From an optimization exercise on the open Yosys and OpenROAD flow, aimed at small area; shortcuts taken in it are not production practice.
In this exercise RTL edits were held to simulation tests only and were not proved equivalent to the original.
The series may have gaps, and a smaller design here may also do less where the tests do not look. The flow treats the clock pin as an ideal source, which a real chip does not have.

==> design.v <==
`default_nettype none
module cordic
( input  var        i_clk
, input  var        i_ld    
, input  var [ 4:0] i_it    
, input  var [15:0] i_ph    
, input  var [15:0] i_phf   
, output var [15:0] o_sin   
);
logic [15:0] qph;   
always_comb qph = i_ph[14] ? {~i_ph[13:0], 2'b11} : {i_ph[13:0], 2'b01};
logic [15:0] qphf;
always_comb qphf = i_phf[14] ? {~i_phf[13:0], 2'b11} : {i_phf[13:0], 2'b01};
logic [22:0] angle;
always_comb
  case (i_it)
    5'd1:  angle = 23'h25C80A;
    5'd2:  angle = 23'h13F670;
    5'd3:  angle = 23'h0A2223;
    5'd4:  angle = 23'h05161A;
    5'd5:  angle = 23'h028BAF;
    5'd6:  angle = 23'h0145EC;
    5'd7:  angle = 23'h00A2F8;
    5'd8:  angle = 23'h00517C;
    5'd9:  angle = 23'h0028BE;
    5'd10: angle = 23'h00145F;
    5'd11: angle = 23'h000A2F;
    5'd12: angle = 23'h000517;
    5'd13: angle = 23'h00028B;
    5'd14: angle = 23'h000145;
    5'd15: angle = 23'h0000A2;
    5'd16: angle = 23'h000051;
    5'd17: angle = 23'h000028;
    5'd18: angle = 23'h000014;
    5'd19: angle = 23'h00000A;
    default: angle = 23'h000000;
  endcase
logic signed [18:0] x, y;
logic        [22:0] p;
logic signed [18:0] xs, ys;
always_comb begin
  xs = x >>> i_it;
  ys = y >>> i_it;
end
always_ff @(posedge i_clk)
  if (i_ld) begin
    x <= qph[15] ? 19'd0 : {1'b0, 16'hDBD9, 2'b00};
    y <= qph[15] ? {1'b0, 16'hDBD9, 2'b00} : 19'd0;
    p <= {qph, 7'd0};
  end else if (p[22]) begin
    x <= x + ys;
    y <= y - xs;
    p <= p + angle;
  end else begin
    x <= x - ys;
    y <= y + xs;
    p <= p - angle;
  end
always_comb
  if (qphf > 16'd65508)   o_sin = 16'hFFFE;
  else if (qphf < 16'd32) o_sin = qphf + (qphf >> 1);
  else                    o_sin = y[17:2];
endmodule
`default_nettype none
module saw2sin
( input  var [15:0] i_saw
, input  var [15:0] i_qsin
, output var [15:0] o_sin
);
logic invert;
always_comb invert = i_saw[15];
logic reverse;
always_comb reverse = i_saw[14];
logic [16:0] sin;
always_comb sin = reverse
  ? (invert ? ~{1'b1, i_qsin[15:0]}           
            : {1'b1, i_qsin[15:0]} + 17'd1)   
  : (invert ? ~{1'b1, i_qsin[15:0]} + 17'd2   
            : {1'b1, i_qsin[15:0]} + 17'd0);  
always_comb o_sin = {~sin[16], sin[15:1]};
endmodule
`default_nettype none
module genWave
( input  var        i_clk48     
, input  var        i_rst48_n   
, input  var        i_pause     
, input  var [ 4:0] i_osc_sel   
, input  var [23:0] i_t_freq    
, input  var        i_tf_valid  
, input  var [ 7:0] i_wav_sel   
, input  var        i_ws_valid  
, output var [15:0] o_sample    
, output var        o_pulse     
);
localparam int L  = 21;         
localparam int TF = 20;         
localparam int PEND = 1 + 31 * L + TF;  
logic [9:0] c;
always_ff @(posedge i_clk48)
  if (!i_rst48_n)         c <= 10'd999;
  else if (c == 10'd999)  c <= 10'd0;
  else                    c <= c + 10'd1;
always_comb o_pulse = (c == 10'd0);
logic [4:0] rot;
always_ff @(posedge i_clk48) rot <= rot + 5'd1;
logic [23:0] int_phase_step;
always_comb int_phase_step = 24'd699 * i_t_freq;
logic [14:0] st_in;
always_comb st_in = int_phase_step[23:9];
logic [1:0] w_in;
always_comb w_in = (i_wav_sel[7:2] == 6'd0) ? i_wav_sel[1:0] : 2'd0;
logic [4:0] wpos;  
always_comb wpos = i_osc_sel + rot + 5'd1;
logic [15:0] ph_r [0:31];
logic [14:0] st_r [0:31];
logic [ 1:0] w_r  [0:31];
logic        vis;      
logic        fin;      
logic [15:0] ph_new;   
for (genvar p = 0; p < 32; p++) begin: l_ring
  localparam int Q = (p + 31) % 32;
  if (p == 1) begin: l_upd
    always_ff @(posedge i_clk48) ph_r[p] <= vis ? ph_new : ph_r[Q];
  end else begin: l_shift
    always_ff @(posedge i_clk48) ph_r[p] <= ph_r[Q];
  end
  always_ff @(posedge i_clk48) begin
    st_r[p] <= (i_tf_valid && wpos == 5'(p)) ? st_in : st_r[Q];
    w_r[p]  <= (i_ws_valid && wpos == 5'(p)) ? w_in  : w_r[Q];
  end
end
logic fp;  
logic [4:0] cyc;
always_ff @(posedge i_clk48)
  if (c == 10'd0 || cyc == 5'(L - 1)) cyc <= 5'd0;
  else                                 cyc <= cyc + 5'd1;
logic in_sweep;
always_comb in_sweep = (c != 10'd0) && (c <= 10'(PEND));
always_comb vis = in_sweep && (cyc == 5'd0);
always_comb fin = in_sweep && (cyc == 5'(TF));
always_ff @(posedge i_clk48)
  if (!i_rst48_n)                   fp <= 1'b1;
  else if (fin && c == 10'(PEND))   fp <= 1'b0;
logic [15:0] ph0, ph;
logic [14:0] st0;
logic [ 1:0] w;
always_comb begin
  ph0 = ph_r[0];
  st0 = st_r[0];
  ph  = ph_r[TF];  
  w   = w_r[TF];
end
always_comb
  if (fp)                ph_new = 16'd0;
  else if (st0 == 15'd0) ph_new = {ph0[15], ph0[15:1]};
  else if (!i_pause)     ph_new = ph0 + {1'b0, st0};
  else                   ph_new = ph0;
logic [15:0] qsin;
cordic m_cordic
( .i_clk (i_clk48)
, .i_ld  (cyc == 5'd0)
, .i_it  (cyc)
, .i_ph  (ph_new)
, .i_phf (ph)
, .o_sin (qsin)
);
logic [15:0] sine;
saw2sin m_saw2sin
( .i_saw  (ph)
, .i_qsin (qsin)
, .o_sin  (sine)
);
logic [15:0] sample;
always_comb
  case (w)
    2'd0: sample = ph;
    2'd1: sample = {~ph[15], {15{ph[15]}}};
    2'd2: sample = ph[15] ? {ph[14], ~ph[13:0], 1'b1} : {~ph[14], ph[13:0], 1'b0};
    default: sample = sine;
  endcase
logic [20:0] acc;
logic [ 5:0] m;  
logic post;
always_comb post = (c > 10'(PEND));
always_ff @(posedge i_clk48)
  if (c == 10'd0) begin
    acc <= 21'd0;
    m   <= 6'h3F;
  end else if (fin) begin
    acc <= acc + {{5{sample[15]}}, sample};
    m   <= m + {5'd0, (ph != 16'd0)};
  end else if (post && m != 6'd0) begin
    acc <= {acc[20], acc[20:1]};
    m   <= {1'b0, m[5:1]};
  end
always_comb o_sample = acc[15:0];
endmodule
==> run.sh <==
#!/bin/bash
# synth_recipe.tcl (not shown) runs the flow's synth.tcl, then flattens the netlist and writes it again
# the make line also repeats each setting of config.mk as NAME=value (left out here)
make -C /OpenROAD-flow-scripts/flow DESIGN_CONFIG=/design/flow/config.mk WORK_HOME=/design/flow/orfs CLKGATE_MAP_FILE= SYNTH_SCRIPT=/design/flow/synth_recipe.tcl finish
==> config.mk <==
export PLATFORM = sky130hd
export DESIGN_NAME = genWave
export DESIGN_NICKNAME = genWave
export VERILOG_FILES = /design/flow/design.v
export SDC_FILE = /design/flow/constraint.sdc
export NUM_CORES = 4
export LEC_CHECK = 0
export CAP_MARGIN = 20
export CORE_MARGIN = 2
export CORE_UTILIZATION = 40
export PLACE_DENSITY = 0.6
export SLEW_MARGIN = 20
==> constraint.sdc <==
create_clock -name core_clock -period 20.8 [get_ports {i_clk48}]
set_input_delay 4.1600 -clock core_clock [delete_from_list [all_inputs] [get_ports {i_clk48}]]
set_output_delay 4.1600 -clock core_clock [all_outputs]
set_load 0.01 [all_outputs]
**Run 1: M3 wires**

(1.5 px per µm)
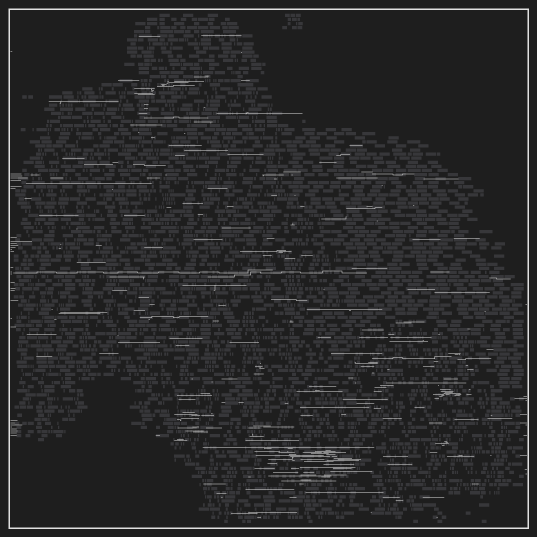
share of all routed wire: 4.0%
main direction: horizontal
via count: 31,000
DRT Wirelength: 97.2 mm
M3 GR Usage: 0.0267

**Run 1: M2 wires**

(1.5 px per µm)
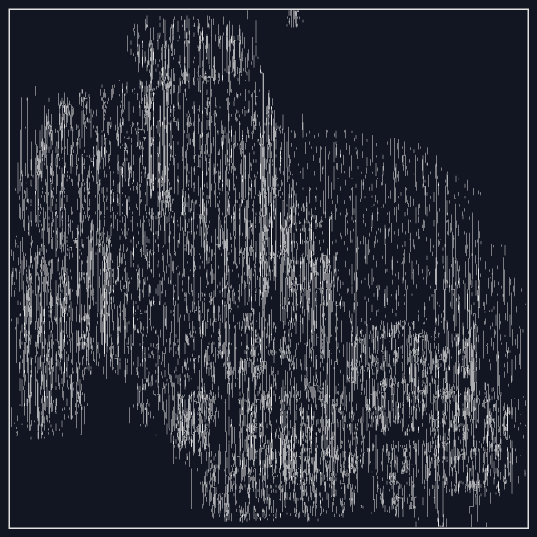
longest straight run: 96.9 µm
wire length on this layer: 43.0 mm
main direction: vertical
GRT met2 Usage: 0.256

==> qor.yml, run 1 <==
outcome:
  outcome: "finished clean"
global_routing:
  gr-total-overflow: 0
  busiest_layer: "met2"
  grt_use_total: 0.164
  grt_max_degree: 62
critical_path:
  path_class: "input pin to flip-flop"
  r2r_end: "acc[20]$_SDFFE_PP0P_"
  path_depth: 19
  crit_path_end_kind: "flip-flop"
  critPathRequiredTime_ps: 21350
  reg2regPathDepth: 27
  cpMostUsedCell: "fa_1"
  arrival_ps: 10330
  path_max_fanout: 32
  worstSetupStartpointType: "input pin"
  critPathTopFamily: "adder cells"
  cp_num_buf_inv: 3
  reg2reg_from: "ph_r[20][14]$_DFF_P_"
  r2r_slack_ps: 13310
  worstSetupStartpoint: "i_t_freq[5]"
final_layout:
  n_antenna_cell: 1
  fin_area_um2: 52400
  reg.largest.list: "ph_r: 512 flops, st_r: 480 flops, w_r: 64 flops"
  mostFrequentLayoutCells: "1,183 x dfxtp_1, 615 x nand2_1, 479 x o21ai_0, 220 x nor2_1"
  multi_input_area_share: 0.401
  layoutNonFillerInstCount: 6198
  buffers: 103
  numSequentialCells: 1187
  sh_seq_area: 0.454
  nMultiInputCombCells: 2959
  largest_register_ff_count: 512
  inverters: 207
  regArea_um2: 23800
  largest_cell_class: "sequential cells"
  fillers: 11000
  clockNetworkAreaShare: 0.0762
  nonClkBufAreaFrac: 0.0178
  nNetsFinal: 4908
  final_common_cell: "dfxtp_1"
  areaGrowthSynthToFinish_pct: 12.6
  nClkBuffers: 159
  layout-drive-gt1-share: 0.111
  top_register: "ph_r"
clock_tree:
  clock-sinks: 1187
  clk_path_buf_depth: 3
  htree_num_levels: 3
  cts_tree: "yes"
  cts_hold_buf: 0
  cts_made_buffers: 115
  cts_setup_buffers: 0
  clk_latency_ps: 720
  cts_resized: 0
  cts_root_buf: "clkbuf_16"
  clk_pin_slew_ps: 60
sta:
  period_share: 0.470
  finalSetupViolations: 0
  finalSetupTns_ps: 0
  finalHoldViolCount: 0
  slew_viol_final: 0
  tightest_slew_ps: 1120
  rsz0062_at_grt: "no"
  setup_ws_ps: 11020
  fin_skew_ps: 67.0
  fmax_ghz: 0.102
  period_needed_ps: 9780
  relSlewSlack: 0.254
synth:
  synth-compound-area-share: 0.127
  async_flop_share: 0
  yosys.area_share.simple: 0.112
  synth_area_um2: 46500
  synthTopCellsByArea: "dfxtp_1 51%, ha_1 5.6%, o21ai_0 5.2%"
  synth.most_common_cell: "dfxtp_1"
  synth_area_leader_cell: "dfxtp_1"
  muxShareOfSynthArea: 0.0730
  synth-xor-area-share: 0.0443
  ys.flop_type: "dfxtp_1"
  ys_ff_latch: 1187
  syn_area_per_cell_um2: 10.1
  yosysWarningCount: 6
  syn_nets: 4949
  ys_seq_area_frac: 0.511
  synthAdderAreaFrac: 0.0927
  synth_edf_count: 0
  synth_common_cells: "1,187 x dfxtp_1, 615 x nand2_1, 479 x o21ai_0"
placement:
  port_buffers: 58
  gp_congestion: 0.855
  placedCellCount: 5977
  post-dp-hpwl_mm: 65.1
drt:
  route.met2.wl_mm: 43.0
  m1WireLength_mm: 48.0
  viasPerCell: 5.00
  highest_layer: "met4"
  first_iter_violations: 1938
  wl_per_cell_um: 15.7
  met3WireLength_mm: 3.90
floorplanning:
  die_area_um2: 119000
  ios: 59
  die_w_um: 345
  fp.coreArea_um2: 116000
  rows: 125
  initial_core_util: 0.402
  dieHeight_um: 345
worst_hold_path:
  min_to: "ph_r[16][15]$_DFF_P_"
  hp-class: "flip-flop to flip-flop"
  min_path_cells: 0
  hold_start: "ph_r[15][15]$_DFF_P_"
**Run 1: the metal 1 layer**

(1.5 px per µm) Supply wires on this layer in grey.
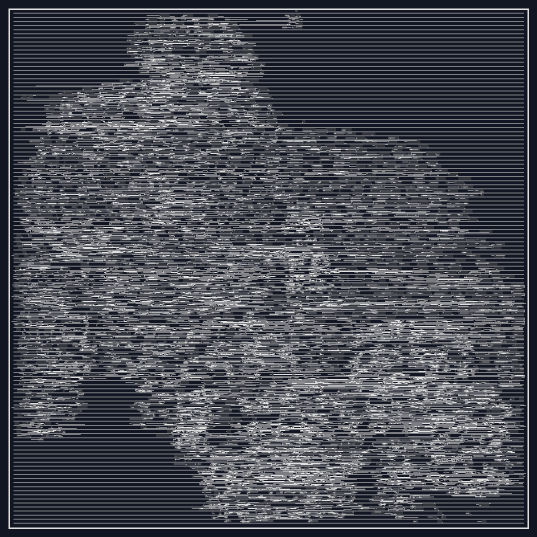
wire length on this layer: 48.0 mm
share of all routed wire: 49%
longest straight run: 105 µm
met1 Use GR: 0.232

## Run 2: files that changed since run 1, shown whole
==> design.v <==
`default_nettype none
module cordic
( input  var        i_clk
, input  var        i_ld    
, input  var [ 4:0] i_it    
, input  var [15:0] i_ph    
, input  var [15:0] i_phf   
, output var [15:0] o_sin   
);
logic [15:0] qph;   
always_comb qph = i_ph[14] ? {~i_ph[13:0], 2'b11} : {i_ph[13:0], 2'b01};
logic [15:0] qphf;
always_comb qphf = i_phf[14] ? {~i_phf[13:0], 2'b11} : {i_phf[13:0], 2'b01};
logic [22:0] angle;
always_comb
  case (i_it)
    5'd1:  angle = 23'h25C80A;
    5'd2:  angle = 23'h13F670;
    5'd3:  angle = 23'h0A2223;
    5'd4:  angle = 23'h05161A;
    5'd5:  angle = 23'h028BAF;
    5'd6:  angle = 23'h0145EC;
    5'd7:  angle = 23'h00A2F8;
    5'd8:  angle = 23'h00517C;
    5'd9:  angle = 23'h0028BE;
    5'd10: angle = 23'h00145F;
    5'd11: angle = 23'h000A2F;
    5'd12: angle = 23'h000517;
    5'd13: angle = 23'h00028B;
    5'd14: angle = 23'h000145;
    5'd15: angle = 23'h0000A2;
    5'd16: angle = 23'h000051;
    5'd17: angle = 23'h000028;
    5'd18: angle = 23'h000014;
    5'd19: angle = 23'h00000A;
    default: angle = 23'h000000;
  endcase
logic [17:0] x, y;
logic [22:0] p;
logic        d;  
always_comb d = p[22];
logic [17:0] xs, ys;
always_comb begin
  xs = x >> i_it;
  ys = y >> i_it;
end
logic [17:0] x_n, y_n;
logic [22:0] p_n;
gw_add #(.W(18)) m_xadd (.i_a(x), .i_b(ys ^ {18{!d}}),    .i_c(!d), .o_s(x_n));
gw_add #(.W(18)) m_yadd (.i_a(y), .i_b(xs ^ {18{d}}),     .i_c(d),  .o_s(y_n));
gw_add #(.W(23)) m_padd (.i_a(p), .i_b(angle ^ {23{!d}}), .i_c(!d), .o_s(p_n));
always_ff @(posedge i_clk)
  if (i_ld) begin
    x <= qph[15] ? 18'd0 : {16'hDBD9, 2'b00};
    y <= qph[15] ? {16'hDBD9, 2'b00} : 18'd0;
    p <= {qph, 7'd0};
  end else begin
    x <= x_n;
    y <= y_n;
    p <= p_n;
  end
always_comb
  if (qphf > 16'd65508)   o_sin = 16'hFFFE;
  else if (qphf < 16'd32) o_sin = qphf + (qphf >> 1);
  else                    o_sin = y[17:2];
endmodule
`default_nettype none
module saw2sin
( input  var [15:0] i_saw
, input  var [15:0] i_qsin
, output var [15:0] o_sin
, output var        o_c
);
logic invert;
always_comb invert = i_saw[15];
logic reverse;
always_comb reverse = i_saw[14];
always_comb o_sin = {invert, i_qsin[15:1] ^ {15{invert}}};
always_comb o_c   = reverse ? (!invert && i_qsin[0]) : invert;
endmodule
`default_nettype none
module genWave
( input  var        i_clk48     
, input  var        i_rst48_n   
, input  var        i_pause     
, input  var [ 4:0] i_osc_sel   
, input  var [23:0] i_t_freq    
, input  var        i_tf_valid  
, input  var [ 7:0] i_wav_sel   
, input  var        i_ws_valid  
, output var [15:0] o_sample    
, output var        o_pulse     
);
logic [5:0] slot;
logic [4:0] cyc;
logic       slot_end;
always_comb slot_end = (slot == 6'd47) ? (cyc == 5'd12) : (cyc == 5'd20);
always_ff @(posedge i_clk48)
  if (!i_rst48_n) begin
    slot <= 6'd47;
    cyc  <= 5'd12;
  end else if (slot_end) begin
    slot <= (slot == 6'd47) ? 6'd0 : slot + 6'd1;
    cyc  <= 5'd0;
  end else begin
    cyc  <= cyc + 5'd1;
  end
logic sweep;       
logic pulse;
logic vis;         
logic fin;         
always_comb begin
  sweep = !slot[5];
  pulse = (slot == 6'd0) && (cyc == 5'd0);
  vis   = sweep && (cyc == 5'd0);
  fin   = sweep && (cyc == 5'd20);
end
always_comb o_pulse = pulse;
logic fp;  
always_ff @(posedge i_clk48)
  if (!i_rst48_n)                  fp <= 1'b1;
  else if (fin && slot == 6'd31)   fp <= 1'b0;
logic [4:0] rot;
always_ff @(posedge i_clk48) rot <= rot + 5'd1;
logic [14:0] st_in;
gw_step m_step
( .i_f  (i_t_freq)
, .o_st (st_in)
);
logic [1:0] w_in;
always_comb w_in = (i_wav_sel[7:2] == 6'd0) ? i_wav_sel[1:0] : 2'd0;
logic [4:0] wpos;  
always_comb wpos = i_osc_sel + rot;
logic [15:0] ph_r [0:31];
logic [14:0] st_r [0:31];
logic [ 1:0] w_r  [0:31];
logic [15:0] ph_new;   
for (genvar p = 0; p < 32; p++) begin: l_ring
  localparam int Q = (p + 31) % 32;
  logic wst, wws;
  always_comb begin
    wst = i_tf_valid && (wpos == 5'(p));
    wws = i_ws_valid && (wpos == 5'(p));
  end
  if (p == 1) begin: l_upd
    always_ff @(posedge i_clk48) ph_r[p] <= ph_new;
  end else begin: l_shift
    always_ff @(posedge i_clk48) ph_r[p] <= ph_r[Q];
  end
  if (p % 2 == 0) begin: l_even
    always_ff @(posedge i_clk48) begin
      st_r[p] <= ~(wst ? ~st_in : st_r[Q]);
      w_r[p]  <= ~(wws ? ~w_in  : w_r[Q]);
    end
  end else begin: l_odd
    always_ff @(posedge i_clk48) begin
      st_r[p] <= ~(wst ? st_in : st_r[Q]);
      w_r[p]  <= ~(wws ? w_in  : w_r[Q]);
    end
  end
end
logic [15:0] ph0;
logic [14:0] st0;
always_comb begin
  ph0 = ph_r[0];
  st0 = st_r[0];
end
logic st_zero, do_add, do_half;
always_comb begin
  st_zero = (st0 == 15'd0);
  do_add  = vis && !st_zero && !i_pause;
  do_half = vis && st_zero;
end
logic [15:0] ph_sum;
gw_add #(.W(16)) m_phadd
( .i_a  (ph0)
, .i_b  ({1'b0, st0 & {15{do_add}}})
, .i_c  (1'b0)
, .o_s  (ph_sum)
);
always_comb
  if (vis && fp)    ph_new = 16'd0;
  else if (do_half) ph_new = {ph0[15], ph0[15:1]};
  else              ph_new = ph_sum;
logic [15:0] ph;
logic [ 1:0] w;
always_comb begin
  ph = ph_r[20];  
  w  = w_r[20];
end
logic [15:0] qsin;
cordic m_cordic
( .i_clk (i_clk48)
, .i_ld  (cyc == 5'd0)
, .i_it  (cyc)
, .i_ph  (ph_new)
, .i_phf (ph)
, .o_sin (qsin)
);
logic [15:0] sine;   
logic        sine_c;
saw2sin m_saw2sin
( .i_saw  (ph)
, .i_qsin (qsin)
, .o_sin  (sine)
, .o_c    (sine_c)
);
logic [15:0] sample;
logic        sample_c;
always_comb begin
  sample_c = 1'b0;
  case (w)
    2'd0: sample = ph;
    2'd1: sample = {~ph[15], {15{ph[15]}}};
    2'd2: sample = ph[15] ? {ph[14], ~ph[13:0], 1'b1} : {~ph[14], ph[13:0], 1'b0};
    default: begin
      sample   = sine;
      sample_c = sine_c;
    end
  endcase
end
logic [20:0] acc;
logic [ 5:0] m;  
logic        shift;
always_comb shift = slot[5] && (m != 6'd0);
logic [15:0] addend;
always_comb addend = sample & {16{fin}};
logic [20:0] acc_in, acc_sum;
always_comb acc_in = shift ? {acc[20], acc[20:1]} : acc;
gw_add #(.W(21)) m_accadd
( .i_a  (acc_in)
, .i_b  ({{5{addend[15]}}, addend})
, .i_c  (fin && sample_c)
, .o_s  (acc_sum)
);
always_ff @(posedge i_clk48)
  if (pulse) begin
    acc <= 21'd0;
    m   <= 6'h3F;
  end else begin
    acc <= acc_sum;
    if (fin)        m <= m + {5'd0, (ph != 16'd0)};
    else if (shift) m <= {1'b0, m[5:1]};
  end
always_comb o_sample = acc[15:0];
endmodule
module gw_add #(parameter int W = 8)
( input  var [W-1:0] i_a
, input  var [W-1:0] i_b
, input  var         i_c
, output var [W-1:0] o_s
);
logic [W:0] c;
always_comb c[0] = i_c;
for (genvar i = 0; i < W; i++) begin: l_bit
  always_comb begin
    o_s[i]  = i_a[i] ^ i_b[i] ^ c[i];
    c[i+1]  = (i_a[i] & i_b[i]) | (i_a[i] & c[i]) | (i_b[i] & c[i]);
  end
end
endmodule
module gw_step
( input  var [23:0] i_f
, output var [14:0] o_st
);
logic [23:0] t0, t1, t2, t3, t4;
always_comb begin
  t0 = {i_f[14:0], 9'd0};
  t1 = {i_f[16:0], 7'd0};
  t2 = {i_f[17:0], 6'd0};
  t3 = ~{i_f[21:0], 2'd0};
  t4 = ~i_f;
end
logic [23:0] s0, c0, s1, c1, s2, c2;
always_comb begin
  s0 = t0 ^ t1 ^ t2;
  c0 = {((t0[22:0] & t1[22:0]) | (t0[22:0] & t2[22:0]) | (t1[22:0] & t2[22:0])), 1'b0} | 24'd2;
  s1 = s0 ^ c0 ^ t3;
  c1 = {((s0[22:0] & c0[22:0]) | (s0[22:0] & t3[22:0]) | (c0[22:0] & t3[22:0])), 1'b0};
  s2 = s1 ^ c1 ^ t4;
  c2 = {((s1[22:0] & c1[22:0]) | (s1[22:0] & t4[22:0]) | (c1[22:0] & t4[22:0])), 1'b0};
end
logic [23:0] prod;
gw_add #(.W(24)) m_add
( .i_a (s2)
, .i_b (c2)
, .i_c (1'b0)
, .o_s (prod)
);
always_comb o_st = prod[23:9];
endmodule
==> config.mk <==
export PLATFORM = sky130hd
export DESIGN_NAME = genWave
export DESIGN_NICKNAME = genWave
export VERILOG_FILES = /design/flow/design.v
export SDC_FILE = /design/flow/constraint.sdc
export NUM_CORES = 4
export LEC_CHECK = 0
export ABC_AREA = 1
export CAP_MARGIN = 20
export CORE_MARGIN = 2
export CORE_UTILIZATION = 70
export CTS_BUF_LIST = sky130_fd_sc_hd__clkbuf_8
export PLACE_DENSITY = 0.78
export SLEW_MARGIN = 20
==> run 2 against run 1 <==
Effect of this change:
- still clean
- register-to-register slack got worse by 4400 ps
- global-route usage increased by 16 points
- hold slack improved by 21 ps
- sequential share of layout area increased by 7.5 points
- core utilization increased by 33 points
- non-clock buffer count increased by 8
- wire length decreased by 3.1%
- critical endpoint is now st_r[12][14]$_DFF_P_
==> qor.yml, run 2 <==
critical_path:
  reg2reg_from: "cyc[3]$_SDFF_PN1_"
  r2r_end: "m_cordic.p[21]$_DFF_P_"
  arrival_ps: 13980  # +3650 ps
  cpMostUsedCell: "fa_1"
  r2r_slack_ps: 8930  # -4380 ps
  path_class: "input pin to flip-flop"
  reg2regPathDepth: 30  # +11%
  path_depth: 30  # +11
  path_max_fanout: 17  # -47%
  worstSetupStartpoint: "i_t_freq[2]"
  cp_num_buf_inv: 6  # +3
  crit_path_end_kind: "flip-flop"
  critPathTopFamily: "adder cells"
  critPathRequiredTime_ps: 21460  # +110 ps
drt:
  wl_per_cell_um: 18.5  # +18%
  met3WireLength_mm: 7.30  # +87%
  route.met2.wl_mm: 44.3  # +2.9%
  highest_layer: "met5"
  m1WireLength_mm: 39.9  # -17%
global_routing:
  grt_max_degree: 76  # +23%
  gr-total-overflow: 0  # unchanged
  busiest_layer: "met2"
  grt_use_total: 0.324  # +0.160
clock_tree:
  cts_root_buf: "clkbuf_8"
  clk_latency_ps: 820  # +100 ps
  cts_tree: "yes"
  cts_resized: 0  # unchanged
  clk_path_buf_depth: 3  # unchanged
  cts_setup_buffers: 0  # unchanged
  clock-sinks: 1159  # -2.4%
  clk_pin_slew_ps: 70  # about the same
  htree_num_levels: 4  # +1
synth:
  ys.flop_type: "dfxtp_1"
  ys_ff_latch: 1159  # -2.4%
  syn_nets: 4432  # -10%
  synth-compound-area-share: 0.112  # -0.0149
  syn_area_per_cell_um2: 9.48  # -5.9%
  synthTopCellsByArea: "dfxtp_1 58%, a21oi_1 7.7%, fa_1 7.4%"
  yosysWarningCount: 12  # +6
  muxShareOfSynthArea: 0.00201  # -0.0710
  synth_edf_count: 0  # unchanged
  synth_area_leader_cell: "dfxtp_1"
  synth_area_um2: 39800  # -14%
  synth-xor-area-share: 0.0206  # -0.0237
  async_flop_share: 0  # unchanged
  synth.most_common_cell: "dfxtp_1"
  synthAdderAreaFrac: 0.0881  # -0.00466
sta:
  finalSetupTns_ps: 0  # unchanged
  period_share: 0.640  # +0.170
  period_needed_ps: 13320  # +3540 ps
  setup_ws_ps: 7480  # -3540 ps
  slew_viol_final: 0  # unchanged
  fin_skew_ps: 47.2  # -19.8 ps
  rsz0062_at_grt: "no"
  finalSetupViolations: 0  # unchanged
  tightest_slew_ps: 1040  # -80.0 ps
  fmax_ghz: 0.0751  # -27%
final_layout:
  inverters: 333  # +61%
  areaGrowthSynthToFinish_pct: 10.3
  layoutNonFillerInstCount: 5099  # -18%
  multi_input_area_share: 0.325  # -0.0762
  clockNetworkAreaShare: 0.0746  # -0.00165
  buffers: 111  # +7.8%
  nMultiInputCombCells: 2456  # -17%
  nonClkBufAreaFrac: 0.0222  # +0.00435
  largest_register_ff_count: 512  # unchanged
  fillers: 3757  # -66%
  final_common_cell: "dfxtp_1"
  mostFrequentLayoutCells: "1,158 x dfxtp_1, 712 x nor2_1, 610 x a21oi_1, 368 x nand2_1, 367 x inv_1"
  sh_seq_area: 0.529  # +0.0746
  top_register: "ph_r"
  regArea_um2: 23200  # -2.4%
  layout-drive-gt1-share: 0.0815  # -0.0291
  largest_cell_class: "sequential cells"
  nNetsFinal: 4460  # -9.1%
  n_antenna_cell: 1  # unchanged
floorplanning:
  initial_core_util: 0.707  # +0.306
  die_area_um2: 58800  # -51%
  fp.coreArea_um2: 56300  # -51%
  rows: 87  # -30%
  dieHeight_um: 242  # -30%
  ios: 59  # unchanged
placement:
  post-dp-hpwl_mm: 59.9  # -7.9%
  port_buffers: 58  # unchanged
  placedCellCount: 4815  # -19%
  gp_congestion: 0.947  # +11%
outcome:
  outcome: "finished clean"
worst_hold_path:
  hold_start: "ph_r[7][14]$_DFF_P_"
  hp-class: "flip-flop to flip-flop"
**Run 2: M2 wires**

(2 px per µm)
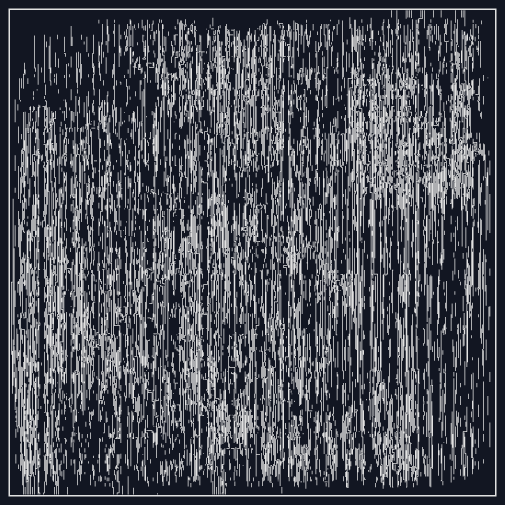
main direction: vertical
wire length on this layer: 44.3 mm
via count: 28,100
DRT Wirelength: 94.2 mm
GRT met2 Usage: 0.526

**Run 2: the metal 1 layer**

(2 px per µm) Supply wires on this layer in grey.
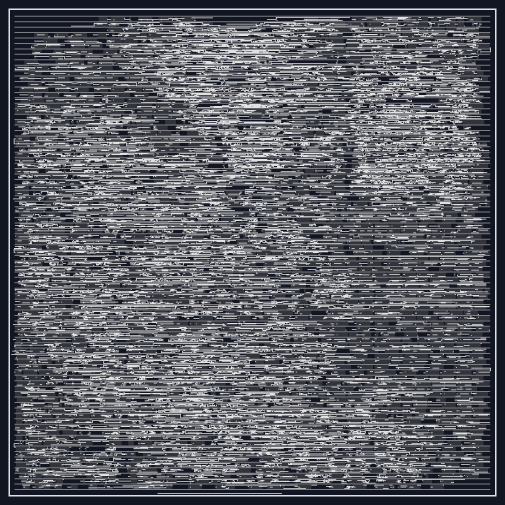
wire length on this layer: 39.9 mm
nets with wire on the layer: 4,270
main direction: horizontal
met1 Use GR: 0.425

**Run 2: met4 routing**

(1.5 px per µm) Supply wires on this layer in grey.
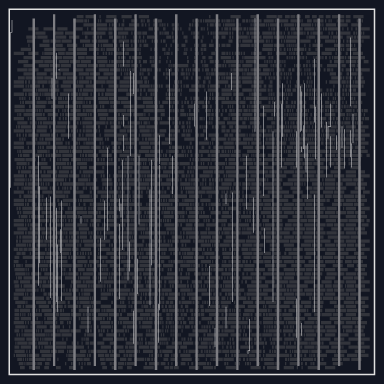
wire length on this layer: 2,780 µm
nets with wire on the layer: 57
main direction: vertical
longest straight run: 114 µm
share of all routed wire: 2.9%

**Run 2: M3 wires**

(2 px per µm)
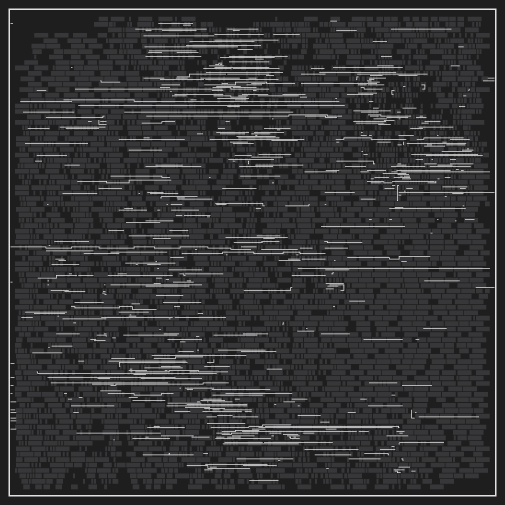

==> inputs of run 3 (changes only) <==
--- a/config.mk
+++ b/config.mk
@@ -11,3 +11,5 @@
 export CORE_UTILIZATION = 70
-export CTS_BUF_LIST = sky130_fd_sc_hd__clkbuf_8
+export CTS_BUF_LIST = sky130_fd_sc_hd__clkbuf_16
+export CTS_CLUSTER_DIAMETER = 100
+export CTS_CLUSTER_SIZE = 30
 export PLACE_DENSITY = 0.78
**Run 3: M3 wires**

(2 px per µm)
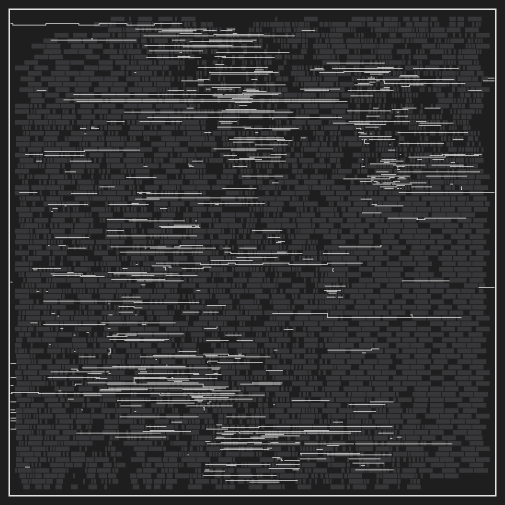
share of all routed wire: 7.7%
nets with wire on the layer: 291
main direction: horizontal
M3 GR Usage: 0.0467
DRT Wirelength: 89.0 mm
via count: 27,000

**Run 3: M2 wires**

(2 px per µm)
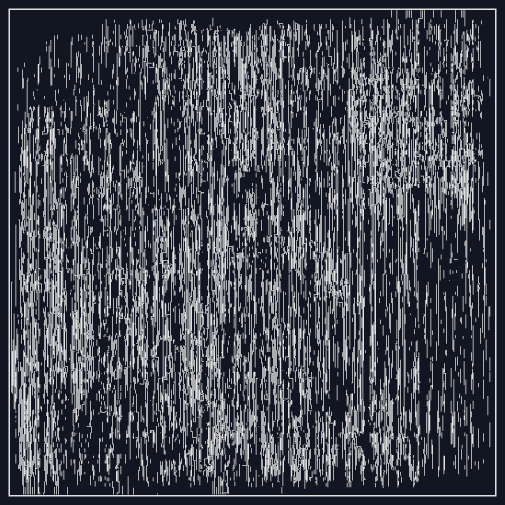
main direction: vertical
nets with wire on the layer: 3,500
share of all routed wire: 46%
GRT met2 Usage: 0.494

==> run 3 against run 2 <==
Effect of this change:
- area after synthesis stayed put
- non-clock buffer count stayed put
- clock skew is 31 ps lower
- sequential share of layout area is 2.6 points higher
- core utilization is 3.6 points lower
- wire length is 5.5% lower
- clock-buffer cell count is 149 lower
- critical endpoint is now st_r[26][14]$_DFF_P_
==> qor.yml, run 3 <==
outcome:
  outcome: "finished clean"
critical_path:
  reg2reg_from: "cyc[3]$_SDFF_PN1_"
  r2r_end: "m_cordic.p[21]$_DFF_P_"
  crit_path_end_kind: "flip-flop"
  reg2regPathDepth: 30  # unchanged
  cp_num_buf_inv: 6  # unchanged
  cpMostUsedCell: "fa_1"
  path_class: "input pin to flip-flop"
  r2r_slack_ps: 8980  # +50 ps
  worstSetupStartpoint: "i_t_freq[2]"
  critPathTopFamily: "adder cells"
sta:
  finalSetupViolations: 0  # unchanged
  slew_viol_final: 0  # unchanged
  setup_ws_ps: 7430  # -49.5 ps
  fin_skew_ps: 15.8  # -31.4 ps
  tightest_slew_ps: 1040  # -0.224 ps
  fmax_ghz: 0.0748  # -0.37%
final_layout:
  mostFrequentLayoutCells: "1,158 x dfxtp_1, 712 x nor2_1, 610 x a21oi_1, 368 x nand2_1, 311 x inv_1"
  largest_cell_class: "sequential cells"
  layout-drive-gt1-share: 0.0438  # -0.0378
  sh_seq_area: 0.554  # +0.0257
  clockNetworkAreaShare: 0.0296  # -0.0450
  top_register: "ph_r"
  fillers: 4059  # +8.0%
  multi_input_area_share: 0.340  # +0.0158
  buffers: 111  # unchanged
  regArea_um2: 23200  # unchanged
  n_antenna_cell: 1  # unchanged
clock_tree:
  cts_resized: 0  # unchanged
  clock-sinks: 1159  # unchanged
  clk_latency_ps: 620  # -200 ps
  htree_num_levels: 2  # -2
global_routing:
  grt_use_total: 0.303  # -0.0209
  grt_max_degree: 76  # unchanged
  busiest_layer: "met2"
  met1_usage: 0.429  # +0.00451
synth:
  synthAdderAreaFrac: 0.0881  # unchanged
  synth_area_leader_cell: "dfxtp_1"
  ys_ff_latch: 1159  # unchanged
  yosysWarningCount: 12  # unchanged
  synth-compound-area-share: 0.112  # unchanged
  synth_edf_count: 0  # unchanged
  async_flop_share: 0  # unchanged
  syn_area_per_cell_um2: 9.48  # unchanged
  synth_area_um2: 39800  # unchanged
  syn_nets: 4432  # unchanged
  synth.most_common_cell: "dfxtp_1"
placement:
  gp_congestion: 0.947  # unchanged
  placedCellCount: 4815  # unchanged
  port_buffers: 58  # unchanged
  post-dp-hpwl_mm: 59.9  # unchanged
worst_hold_path:
  hp-class: "flip-flop to flip-flop"
  hold_start: "ph_r[29][13]$_DFF_P_"
drt:
  highest_layer: "met5"
  route.met2.wl_mm: 41.2  # -7.0%
  m1WireLength_mm: 39.0  # -2.1%
  wl_per_cell_um: 18.3  # -1.1%
  met3WireLength_mm: 6.88  # -5.8%
floorplanning:
  dieHeight_um: 242  # unchanged
  initial_core_util: 0.707  # unchanged
  rows: 87  # unchanged
**Run 3: met4 routing**

(1.5 px per µm) Supply wires on this layer in grey.
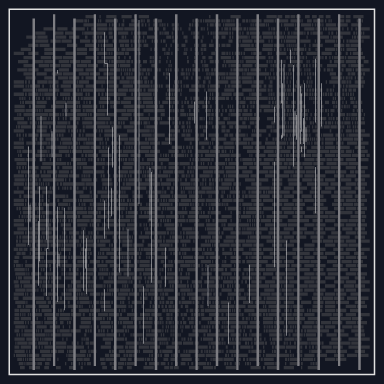
nets with wire on the layer: 40
share of all routed wire: 2.2%
longest straight run: 122 µm
main direction: vertical

==> inputs of run 4 (changes only) <==
--- a/config.mk
+++ b/config.mk
@@ -11,5 +11,5 @@
 export CORE_UTILIZATION = 70
-export CTS_BUF_LIST = sky130_fd_sc_hd__clkbuf_16
-export CTS_CLUSTER_DIAMETER = 100
-export CTS_CLUSTER_SIZE = 30
+export CTS_BUF_LIST = sky130_fd_sc_hd__clkbuf_4 sky130_fd_sc_hd__clkbuf_8
+export CTS_CLUSTER_DIAMETER = 60
+export CTS_CLUSTER_SIZE = 20
 export PLACE_DENSITY = 0.78
**Run 4: the metal 1 layer**

(2 px per µm) Supply wires on this layer in grey.
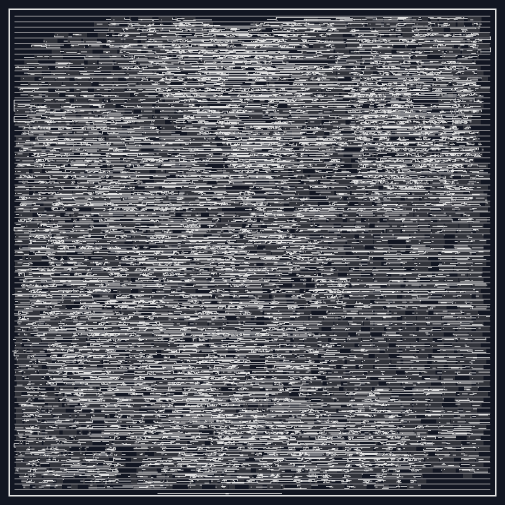
main direction: horizontal
longest straight run: 75.4 µm
nets with wire on the layer: 4,189
met1 Use GR: 0.425
DRT Wirelength: 88.4 mm
via count: 27,100

**Run 4: M2 wires**

(2 px per µm)
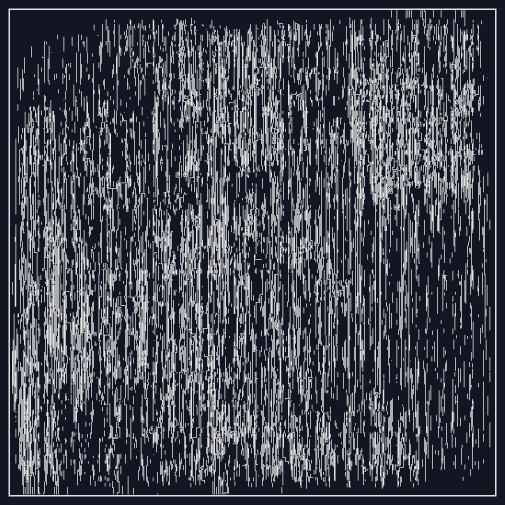
main direction: vertical
wire length on this layer: 40.5 mm
longest straight run: 107 µm
nets with wire on the layer: 3,508
share of all routed wire: 46%
GRT met2 Usage: 0.485

==> run 4 against run 3 <==
Effect of this change:
- final area about the same
- register-to-register slack lost 20 ps
- die area unchanged
- cell count is 0.78% higher
==> qor.yml, run 4 <==
critical_path:
  crit_path_end_kind: "flip-flop"
  arrival_ps: 13890
  path_depth: 30
  path_max_fanout: 17
  path_class: "input pin to flip-flop"
  cpMostUsedCell: "fa_1"
  r2r_slack_ps: 8960  # -20 ps
  worstSetupStartpointType: "input pin"
  critPathRequiredTime_ps: 21390
  worstSetupStartpoint: "i_t_freq[2]"
  r2r_end: "m_cordic.p[21]$_DFF_P_"
  endpoint: "st_r[16][14]$_DFF_P_"
  critPathTopFamily: "adder cells"
  cp_slowest_cell: "xor2_2"
  cp_num_buf_inv: 6  # unchanged
  reg2regPathDepth: 31  # +3.3%
  reg2reg_from: "cyc[0]$_SDFF_PP0_"
  slowest_delay_ps: 720
placement:
  port_buffers: 58  # unchanged
  gp_congestion: 0.947  # unchanged
  dpl_cell_area_um2: 40600
  placedCellCount: 4815  # unchanged
  post-place-ws_ps: 6760
  post-dp-hpwl_mm: 59.9  # unchanged
sta:
  fin_skew_ps: 43.8  # +28.0 ps
  rsz0062_at_grt: "no"
  finalSetupViolations: 0  # unchanged
  period_needed_ps: 13300
  finalHoldViolCount: 0
  slew_viol_final: 0  # unchanged
  relSlewSlack: 0.305
  finalSetupTns_ps: 0
  whs_ps: 324
  setup_ws_ps: 7500  # +73.7 ps
  period_share: 0.639
  fmax_ghz: 0.0752  # +0.55%
  tightest_slew_ps: 1040  # -0.511 ps
floorplanning:
  die_w_um: 242
  ios: 59
  tap_cells: 756
  dieHeight_um: 242  # unchanged
  rows: 87  # unchanged
  fp.coreArea_um2: 56300
  initial_core_util: 0.707  # unchanged
  die_area_um2: 58800
clock_tree:
  cts_tree: "yes"
  clock-sinks: 1159  # unchanged
  cts_resized: 0  # unchanged
  clk_path_buf_depth: 3
  cts_setup_buffers: 0
  clk_latency_ps: 730  # +110 ps
  cts_hold_buf: 0
  clk_pin_slew_ps: 120
  cts_root_buf: "clkbuf_8"
  htree_num_levels: 3  # +1
  cts_made_buffers: 72
drt:
  first_iter_violations: 2342
  highest_layer: "met5"
  ant_nets: 0
  wl_per_cell_um: 18.0  # -1.5%
  m1WireLength_mm: 38.9  # -0.38%
  route.met2.wl_mm: 40.5  # -1.6%
  viasPerCell: 5.52
  drc: 0
  firstDrtPassIters: 5
  met3WireLength_mm: 6.91  # +0.48%
final_layout:
  inverters: 333
  layout-drive-gt1-share: 0.0525  # +0.00876
  top_register: "ph_r"
  nMultiInputCombCells: 2456
  reg.largest.list: "ph_r: 512 flops, st_r: 480 flops, w_r: 64 flops"
  regArea_um2: 23200  # unchanged
  final_common_cell: "dfxtp_1"
  nClkBuffers: 75
  multi_input_comb_area_um2: 14200
  clockNetworkAreaShare: 0.0297  # +0.000174
  layoutNonFillerInstCount: 4907
  largest_cell_class: "sequential cells"
  fillers: 4082  # +0.57%
  fin_util: 0.744
  areaGrowthSynthToFinish_pct: 5.18
  mostFrequentLayoutCells: "1,158 x dfxtp_1, 712 x nor2_1, 610 x a21oi_1, 368 x nand2_1, 311 x inv_1"
  n_antenna_cell: 1  # unchanged
  numSequentialCells: 1159
  fin_area_um2: 41900
  multi_input_area_share: 0.340  # about the same
  buffers: 111  # unchanged
  largest_register_ff_count: 512
  sh_seq_area: 0.554  # about the same
  nNetsFinal: 4367
  nonClkBufAreaFrac: 0.0232
synth:
  yosys.area_share.simple: 0.135
  synth_edf_count: 0  # unchanged
  synth_top_family_by_area: "simple AND/OR/NAND/NOR gates"
  synth-compound-area-share: 0.112  # unchanged
  ys_ff_latch: 1159  # unchanged
  syn_inst: 4198
  ys_seq_area_frac: 0.583
  synth_area_um2: 39800  # unchanged
  yosysWarningCount: 12  # unchanged
  synth-xor-area-share: 0.0206
  syn_area_per_cell_um2: 9.48  # unchanged
  synthAdderAreaFrac: 0.0881  # unchanged
  synthTopCellsByArea: "dfxtp_1 58%, a21oi_1 7.7%, fa_1 7.4%"
  syn_nets: 4432  # unchanged
  synth_common_cells: "1,159 x dfxtp_1, 712 x nor2_1, 611 x a21oi_1"
  yosysUniqueCellTypes: 52
  synth.most_common_cell: "dfxtp_1"
  synth_top_area_frac: 0.583
  synth_area_leader_cell: "dfxtp_1"
  async_flop_share: 0  # unchanged
  ys.flop_type: "dfxtp_1"
  muxShareOfSynthArea: 0.00201
worst_hold_path:
  hp-class: "flip-flop to flip-flop"
  min_to: "ph_r[3][13]$_DFF_P_"
  min_path_cells: 0
  hold_start: "ph_r[2][13]$_DFF_P_"
global_routing:
  grt_pass1_wl_mm: 140
  met3_usage: 0.0567  # +0.00997
  grt_max_degree: 76  # unchanged
  antenna_found_initial: 3
  grt_use_total: 0.303  # -0.000348
  gr-total-overflow: 0
  busiest_layer: "met2"
  grt_pass1_vias: 25800
outcome:
  outcome: "finished clean"
job:
  maxCapViolCount: 0
**Run 4: met4 routing**

(1.5 px per µm) Supply wires on this layer in grey.
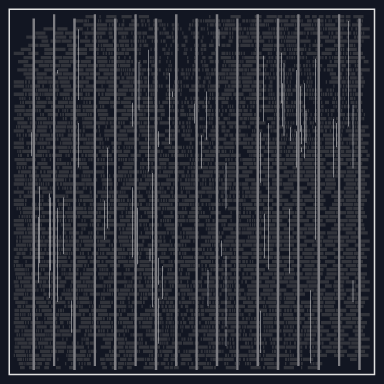
nets with wire on the layer: 39
main direction: vertical
longest straight run: 97.2 µm

==> inputs of run 5 (changes only) <==
==> flow/run.sh (new file) <==
#!/bin/bash
# The standard layout (standard.sh), changed in three ways:
#  - synthesis maps the logic with ABC's area mapper (amap, flow/abc_area.script),
#    which turns the ring shift registers' write selects into one o22ai per bit;
#  - clock tree synthesis inserts no dummy loads;
#  - the ports are buffered with the smallest buffer.
# Registers, their names and their cell types are those of the standard synthesis:
# only the combinational mapping differs.
set -euo pipefail
WORK=$(pwd)
rm -rf "$WORK/scripts"
cp -r "$FLOW_HOME/scripts" "$WORK/scripts"
cp "$WORK/flow/abc_area.script" "$WORK/scripts/abc_area.script"
export SCRIPTS_DIR="$WORK/scripts"
export CTS_ARGS="-sink_clustering_enable -repair_clock_nets -sink_clustering_size 30 -sink_clustering_max_diameter 100 -buf_list sky130_fd_sc_hd__clkbuf_16 -dont_use_dummy_load"
export BUFFER_PORTS_ARGS="-buffer_cell sky130_fd_sc_hd__buf_1"
bash standard.sh synth > "$WORK/synth.log" 2>&1
bash standard.sh > "$WORK/layout.log" 2>&1
==> flow/abc_area.script (new file) <==
strash
dch
amap
==> standard.sh (new file) <==
#!/bin/bash
# synth_recipe.tcl (not shown) runs the flow's synth.tcl, then flattens the netlist and writes it again
# the make line also repeats each setting of config.mk as NAME=value (left out here)
make -C /OpenROAD-flow-scripts/flow DESIGN_CONFIG=/design/flow/config.mk WORK_HOME=/design/flow/orfs CLKGATE_MAP_FILE= SYNTH_SCRIPT=/design/flow/synth_recipe.tcl "${@:-finish}"
==> config.mk (replaced) <==
export PLATFORM = sky130hd
export DESIGN_NAME = genWave
export DESIGN_NICKNAME = genWave
export VERILOG_FILES = /design/flow/design.v
export SDC_FILE = /design/flow/constraint.sdc
export NUM_CORES = 4
export LEC_CHECK = 0
export ABC_AREA = 1
export CAP_MARGIN = 0
export CORE_MARGIN = 2
export CORE_UTILIZATION = 72
export CTS_BUF_LIST = sky130_fd_sc_hd__clkbuf_16
export CTS_CLUSTER_DIAMETER = 100
export CTS_CLUSTER_SIZE = 30
export PLACE_DENSITY = 0.8
export SLEW_MARGIN = 0
removed: run.sh
**Run 5: met4 routing**

(1.5 px per µm) Supply wires on this layer in grey.
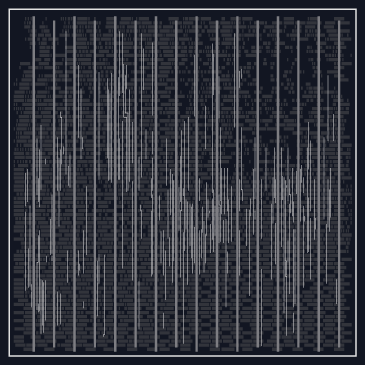
longest straight run: 99.3 µm
share of all routed wire: 6.5%
nets with wire on the layer: 148
main direction: vertical
wire length on this layer: 6,300 µm
via count: 26,600
DRT Wirelength: 96.4 mm

**Run 5: M3 wires**

(2 px per µm)
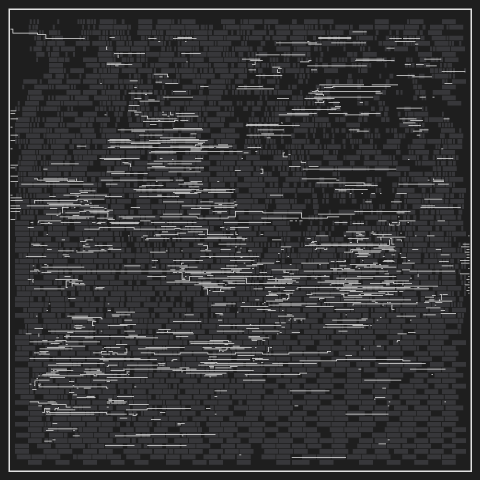
main direction: horizontal
share of all routed wire: 7.6%
longest straight run: 92.0 µm
M3 GR Usage: 0.0621

**Run 5: M2 wires**

(2 px per µm)
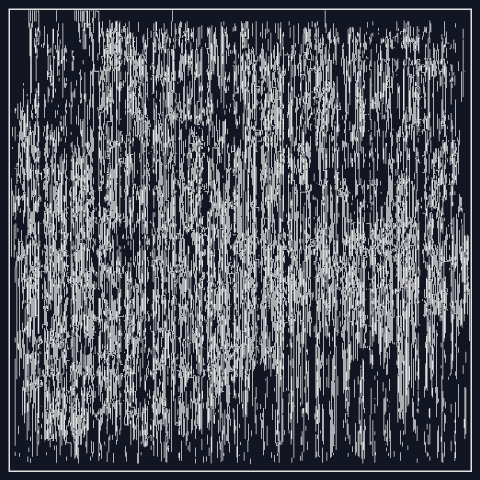
wire length on this layer: 46.6 mm
share of all routed wire: 48%
nets with wire on the layer: 3,211
longest straight run: 69.5 µm
GRT met2 Usage: 0.608

==> run 5 against run 4 <==
Effect of this change:
- global-route usage grew 6.0 points
- cell count shrank 18%
==> qor.yml, run 5 <==
sta:
  finalSetupViolations: 0  # unchanged
  fin_skew_ps: 110  # +66.1 ps
  finalSetupTns_ps: 0  # unchanged
  relSlewSlack: 0.0935  # -0.212
  rsz0062_at_grt: "no"
  finalHoldViolCount: 0  # unchanged
  period_share: 0.676  # +0.0370
  whs_ps: 304  # -20.5 ps
  fmax_ghz: 0.0711  # -5.5%
  period_needed_ps: 14070  # +770 ps
  slew_viol_final: 0  # unchanged
  setup_ws_ps: 6730  # -770 ps
  tightest_slew_ps: 1360  # +321 ps
synth:
  synth_top_family_by_area: "compound AO/OA/AOI/OAI gates"
  synthAdderAreaFrac: 0.0951  # +0.00707
  syn_inst: 3238  # -23%
  synth_area_um2: 36900  # -7.4%
  synth-compound-area-share: 0.176  # +0.0643
  synth_common_cells: "1,159 x dfxtp_1, 658 x o22ai_1, 342 x clkinv_1"
  synth-xor-area-share: 0.000713  # -0.0199
  muxShareOfSynthArea: 0  # -0.00201
  ys_seq_area_frac: 0.630  # +0.0468
  synth.most_common_cell: "dfxtp_1"
  yosysWarningCount: 12  # unchanged
  yosys.area_share.simple: 0.0604  # -0.0744
  synthTopCellsByArea: "dfxtp_1 63%, o22ai_1 11%, fa_1 8.0%"
  syn_area_per_cell_um2: 11.4  # +20%
global_routing:
  grt_pass1_vias: 26800  # +4.1%
  met1_usage: 0.443  # +0.0182
  antenna_found_initial: 3  # unchanged
  grt_use_total: 0.363  # +0.0602
  gr-total-overflow: 0  # unchanged
  grt_pass1_wl_mm: 149  # +6.5%
  busiest_layer: "met2"
final_layout:
  nClkBuffers: 45  # -40%
  numSequentialCells: 1159  # unchanged
  inverters: 342  # +2.7%
  layout-drive-gt1-share: 0.0287  # -0.0238
  areaGrowthSynthToFinish_pct: 6.66
  clockNetworkAreaShare: 0.0286  # -0.00108
  largest_register_ff_count: 512  # unchanged
  largest_cell_class: "sequential cells"
  mostFrequentLayoutCells: "1,159 x dfxtp_1, 658 x o22ai_1, 342 x clkinv_1, 242 x nor2_1, 147 x fa_1"
  nNetsFinal: 3610  # -17%
  sh_seq_area: 0.590  # +0.0362
  fillers: 2936  # -28%
  fin_util: 0.780  # +0.0362
  reg.largest.list: "ph_r: 512 flops, st_r: 480 flops, w_r: 64 flops"
  nMultiInputCombCells: 1721  # -30%
  top_register: "ph_r"
  buffers: 107  # -3.6%
  fin_area_um2: 39300  # -6.1%
  regArea_um2: 23200  # about the same
  multi_input_comb_area_um2: 12300  # -14%
clock_tree:
  cts_root_buf: "clkbuf_16"
  htree_num_levels: 2  # -1
  cts_made_buffers: 45  # -38%
  clock-sinks: 1159  # unchanged
  cts_resized: 0  # unchanged
  clk_pin_slew_ps: 110  # about the same
  clk_latency_ps: 670  # -60 ps
  cts_tree: "yes"
  clk_path_buf_depth: 3  # unchanged
  cts_setup_buffers: 0  # unchanged
floorplanning:
  die_area_um2: 53000  # -9.8%
  dieHeight_um: 230  # -5.0%
  die_w_um: 230  # -5.0%
  ios: 59  # unchanged
  fp.coreArea_um2: 50400  # -10%
drt:
  m1WireLength_mm: 36.1  # -7.0%
  ant_nets: 0  # unchanged
  first_iter_violations: 2917  # +25%
  highest_layer: "met4"
  firstDrtPassIters: 8  # +3
  wl_per_cell_um: 23.8  # +32%
  viasPerCell: 6.57  # +19%
critical_path:
  critPathRequiredTime_ps: 21320  # -70 ps
  cpMostUsedCell: "fa_1"
  r2r_end: "acc[20]$_SDFF_PP0_"
  arrival_ps: 14580  # +690 ps
  path_class: "input pin to flip-flop"
  worstSetupStartpoint: "i_t_freq[2]"
  endpoint: "st_r[7][14]$_DFF_P_"
  cp_slowest_cell: "xor2_2"
  reg2regPathDepth: 35  # +13%
  reg2reg_from: "ph_r[20][14]$_DFF_P_"
  path_max_fanout: 17  # unchanged
  slowest_delay_ps: 770  # +50 ps
  crit_path_end_kind: "flip-flop"
  path_depth: 31  # +3.3%
worst_hold_path:
  hold_start: "ph_r[13][14]$_DFF_P_"
  min_path_cells: 0  # unchanged
  hp-class: "flip-flop to flip-flop"
  min_to: "ph_r[14][14]$_DFF_P_"
outcome:
  outcome: "finished clean"
placement:
  post-dp-hpwl_mm: 62.9  # +4.9%
  port_buffers: 58  # unchanged
  dpl_cell_area_um2: 38200  # -6.0%
job:
  maxCapViolCount: 0  # unchanged
**Run 5: the metal 1 layer**

(2 px per µm) Supply wires on this layer in grey.
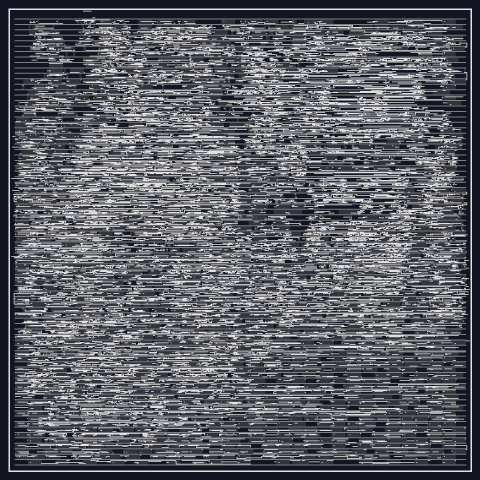

==> inputs of run 6 (changes only) <==
--- a/config.mk
+++ b/config.mk
@@ -8,5 +8,5 @@
 export ABC_AREA = 1
-export CAP_MARGIN = 0
+export CAP_MARGIN = 20
 export CORE_MARGIN = 2
-export CORE_UTILIZATION = 72
+export CORE_UTILIZATION = 70
 export CTS_BUF_LIST = sky130_fd_sc_hd__clkbuf_16
@@ -14,3 +14,3 @@
 export CTS_CLUSTER_SIZE = 30
-export PLACE_DENSITY = 0.8
-export SLEW_MARGIN = 0
+export PLACE_DENSITY = 0.78
+export SLEW_MARGIN = 20
**Run 6: the metal 1 layer**

(2 px per µm) Supply wires on this layer in grey.
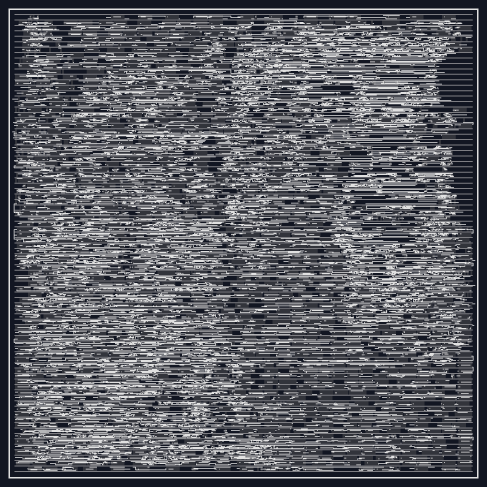
share of all routed wire: 39%
main direction: horizontal
nets with wire on the layer: 3,449
wire length on this layer: 36.1 mm
longest straight run: 62.1 µm
met1 Use GR: 0.424
via count: 26,000
DRT Wirelength: 93.3 mm

**Run 6: met4 routing**

(1.5 px per µm) Supply wires on this layer in grey.
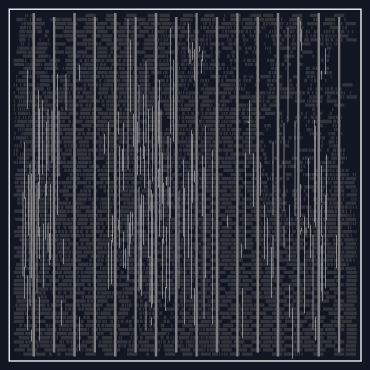
nets with wire on the layer: 98
share of all routed wire: 6.1%
longest straight run: 116 µm
main direction: vertical
wire length on this layer: 5,650 µm

==> run 6 against run 5 <==
Effect of this change:
- still clean
- die area rose by 2.8%
- area after synthesis did not move
- clock-buffer cell count did not move
- non-clock buffer count did not move
- synthesized cell count did not move
- critical path type unchanged
- critical endpoint is now st_r[31][14]$_DFF_P_
- highest routed layer unchanged
==> qor.yml, run 6 <==
outcome:
  outcome: "finished clean"
synth:
  synth_top_area_frac: 0.630
  syn_area_per_cell_um2: 11.4  # unchanged
  yosysUniqueCellTypes: 46
  synth_area_um2: 36900  # unchanged
  syn_nets: 3472
  synth_common_cells: "1,159 x dfxtp_1, 658 x o22ai_1, 342 x clkinv_1"
  yosysWarningCount: 12  # unchanged
  synth_area_leader_cell: "dfxtp_1"
  async_flop_share: 0
  synth_top_family_by_area: "compound AO/OA/AOI/OAI gates"
  synthTopCellsByArea: "dfxtp_1 63%, o22ai_1 11%, fa_1 8.0%"
  yosys.area_share.simple: 0.0604  # unchanged
  synth-xor-area-share: 0.000713  # unchanged
  ys_seq_area_frac: 0.630  # unchanged
  ys_ff_latch: 1159
  syn_inst: 3238  # unchanged
  synthAdderAreaFrac: 0.0951  # unchanged
  muxShareOfSynthArea: 0  # unchanged
  synth.most_common_cell: "dfxtp_1"
  ys.flop_type: "dfxtp_1"
  synth-compound-area-share: 0.176  # unchanged
drt:
  highest_layer: "met4"
  viasPerCell: 6.40  # -2.5%
  m1WireLength_mm: 36.1  # -0.24%
  first_iter_violations: 2519  # -14%
  wl_per_cell_um: 23.0  # -3.6%
  ant_nets: 0  # unchanged
  firstDrtPassIters: 6  # -2
  drc: 0
  met3WireLength_mm: 6.46
  route.met2.wl_mm: 45.1
sta:
  rsz0062_at_grt: "no"
  tightest_slew_ps: 1230  # -126 ps
  period_share: 0.679  # +0.00242
  finalSetupViolations: 0  # unchanged
  setup_ws_ps: 6680  # -50.4 ps
  fin_skew_ps: 71.2  # -38.6 ps
  whs_ps: 296  # -7.59 ps
  period_needed_ps: 14120  # +50.4 ps
  finalHoldViolCount: 0  # unchanged
  fmax_ghz: 0.0708  # -0.36%
  slew_viol_final: 0  # unchanged
  relSlewSlack: 0.176  # +0.0829
  finalSetupTns_ps: 0  # unchanged
final_layout:
  largest_register_ff_count: 512  # unchanged
  nClkBuffers: 45  # unchanged
  buffers: 107  # unchanged
  layout-drive-gt1-share: 0.0314  # +0.00267
  nNetsFinal: 3610  # unchanged
  n_antenna_cell: 0
  regArea_um2: 23200  # unchanged
  largest_cell_class: "sequential cells"
  fillers: 3389  # +15%
  numSequentialCells: 1159  # unchanged
  sh_seq_area: 0.590  # -0.000620
  fin_area_um2: 39300  # +0.11%
  mostFrequentLayoutCells: "1,159 x dfxtp_1, 658 x o22ai_1, 342 x clkinv_1, 234 x nor2_1, 147 x fa_1"
  fin_util: 0.752  # -0.0285
  inverters: 342  # unchanged
  areaGrowthSynthToFinish_pct: 6.77
  layoutNonFillerInstCount: 4062
  nMultiInputCombCells: 1721  # unchanged
  clockNetworkAreaShare: 0.0286  # -0.0000301
  top_register: "ph_r"
  final_common_cell: "dfxtp_1"
  reg.largest.list: "ph_r: 512 flops, st_r: 480 flops, w_r: 64 flops"
  multi_input_comb_area_um2: 12300  # +0.21%
placement:
  port_buffers: 58  # unchanged
  post-dp-hpwl_mm: 61.4  # -2.3%
  dpl_cell_area_um2: 38200  # about the same
  placedCellCount: 4015
floorplanning:
  die_area_um2: 54500  # +2.8%
  fp.coreArea_um2: 52300  # +3.9%
  ios: 59  # unchanged
  dieHeight_um: 233  # +1.4%
  die_w_um: 233  # +1.4%
  initial_core_util: 0.704
  tap_cells: 688
critical_path:
  critPathTopFamily: "adder cells"
  arrival_ps: 14620  # +40 ps
  endpoint: "st_r[31][14]$_DFF_P_"
  cpMostUsedCell: "fa_1"
  crit_path_end_kind: "flip-flop"
  reg2regPathDepth: 35  # unchanged
  critPathRequiredTime_ps: 21300  # -20 ps
  slowest_delay_ps: 720  # -50 ps
  reg2reg_from: "ph_r[20][14]$_DFF_P_"
  r2r_end: "acc[20]$_SDFF_PP0_"
  path_max_fanout: 17  # unchanged
  worstSetupStartpoint: "i_t_freq[0]"
  cp_slowest_cell: "xor2_2"
  path_depth: 31  # unchanged
  path_class: "input pin to flip-flop"
clock_tree:
  cts_root_buf: "clkbuf_16"
  clock-sinks: 1159  # unchanged
  htree_num_levels: 2  # unchanged
  cts_made_buffers: 45  # unchanged
  clk_pin_slew_ps: 110  # about the same
  cts_tree: "yes"
  cts_setup_buffers: 0  # unchanged
  cts_resized: 0  # unchanged
  clk_latency_ps: 620  # -50 ps
  clk_path_buf_depth: 3  # unchanged
worst_hold_path:
  hp-class: "flip-flop to flip-flop"
  hold_start: "ph_r[3][1]$_DFF_P_"
  min_to: "ph_r[4][1]$_DFF_P_"
  min_path_cells: 0  # unchanged
global_routing:
  grt_pass1_wl_mm: 144  # -3.9%
  busiest_layer: "met2"
  gr-total-overflow: 0  # unchanged
  grt_max_degree: 59
  antenna_found_initial: 0  # -3
  grt_use_total: 0.341  # -0.0216
  met3_usage: 0.0472  # -0.0149
  grt_pass1_vias: 25800  # -4.0%
job:
  maxCapViolCount: 0  # unchanged
**Run 6: M2 wires**

(2 px per µm)
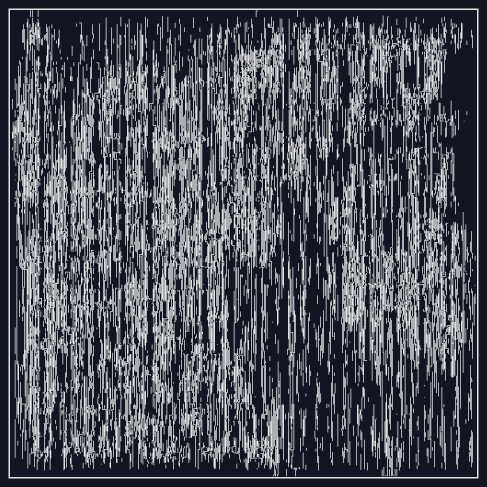
wire length on this layer: 45.1 mm
nets with wire on the layer: 3,207
GRT met2 Usage: 0.577

==> inputs of run 7 (changes only) <==
--- a/design.v
+++ b/design.v
@@ -61,6 +61,13 @@
   end
+logic at_edge, edge_hi;
+always_comb begin
+  at_edge = (qphf[15:5] == 11'h7FF) || (qphf[15:5] == 11'h000);
+  edge_hi = qphf[15] && (qphf[4:0] > 5'd4);
+end
+logic [5:0] lo_val;
+always_comb lo_val = {1'b0, qphf[4:0]} + {2'b0, qphf[4:1]};
 always_comb
-  if (qphf > 16'd65508)   o_sin = 16'hFFFE;
-  else if (qphf < 16'd32) o_sin = qphf + (qphf >> 1);
-  else                    o_sin = y[17:2];
+  if (!at_edge)        o_sin = y[17:2];
+  else if (edge_hi) o_sin = 16'hFFFE;
+  else              o_sin = qphf[15] ? y[17:2] : {10'd0, lo_val};
 endmodule
@@ -77,3 +84,3 @@
 always_comb reverse = i_saw[14];
-always_comb o_sin = {invert, i_qsin[15:1] ^ {15{invert}}};
+always_comb o_sin = {1'b0, i_qsin[15:1]};  
 always_comb o_c   = reverse ? (!invert && i_qsin[0]) : invert;
@@ -133,2 +140,11 @@
 always_comb wpos = i_osc_sel + rot;
+logic [3:0] dec_st, dec_ws;
+logic [7:0] dec_hi;
+always_comb begin
+  for (int i = 0; i < 4; i++) begin
+    dec_st[i] = i_tf_valid && (wpos[1:0] == 2'(i));
+    dec_ws[i] = i_ws_valid && (wpos[1:0] == 2'(i));
+  end
+  for (int i = 0; i < 8; i++) dec_hi[i] = (wpos[4:2] == 3'(i));
+end
 logic [15:0] ph_r [0:31];
@@ -141,4 +157,4 @@
   always_comb begin
-    wst = i_tf_valid && (wpos == 5'(p));
-    wws = i_ws_valid && (wpos == 5'(p));
+    wst = dec_st[p % 4] && dec_hi[p / 4];
+    wws = dec_ws[p % 4] && dec_hi[p / 4];
   end
@@ -207,2 +223,10 @@
 );
+logic [15:0] sample_src;
+always_comb
+  case (w)
+    2'd0:    sample_src = ph;
+    2'd1:    sample_src = 16'h8000;
+    2'd2:    sample_src = {~ph[14], ph[13:0], 1'b0};
+    default: sample_src = sine;
+  endcase
 logic [15:0] sample;
@@ -210,12 +234,4 @@
 always_comb begin
-  sample_c = 1'b0;
-  case (w)
-    2'd0: sample = ph;
-    2'd1: sample = {~ph[15], {15{ph[15]}}};
-    2'd2: sample = ph[15] ? {ph[14], ~ph[13:0], 1'b1} : {~ph[14], ph[13:0], 1'b0};
-    default: begin
-      sample   = sine;
-      sample_c = sine_c;
-    end
-  endcase
+  sample   = sample_src ^ {16{ph[15] && (w != 2'd0)}};
+  sample_c = (w == 2'd3) && sine_c;
 end
--- a/config.mk
+++ b/config.mk
@@ -14,2 +14,3 @@
 export CTS_CLUSTER_SIZE = 30
+export GPL_TIMING_DRIVEN = 0
 export PLACE_DENSITY = 0.78
**Run 7: the metal 1 layer**

(2 px per µm) Supply wires on this layer in grey.
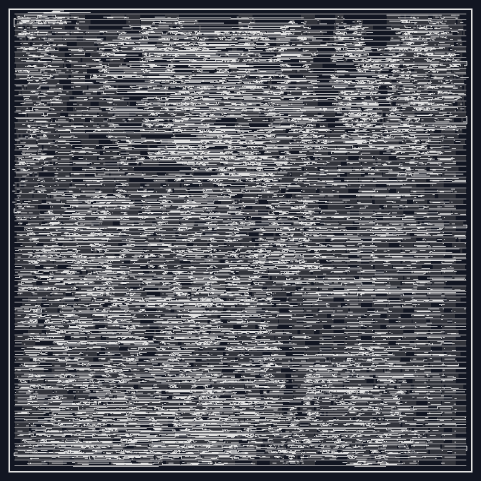
nets with wire on the layer: 3,294
longest straight run: 91.1 µm
wire length on this layer: 36.7 mm
share of all routed wire: 42%
main direction: horizontal
via count: 24,400
DRT Wirelength: 86.6 mm
met1 Use GR: 0.452

**Run 7: M2 wires**

(2 px per µm)
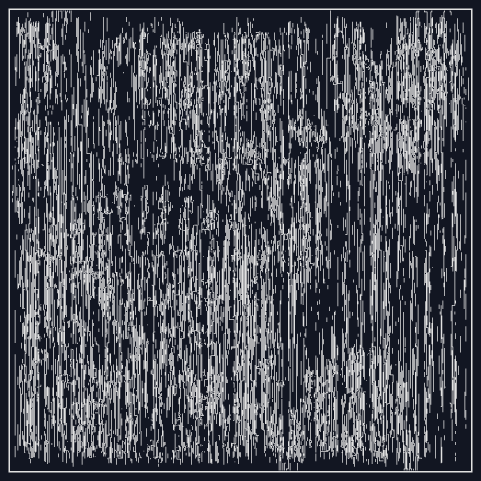
wire length on this layer: 40.6 mm
nets with wire on the layer: 3,026
share of all routed wire: 47%
main direction: vertical
GRT met2 Usage: 0.528

**Run 7: M3 wires**

(2 px per µm)
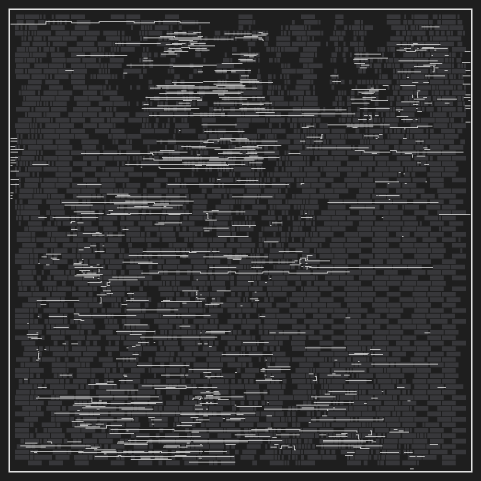
share of all routed wire: 7.2%
wire length on this layer: 6,280 µm
nets with wire on the layer: 402
M3 GR Usage: 0.0483

==> run 7 against run 6 <==
Effect of this change:
- first-iteration DRC count up 7.6%
- clock skew up 9.5 ps
- critical path depth unchanged
- critical path type unchanged
- highest routed layer unchanged
==> qor.yml, run 7 <==
global_routing:
  antenna_found_initial: 1  # +1
  busiest_layer: "met2"
  grt_pass1_wl_mm: 135  # -6.1%
  gr-total-overflow: 0  # unchanged
  grt_max_degree: 53  # -10%
  grt_pass1_vias: 23900  # -7.1%
  grt_use_total: 0.326  # -0.0150
synth:
  muxShareOfSynthArea: 0  # unchanged
  synth-xor-area-share: 0.000488  # -0.000225
  synth_area_um2: 35900  # -2.6%
  synth_top_area_frac: 0.646  # +0.0165
  synth_top_family_by_area: "compound AO/OA/AOI/OAI gates"
  synthAdderAreaFrac: 0.0941  # -0.000992
  syn_area_per_cell_um2: 11.6  # +2.1%
  syn_inst: 3089  # -4.6%
  async_flop_share: 0  # unchanged
  ys_ff_latch: 1159  # unchanged
  yosys.area_share.simple: 0.0497  # -0.0107
  synth_area_leader_cell: "dfxtp_1"
  yosysWarningCount: 12  # unchanged
  synth-compound-area-share: 0.173  # -0.00340
  ys.flop_type: "dfxtp_1"
  yosysUniqueCellTypes: 42  # -8.7%
  ys_seq_area_frac: 0.646  # +0.0165
critical_path:
  cpMostUsedCell: "fa_1"
  path_depth: 31  # unchanged
  path_class: "input pin to flip-flop"
  crit_path_end_kind: "flip-flop"
  path_max_fanout: 17  # unchanged
  critPathTopFamily: "adder cells"
  arrival_ps: 14410  # -210 ps
  reg2reg_from: "cyc[4]$_SDFF_PP0_"
  reg2regPathDepth: 27  # -23%
  slowest_delay_ps: 860  # +140 ps
  worstSetupStartpoint: "i_t_freq[2]"
  r2r_end: "m_cordic.p[21]$_DFF_P_"
  endpoint: "st_r[13][14]$_DFF_P_"
drt:
  first_iter_violations: 2711  # +7.6%
  drc: 0  # unchanged
  met3WireLength_mm: 6.28  # -2.8%
  firstDrtPassIters: 6  # unchanged
  wl_per_cell_um: 22.2  # -3.1%
  m1WireLength_mm: 36.7  # +1.8%
  viasPerCell: 6.27  # -2.1%
  highest_layer: "met4"
  route.met2.wl_mm: 40.6  # -9.9%
sta:
  setup_ws_ps: 6910  # +229 ps
  period_needed_ps: 13890  # -229 ps
  relSlewSlack: 0.198  # +0.0220
  rsz0062_at_grt: "no"
  finalHoldViolCount: 0  # unchanged
  finalSetupViolations: 0  # unchanged
  tightest_slew_ps: 1200  # -33.0 ps
  period_share: 0.668  # -0.0110
  fmax_ghz: 0.0720  # +1.6%
  fin_skew_ps: 80.7  # +9.54 ps
  whs_ps: 302  # +5.98 ps
clock_tree:
  cts_resized: 0  # unchanged
  cts_setup_buffers: 0  # unchanged
  clk_pin_slew_ps: 100  # about the same
  clk_latency_ps: 640  # +20 ps
  clk_path_buf_depth: 3  # unchanged
  htree_num_levels: 2  # unchanged
  cts_made_buffers: 46  # +2.2%
  cts_tree: "yes"
  clock-sinks: 1159  # unchanged
worst_hold_path:
  hold_start: "ph_r[8][12]$_DFF_P_"
  hp-class: "flip-flop to flip-flop"
  min_path_cells: 0  # unchanged
placement:
  post-dp-hpwl_mm: 55.4  # -9.8%
floorplanning:
  die_area_um2: 53100  # -2.5%
  ios: 59  # unchanged
  dieHeight_um: 231  # -1.3%
  die_w_um: 231  # -1.3%
  initial_core_util: 0.704  # about the same
  fp.coreArea_um2: 51000  # -2.6%
  tap_cells: 680  # -1.2%
final_layout:
  buffers: 91  # -15%
  largest_register_ff_count: 512  # unchanged
  fin_util: 0.754  # +0.00199
  n_antenna_cell: 6  # +6
  inverters: 321  # -6.1%
  multi_input_comb_area_um2: 11500  # -6.8%
  sh_seq_area: 0.604  # +0.0141
  areaGrowthSynthToFinish_pct: 7.03
  nNetsFinal: 3436  # -4.8%
  fin_area_um2: 38400  # -2.3%
  fillers: 3213  # -5.2%
  mostFrequentLayoutCells: "1,156 x dfxtp_1, 658 x o22ai_1, 320 x clkinv_1, 251 x nor2_1, 144 x fa_1"
  largest_cell_class: "sequential cells"
  numSequentialCells: 1159  # unchanged
  nMultiInputCombCells: 1593  # -7.4%
  clockNetworkAreaShare: 0.0299  # +0.00133
  layout-drive-gt1-share: 0.0305  # -0.000887
  nClkBuffers: 46  # +2.2%
  final_common_cell: "dfxtp_1"
job:
  maxCapViolCount: 0  # unchanged
outcome:
  outcome: "finished clean"
**Run 7: met4 routing**

(1.5 px per µm) Supply wires on this layer in grey.
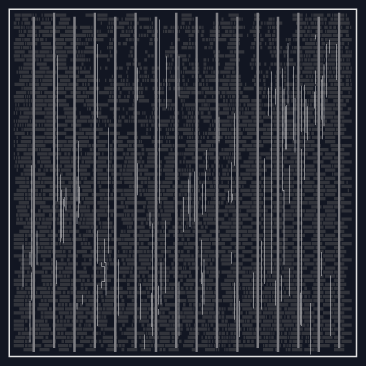

==> inputs of run 8 (changes only) <==
--- a/config.mk
+++ b/config.mk
@@ -14,3 +14,2 @@
 export CTS_CLUSTER_SIZE = 30
-export GPL_TIMING_DRIVEN = 0
 export PLACE_DENSITY = 0.78
**Run 8: met4 routing**

(1.5 px per µm) Supply wires on this layer in grey.
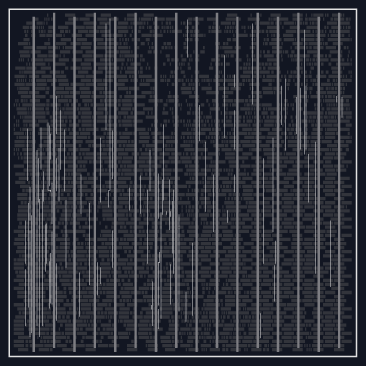
main direction: vertical
wire length on this layer: 3,290 µm
DRT Wirelength: 86.5 mm
via count: 24,400

**Run 8: the metal 1 layer**

(2 px per µm) Supply wires on this layer in grey.
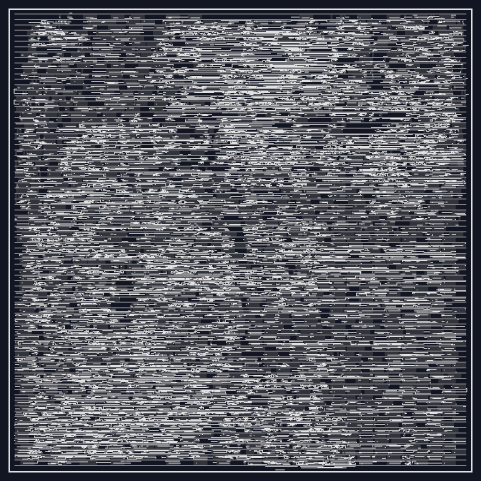
main direction: horizontal
wire length on this layer: 35.4 mm
longest straight run: 74.5 µm
met1 Use GR: 0.433

==> run 8 against run 7 <==
Effect of this change:
- wire length is 0.13% lower
- core utilization down 0.16 points
- critical path depth unchanged
- largest cell class unchanged
==> qor.yml, run 8 <==
global_routing:
  grt_max_degree: 63  # +19%
  gr-total-overflow: 0  # unchanged
  busiest_layer: "met2"
  grt_use_total: 0.327  # +0.000560
sta:
  tightest_slew_ps: 1110  # -90.9 ps
  finalSetupViolations: 0  # unchanged
  setup_ws_ps: 6980  # +67.5 ps
  period_needed_ps: 13820  # -67.5 ps
  period_share: 0.664  # -0.00324
  fin_skew_ps: 74.1  # -6.66 ps
  fmax_ghz: 0.0724  # +0.49%
  finalHoldViolCount: 0  # unchanged
  whs_ps: 288  # -13.6 ps
final_layout:
  largest_cell_class: "sequential cells"
  nNetsFinal: 3447  # +0.32%
  clockNetworkAreaShare: 0.0294  # -0.000587
  final_common_cell: "dfxtp_1"
  inverters: 321  # unchanged
  fillers: 3309  # +3.0%
  numSequentialCells: 1159  # unchanged
  buffers: 103  # +13%
  fin_util: 0.752  # -0.00164
  areaGrowthSynthToFinish_pct: 6.79
  layout-drive-gt1-share: 0.0298  # -0.000725
  fin_area_um2: 38400  # -0.22%
  mostFrequentLayoutCells: "1,158 x dfxtp_1, 658 x o22ai_1, 321 x clkinv_1, 254 x nor2_1, 147 x fa_1"
  n_antenna_cell: 0  # -6
synth:
  synthAdderAreaFrac: 0.0941  # unchanged
  yosysWarningCount: 12  # unchanged
  async_flop_share: 0  # unchanged
  synth-compound-area-share: 0.173  # unchanged
  ys_ff_latch: 1159  # unchanged
  ys_seq_area_frac: 0.646  # unchanged
  synth-xor-area-share: 0.000488  # unchanged
  syn_area_per_cell_um2: 11.6  # unchanged
  yosys.area_share.simple: 0.0497  # unchanged
  yosysUniqueCellTypes: 42  # unchanged
  synth_area_um2: 35900  # unchanged
  synth_area_leader_cell: "dfxtp_1"
  ys.flop_type: "dfxtp_1"
  syn_inst: 3089  # unchanged
  synth_top_area_frac: 0.646  # unchanged
critical_path:
  reg2regPathDepth: 29  # +7.4%
  worstSetupStartpoint: "i_t_freq[2]"
  path_max_fanout: 17  # unchanged
  endpoint: "st_r[23][14]$_DFF_P_"
  path_class: "input pin to flip-flop"
  reg2reg_from: "cyc[3]$_SDFF_PN1_"
  crit_path_end_kind: "flip-flop"
  r2r_end: "m_cordic.p[21]$_DFF_P_"
  path_depth: 31  # unchanged
  critPathTopFamily: "adder cells"
  arrival_ps: 14320  # -90 ps
floorplanning:
  initial_core_util: 0.704  # unchanged
  die_w_um: 231  # unchanged
  dieHeight_um: 231  # unchanged
  fp.coreArea_um2: 51000  # unchanged
  tap_cells: 680  # unchanged
drt:
  wl_per_cell_um: 22.2  # -0.25%
  route.met2.wl_mm: 41.9  # +3.2%
  first_iter_violations: 2328  # -14%
  drc: 0  # unchanged
  highest_layer: "met4"
  firstDrtPassIters: 5  # -1
clock_tree:
  htree_num_levels: 2  # unchanged
  clk_latency_ps: 640  # about the same
  clock-sinks: 1159  # unchanged
  clk_pin_slew_ps: 110  # about the same
  cts_made_buffers: 45  # -2.2%
  cts_resized: 0  # unchanged
  cts_setup_buffers: 0  # unchanged
  clk_path_buf_depth: 3  # unchanged
worst_hold_path:
  hp-class: "flip-flop to flip-flop"
  min_path_cells: 0  # unchanged
outcome:
  outcome: "finished clean"
placement:
  post-dp-hpwl_mm: 55.7  # +0.49%
job:
  maxCapViolCount: 0  # unchanged
**Run 8: M3 wires**

(2 px per µm)
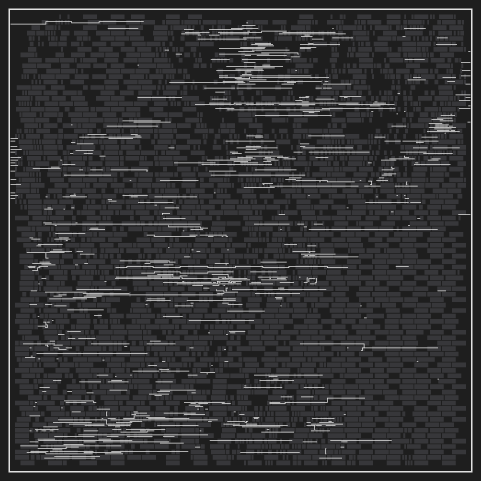
wire length on this layer: 5,900 µm
nets with wire on the layer: 356
share of all routed wire: 6.8%
main direction: horizontal
longest straight run: 77.3 µm
M3 GR Usage: 0.0458

**Run 8: M2 wires**

(2 px per µm)
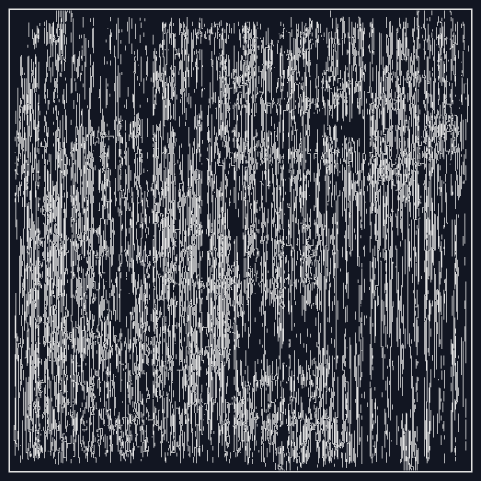

==> inputs of run 9 (changes only) <==
--- a/config.mk
+++ b/config.mk
@@ -10,3 +10,3 @@
 export CORE_MARGIN = 2
-export CORE_UTILIZATION = 70
+export CORE_UTILIZATION = 60
 export CTS_BUF_LIST = sky130_fd_sc_hd__clkbuf_16
@@ -14,3 +14,3 @@
 export CTS_CLUSTER_SIZE = 30
-export PLACE_DENSITY = 0.78
+export PLACE_DENSITY = 0.7
 export SLEW_MARGIN = 20
**Run 9: M2 wires**

(2 px per µm)
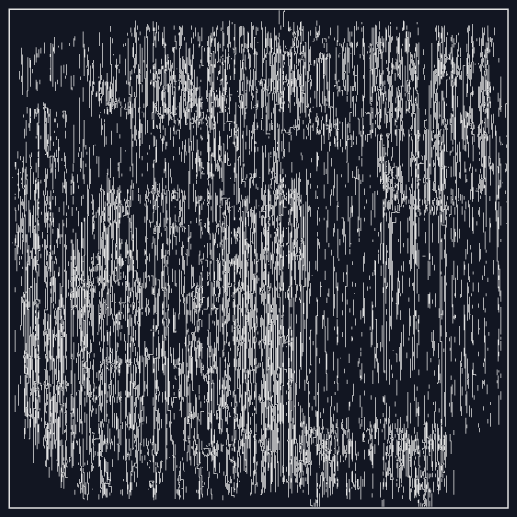
nets with wire on the layer: 2,942
wire length on this layer: 36.9 mm
GRT met2 Usage: 0.415
via count: 23,800

**Run 9: M3 wires**

(2 px per µm)
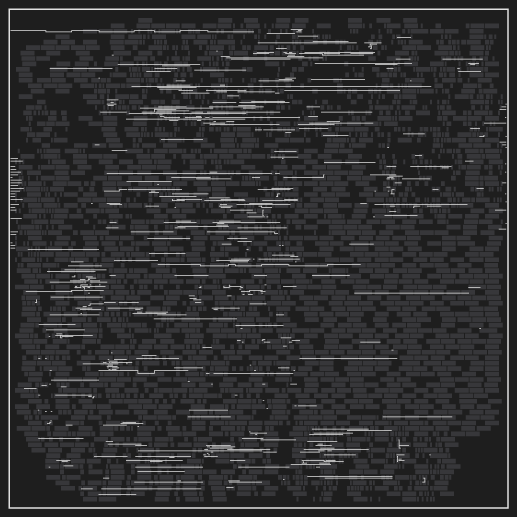
main direction: horizontal
nets with wire on the layer: 292
share of all routed wire: 6.2%
longest straight run: 150 µm
wire length on this layer: 5,080 µm
M3 GR Usage: 0.0359
DRT Wirelength: 81.9 mm

==> run 9 against run 8 <==
Effect of this change:
- non-clock buffer count increased by 5
- core utilization fell by 10 points
- via count down 2.5%
- synthesized cell count did not move
- cell count grew 2.5%
- hold slack better by 3.5 ps
- final area increased by 0.43%
- die area up 16%
- critical path depth unchanged
- wire length decreased by 5.4%
==> qor.yml, run 9 <==
final_layout:
  buffers: 108  # +4.9%
  fin_util: 0.651  # -0.101
  nonClkBufAreaFrac: 0.0154
  layout-drive-gt1-share: 0.0325  # +0.00274
  sh_seq_area: 0.602
  multi_input_area_share: 0.297
  mostFrequentLayoutCells: "1,158 x dfxtp_1, 658 x o22ai_1, 321 x clkinv_1, 250 x nor2_1, 147 x fa_1"
  reg.largest.list: "ph_r: 512 flops, st_r: 480 flops, w_r: 64 flops"
  clockNetworkAreaShare: 0.0292  # -0.000127
  multi_input_comb_area_um2: 11400
  fillers: 4582  # +38%
  fin_area_um2: 38500  # +0.43%
  numSequentialCells: 1159  # unchanged
  inverters: 321  # unchanged
  nClkBuffers: 45
  regArea_um2: 23200
  largest_cell_class: "sequential cells"
  largest_register_ff_count: 512
  layoutNonFillerInstCount: 4000
  final_common_cell: "dfxtp_1"
  areaGrowthSynthToFinish_pct: 7.26
  n_antenna_cell: 1  # +1
  top_register: "ph_r"
  nNetsFinal: 3452  # +0.15%
critical_path:
  arrival_ps: 14300  # -20 ps
  path_class: "input pin to flip-flop"
  r2r_end: "m_cordic.p[22]$_DFF_P_"
  critPathRequiredTime_ps: 21300
  critPathTopFamily: "adder cells"
  endpoint: "st_r[1][14]$_DFF_P_"
  reg2reg_from: "cyc[2]$_SDFF_PN1_"
  path_max_fanout: 17  # unchanged
  crit_path_end_kind: "flip-flop"
  reg2regPathDepth: 29  # unchanged
  cpMostUsedCell: "fa_1"
  path_depth: 31  # unchanged
  worstSetupStartpoint: "i_t_freq[2]"
  cp_num_buf_inv: 6
drt:
  highest_layer: "met4"
  drc: 0  # unchanged
  ant_nets: 0
  first_iter_violations: 2254  # -3.2%
  wl_per_cell_um: 20.5  # -7.7%
  route.met2.wl_mm: 36.9  # -12%
  firstDrtPassIters: 21  # +16
  met3WireLength_mm: 5.08
sta:
  finalSetupViolations: 0  # unchanged
  period_share: 0.663  # -0.00117
  period_needed_ps: 13800  # -24.4 ps
  fmax_ghz: 0.0725  # +0.18%
  slew_viol_final: 0
  finalHoldViolCount: 0  # unchanged
  relSlewSlack: 0.259
  fin_skew_ps: 76.6  # +2.48 ps
  tightest_slew_ps: 1110  # -2.94 ps
  whs_ps: 292  # +3.53 ps
  setup_ws_ps: 7000  # +24.4 ps
clock_tree:
  cts_setup_buffers: 0  # unchanged
  htree_num_levels: 2  # unchanged
  cts_tree: "yes"
  cts_made_buffers: 45  # unchanged
  clock-sinks: 1159  # unchanged
  clk_pin_slew_ps: 110  # about the same
  clk_path_buf_depth: 3  # unchanged
  cts_hold_buf: 0
  cts_resized: 0  # unchanged
  clk_latency_ps: 630  # about the same
  cts_root_buf: "clkbuf_16"
synth:
  synth-xor-area-share: 0.000488  # unchanged
  synth_top_area_frac: 0.646  # unchanged
  synth-compound-area-share: 0.173  # unchanged
  syn_area_per_cell_um2: 11.6  # unchanged
  synthAdderAreaFrac: 0.0941  # unchanged
  ys_ff_latch: 1159  # unchanged
  synth_edf_count: 0
  synth_area_um2: 35900  # unchanged
  yosys.area_share.simple: 0.0497  # unchanged
  syn_inst: 3089  # unchanged
  yosysWarningCount: 12  # unchanged
  ys_seq_area_frac: 0.646  # unchanged
  ys.flop_type: "dfxtp_1"
  synth_area_leader_cell: "dfxtp_1"
  yosysUniqueCellTypes: 42  # unchanged
  synth.most_common_cell: "dfxtp_1"
  async_flop_share: 0  # unchanged
global_routing:
  grt_max_degree: 63  # unchanged
  grt_use_total: 0.261  # -0.0660
  antenna_found_initial: 1
  gr-total-overflow: 0  # unchanged
  busiest_layer: "met2"
placement:
  port_buffers: 58
  post-place-ws_ps: 6360
  placedCellCount: 3954
  post-dp-hpwl_mm: 54.5  # -2.2%
floorplanning:
  initial_core_util: 0.607  # -0.0970
  die_w_um: 249  # +7.9%
  tap_cells: 773  # +14%
  ios: 59
  rows: 89
  dieHeight_um: 249  # +7.9%
  fp.coreArea_um2: 59100  # +16%
job:
  maxCapViolCount: 0  # unchanged
worst_hold_path:
  min_path_cells: 0  # unchanged
  min_to: "ph_r[5][2]$_DFF_P_"
  hp-class: "flip-flop to flip-flop"
  hold_start: "ph_r[4][2]$_DFF_P_"
outcome:
  outcome: "finished clean"
**Run 9: the metal 1 layer**

(2 px per µm) Supply wires on this layer in grey.
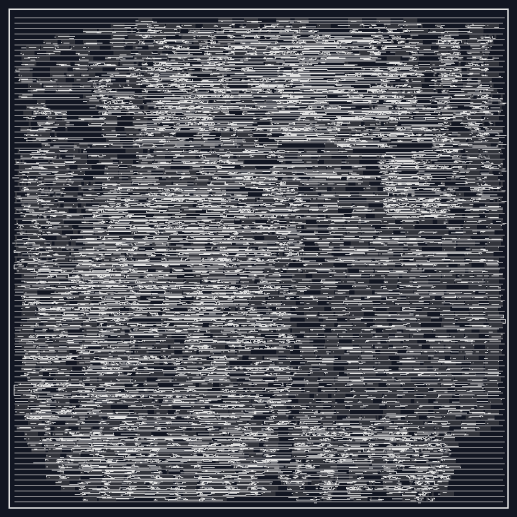
main direction: horizontal
wire length on this layer: 37.7 mm
longest straight run: 85.6 µm
share of all routed wire: 46%
met1 Use GR: 0.375

==> inputs of run 10 (changes only) <==
--- a/config.mk
+++ b/config.mk
@@ -10,3 +10,3 @@
 export CORE_MARGIN = 2
-export CORE_UTILIZATION = 60
+export CORE_UTILIZATION = 75
 export CTS_BUF_LIST = sky130_fd_sc_hd__clkbuf_16
@@ -14,3 +14,3 @@
 export CTS_CLUSTER_SIZE = 30
-export PLACE_DENSITY = 0.7
+export PLACE_DENSITY = 0.85
 export SLEW_MARGIN = 20
**Run 10: M2 wires**

(2 px per µm)
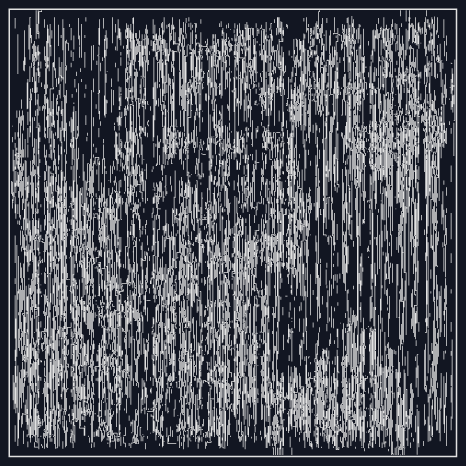
main direction: vertical
share of all routed wire: 46%
longest straight run: 74.5 µm
nets with wire on the layer: 3,051
DRT Wirelength: 90.6 mm
GRT met2 Usage: 0.582
via count: 25,200

**Run 10: met4 routing**

(1.5 px per µm) Supply wires on this layer in grey.
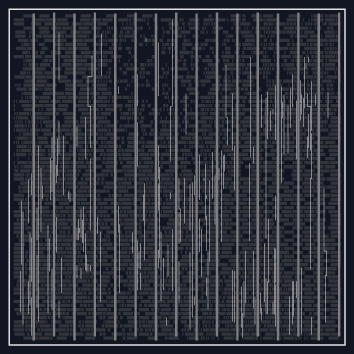
share of all routed wire: 4.9%
longest straight run: 117 µm
nets with wire on the layer: 117

**Run 10: the metal 1 layer**

(2 px per µm) Supply wires on this layer in grey.
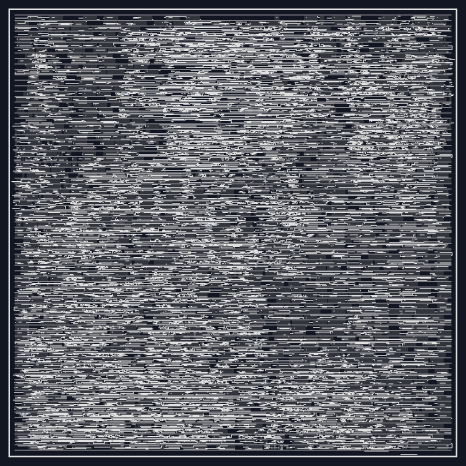
longest straight run: 79.1 µm
share of all routed wire: 40%
nets with wire on the layer: 3,309
wire length on this layer: 36.2 mm
main direction: horizontal
met1 Use GR: 0.485

==> run 10 against run 9 <==
Effect of this change:
- synthesized cell count unchanged
- setup slack lost 180 ps
- first-iteration DRC count rose by 33%
- still clean on timing, DRC and antenna
- final area fell by 0.55%
==> qor.yml, run 10 <==
synth:
  synthAdderAreaFrac: 0.0941  # unchanged
  syn_nets: 3313
  synth_common_cells: "1,159 x dfxtp_1, 658 x o22ai_1, 321 x clkinv_1"
  ys_ff_latch: 1159  # unchanged
  synth_top_area_frac: 0.646  # unchanged
  synth_area_um2: 35900  # unchanged
  yosys.area_share.simple: 0.0497  # unchanged
  muxShareOfSynthArea: 0
  synth.most_common_cell: "dfxtp_1"
  yosysUniqueCellTypes: 42  # unchanged
  synth_area_leader_cell: "dfxtp_1"
  synth-xor-area-share: 0.000488  # unchanged
  synth-compound-area-share: 0.173  # unchanged
  ys.flop_type: "dfxtp_1"
  synthTopCellsByArea: "dfxtp_1 65%, o22ai_1 11%, fa_1 8.2%"
  yosysWarningCount: 12  # unchanged
  syn_inst: 3089  # unchanged
  ys_seq_area_frac: 0.646  # unchanged
  synth_top_family_by_area: "compound AO/OA/AOI/OAI gates"
  async_flop_share: 0  # unchanged
  synth_edf_count: 0  # unchanged
  syn_area_per_cell_um2: 11.6  # unchanged
outcome:
  outcome: "finished clean"
critical_path:
  r2r_slack_ps: 8260
  path_class: "input pin to flip-flop"
  critPathTopFamily: "adder cells"
  critPathRequiredTime_ps: 21340  # +40 ps
  cp_num_buf_inv: 6  # unchanged
  endpoint: "st_r[3][14]$_DFF_P_"
  worstSetupStartpointType: "input pin"
  reg2reg_from: "ph_r[20][14]$_DFF_P_"
  path_depth: 31  # unchanged
  arrival_ps: 14520  # +220 ps
  cpMostUsedCell: "fa_1"
  cp_slowest_cell: "xor2_2"
  slowest_delay_ps: 800
  r2r_end: "acc[20]$_SDFF_PP0_"
  crit_path_end_kind: "flip-flop"
  path_max_fanout: 17  # unchanged
  reg2regPathDepth: 35  # +21%
  worstSetupStartpoint: "i_t_freq[2]"
worst_hold_path:
  hold_start: "ph_r[26][10]$_DFF_P_"
  hp-class: "flip-flop to flip-flop"
  min_path_cells: 0  # unchanged
  min_to: "ph_r[27][10]$_DFF_P_"
sta:
  period_needed_ps: 13980  # +182 ps
  tightest_slew_ps: 1170  # +62.4 ps
  finalHoldViolCount: 0  # unchanged
  finalSetupViolations: 0  # unchanged
  fmax_ghz: 0.0715  # -1.3%
  rsz0062_at_grt: "no"
  finalSetupTns_ps: 0
  period_share: 0.672  # +0.00877
  setup_ws_ps: 6820  # -182 ps
  slew_viol_final: 0  # unchanged
  whs_ps: 282  # -10.1 ps
  relSlewSlack: 0.219  # -0.0398
  fin_skew_ps: 112  # +35.4 ps
global_routing:
  grt_pass1_vias: 24900
  grt_max_degree: 63  # unchanged
  antenna_found_initial: 1  # unchanged
  grt_use_total: 0.362  # +0.101
  busiest_layer: "met2"
  gr-total-overflow: 0  # unchanged
  grt_pass1_wl_mm: 140
  met3_usage: 0.0610  # +0.0251
final_layout:
  nMultiInputCombCells: 1593
  multi_input_area_share: 0.298  # +0.00143
  fin_util: 0.806  # +0.154
  multi_input_comb_area_um2: 11400  # about the same
  reg.largest.list: "ph_r: 512 flops, st_r: 480 flops, w_r: 64 flops"
  largest_register_ff_count: 512  # unchanged
  sh_seq_area: 0.606  # +0.00331
  regArea_um2: 23200  # unchanged
  areaGrowthSynthToFinish_pct: 6.67
  largest_cell_class: "sequential cells"
  inverters: 321  # unchanged
  nNetsFinal: 3451  # -0.029%
  layout-drive-gt1-share: 0.0313  # -0.00123
  fin_area_um2: 38300  # -0.55%
  n_antenna_cell: 2  # +1
  numSequentialCells: 1159  # unchanged
  fillers: 2640  # -42%
  mostFrequentLayoutCells: "1,158 x dfxtp_1, 658 x o22ai_1, 321 x clkinv_1, 253 x nor2_1, 147 x fa_1"
  clockNetworkAreaShare: 0.0294  # +0.000160
  top_register: "ph_r"
  buffers: 107  # -0.93%
  layoutNonFillerInstCount: 3842  # -4.0%
  nonClkBufAreaFrac: 0.0153  # -0.000111
  final_common_cell: "dfxtp_1"
  nClkBuffers: 45  # unchanged
floorplanning:
  die_w_um: 223  # -10%
  ios: 59  # unchanged
  tap_cells: 615  # -20%
  fp.coreArea_um2: 47500  # -20%
  rows: 80  # -10%
  dieHeight_um: 223  # -10%
  die_area_um2: 49600
  initial_core_util: 0.755  # +0.148
drt:
  ant_nets: 0  # unchanged
  met3WireLength_mm: 7.86  # +55%
  viasPerCell: 6.56
  m1WireLength_mm: 36.2
  route.met2.wl_mm: 42.1  # +14%
  wl_per_cell_um: 23.6  # +15%
  highest_layer: "met5"
  firstDrtPassIters: 9  # -57%
  first_iter_violations: 2999  # +33%
  drc: 0  # unchanged
placement:
  post-place-ws_ps: 6260  # -108 ps
  port_buffers: 58  # unchanged
  post-dp-hpwl_mm: 57.3  # +5.1%
  dpl_cell_area_um2: 37200
  placedCellCount: 3795  # -4.0%
  gp_congestion: 0.903
clock_tree:
  cts_made_buffers: 45  # unchanged
  htree_num_levels: 2  # unchanged
  clk_latency_ps: 640  # about the same
  clock-sinks: 1159  # unchanged
  cts_tree: "yes"
  cts_resized: 0  # unchanged
  clk_path_buf_depth: 3  # unchanged
  cts_hold_buf: 0  # unchanged
  cts_setup_buffers: 0  # unchanged
  cts_root_buf: "clkbuf_16"
  clk_pin_slew_ps: 110  # about the same
job:
  maxCapViolCount: 0  # unchanged

==> layout pictures side by side <==
M3 wires.
(2 px per µm)
panel A
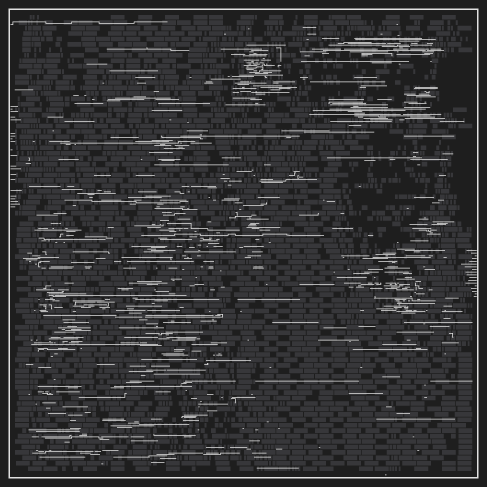
panel B
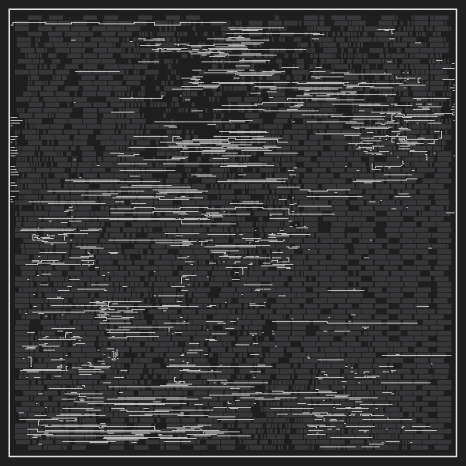
panel C
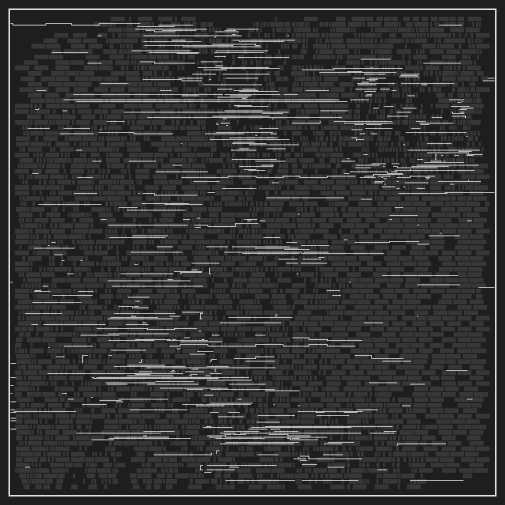
Panel B is run 10.
Panel A is run 6.
Panel C is run 4.

Key to panel C:
longest straight run: 138 µm
main direction: horizontal
share of all routed wire: 7.8%
wire length on this layer: 6,910 µm
nets with wire on the layer: 288

separate check: timing with driven ports:
No port has a modelled driver above. Below, the same layouts with a new extraction and two added sets of constraints.
Step 1: set_driving_cell puts a clkbuf_16 on i_clk48 and a buf_2 on each other input, an assumption about the parent block.
Step 2 times the ports against the registers' clock, not the clock port: input delays grow and output delays shrink by t, the midpoint of the rising clock arrivals with the driver on.
a / b / c = ideal ports / drivers / drivers and shift; a / b = the first two.
| run | shift t [ns] | slack for setup (ns) | hold slack, ns | slew at the worst register clock pin (ns) | worst slew at a driven data input, ns |
|---|---|---|---|---|---|
| run 1 | 0.752 | 11.018 / 11.067 / 10.315 | 0.279 / 0.279 / 0.279 | 0.07 / 0.07 | 0.16 |
| run 2 | 0.854 | 7.480 / 7.500 / 6.646 | 0.300 / 0.300 / 0.300 | 0.08 / 0.08 | 0.14 |
| run 3 | 0.679 | 7.431 / 7.461 / 6.782 | 0.328 / 0.328 / 0.328 | 0.12 / 0.12 | 0.13 |
| run 4 | 0.764 | 7.505 / 7.524 / 6.760 | 0.324 / 0.324 / 0.324 | 0.12 / 0.12 | 0.14 |
| run 5 | 0.678 | 6.734 / 6.771 / 6.093 | 0.304 / 0.304 / 0.304 | 0.12 / 0.12 | 0.04 |
| run 6 | 0.649 | 6.684 / 6.724 / 6.074 | 0.296 / 0.296 / 0.296 | 0.12 / 0.12 | 0.07 |
| run 7 | 0.663 | 6.912 / 6.951 / 6.288 | 0.302 / 0.302 / 0.302 | 0.12 / 0.12 | 0.05 |
| run 8 | 0.662 | 6.980 / 7.017 / 6.355 | 0.288 / 0.288 / 0.288 | 0.11 / 0.11 | 0.04 |
| run 9 | 0.655 | 7.004 / 7.042 / 6.386 | 0.292 / 0.292 / 0.292 | 0.11 / 0.11 | 0.03 |
| run 10 | 0.647 | 6.822 / 6.848 / 6.201 | 0.282 / 0.282 / 0.282 | 0.12 / 0.12 | 0.06 |
After both steps setup and hold are still met in every run listed. The setup slack of run 2, which loses most, moves by +0.020 ns with the drivers and by -0.834 ns with both steps.
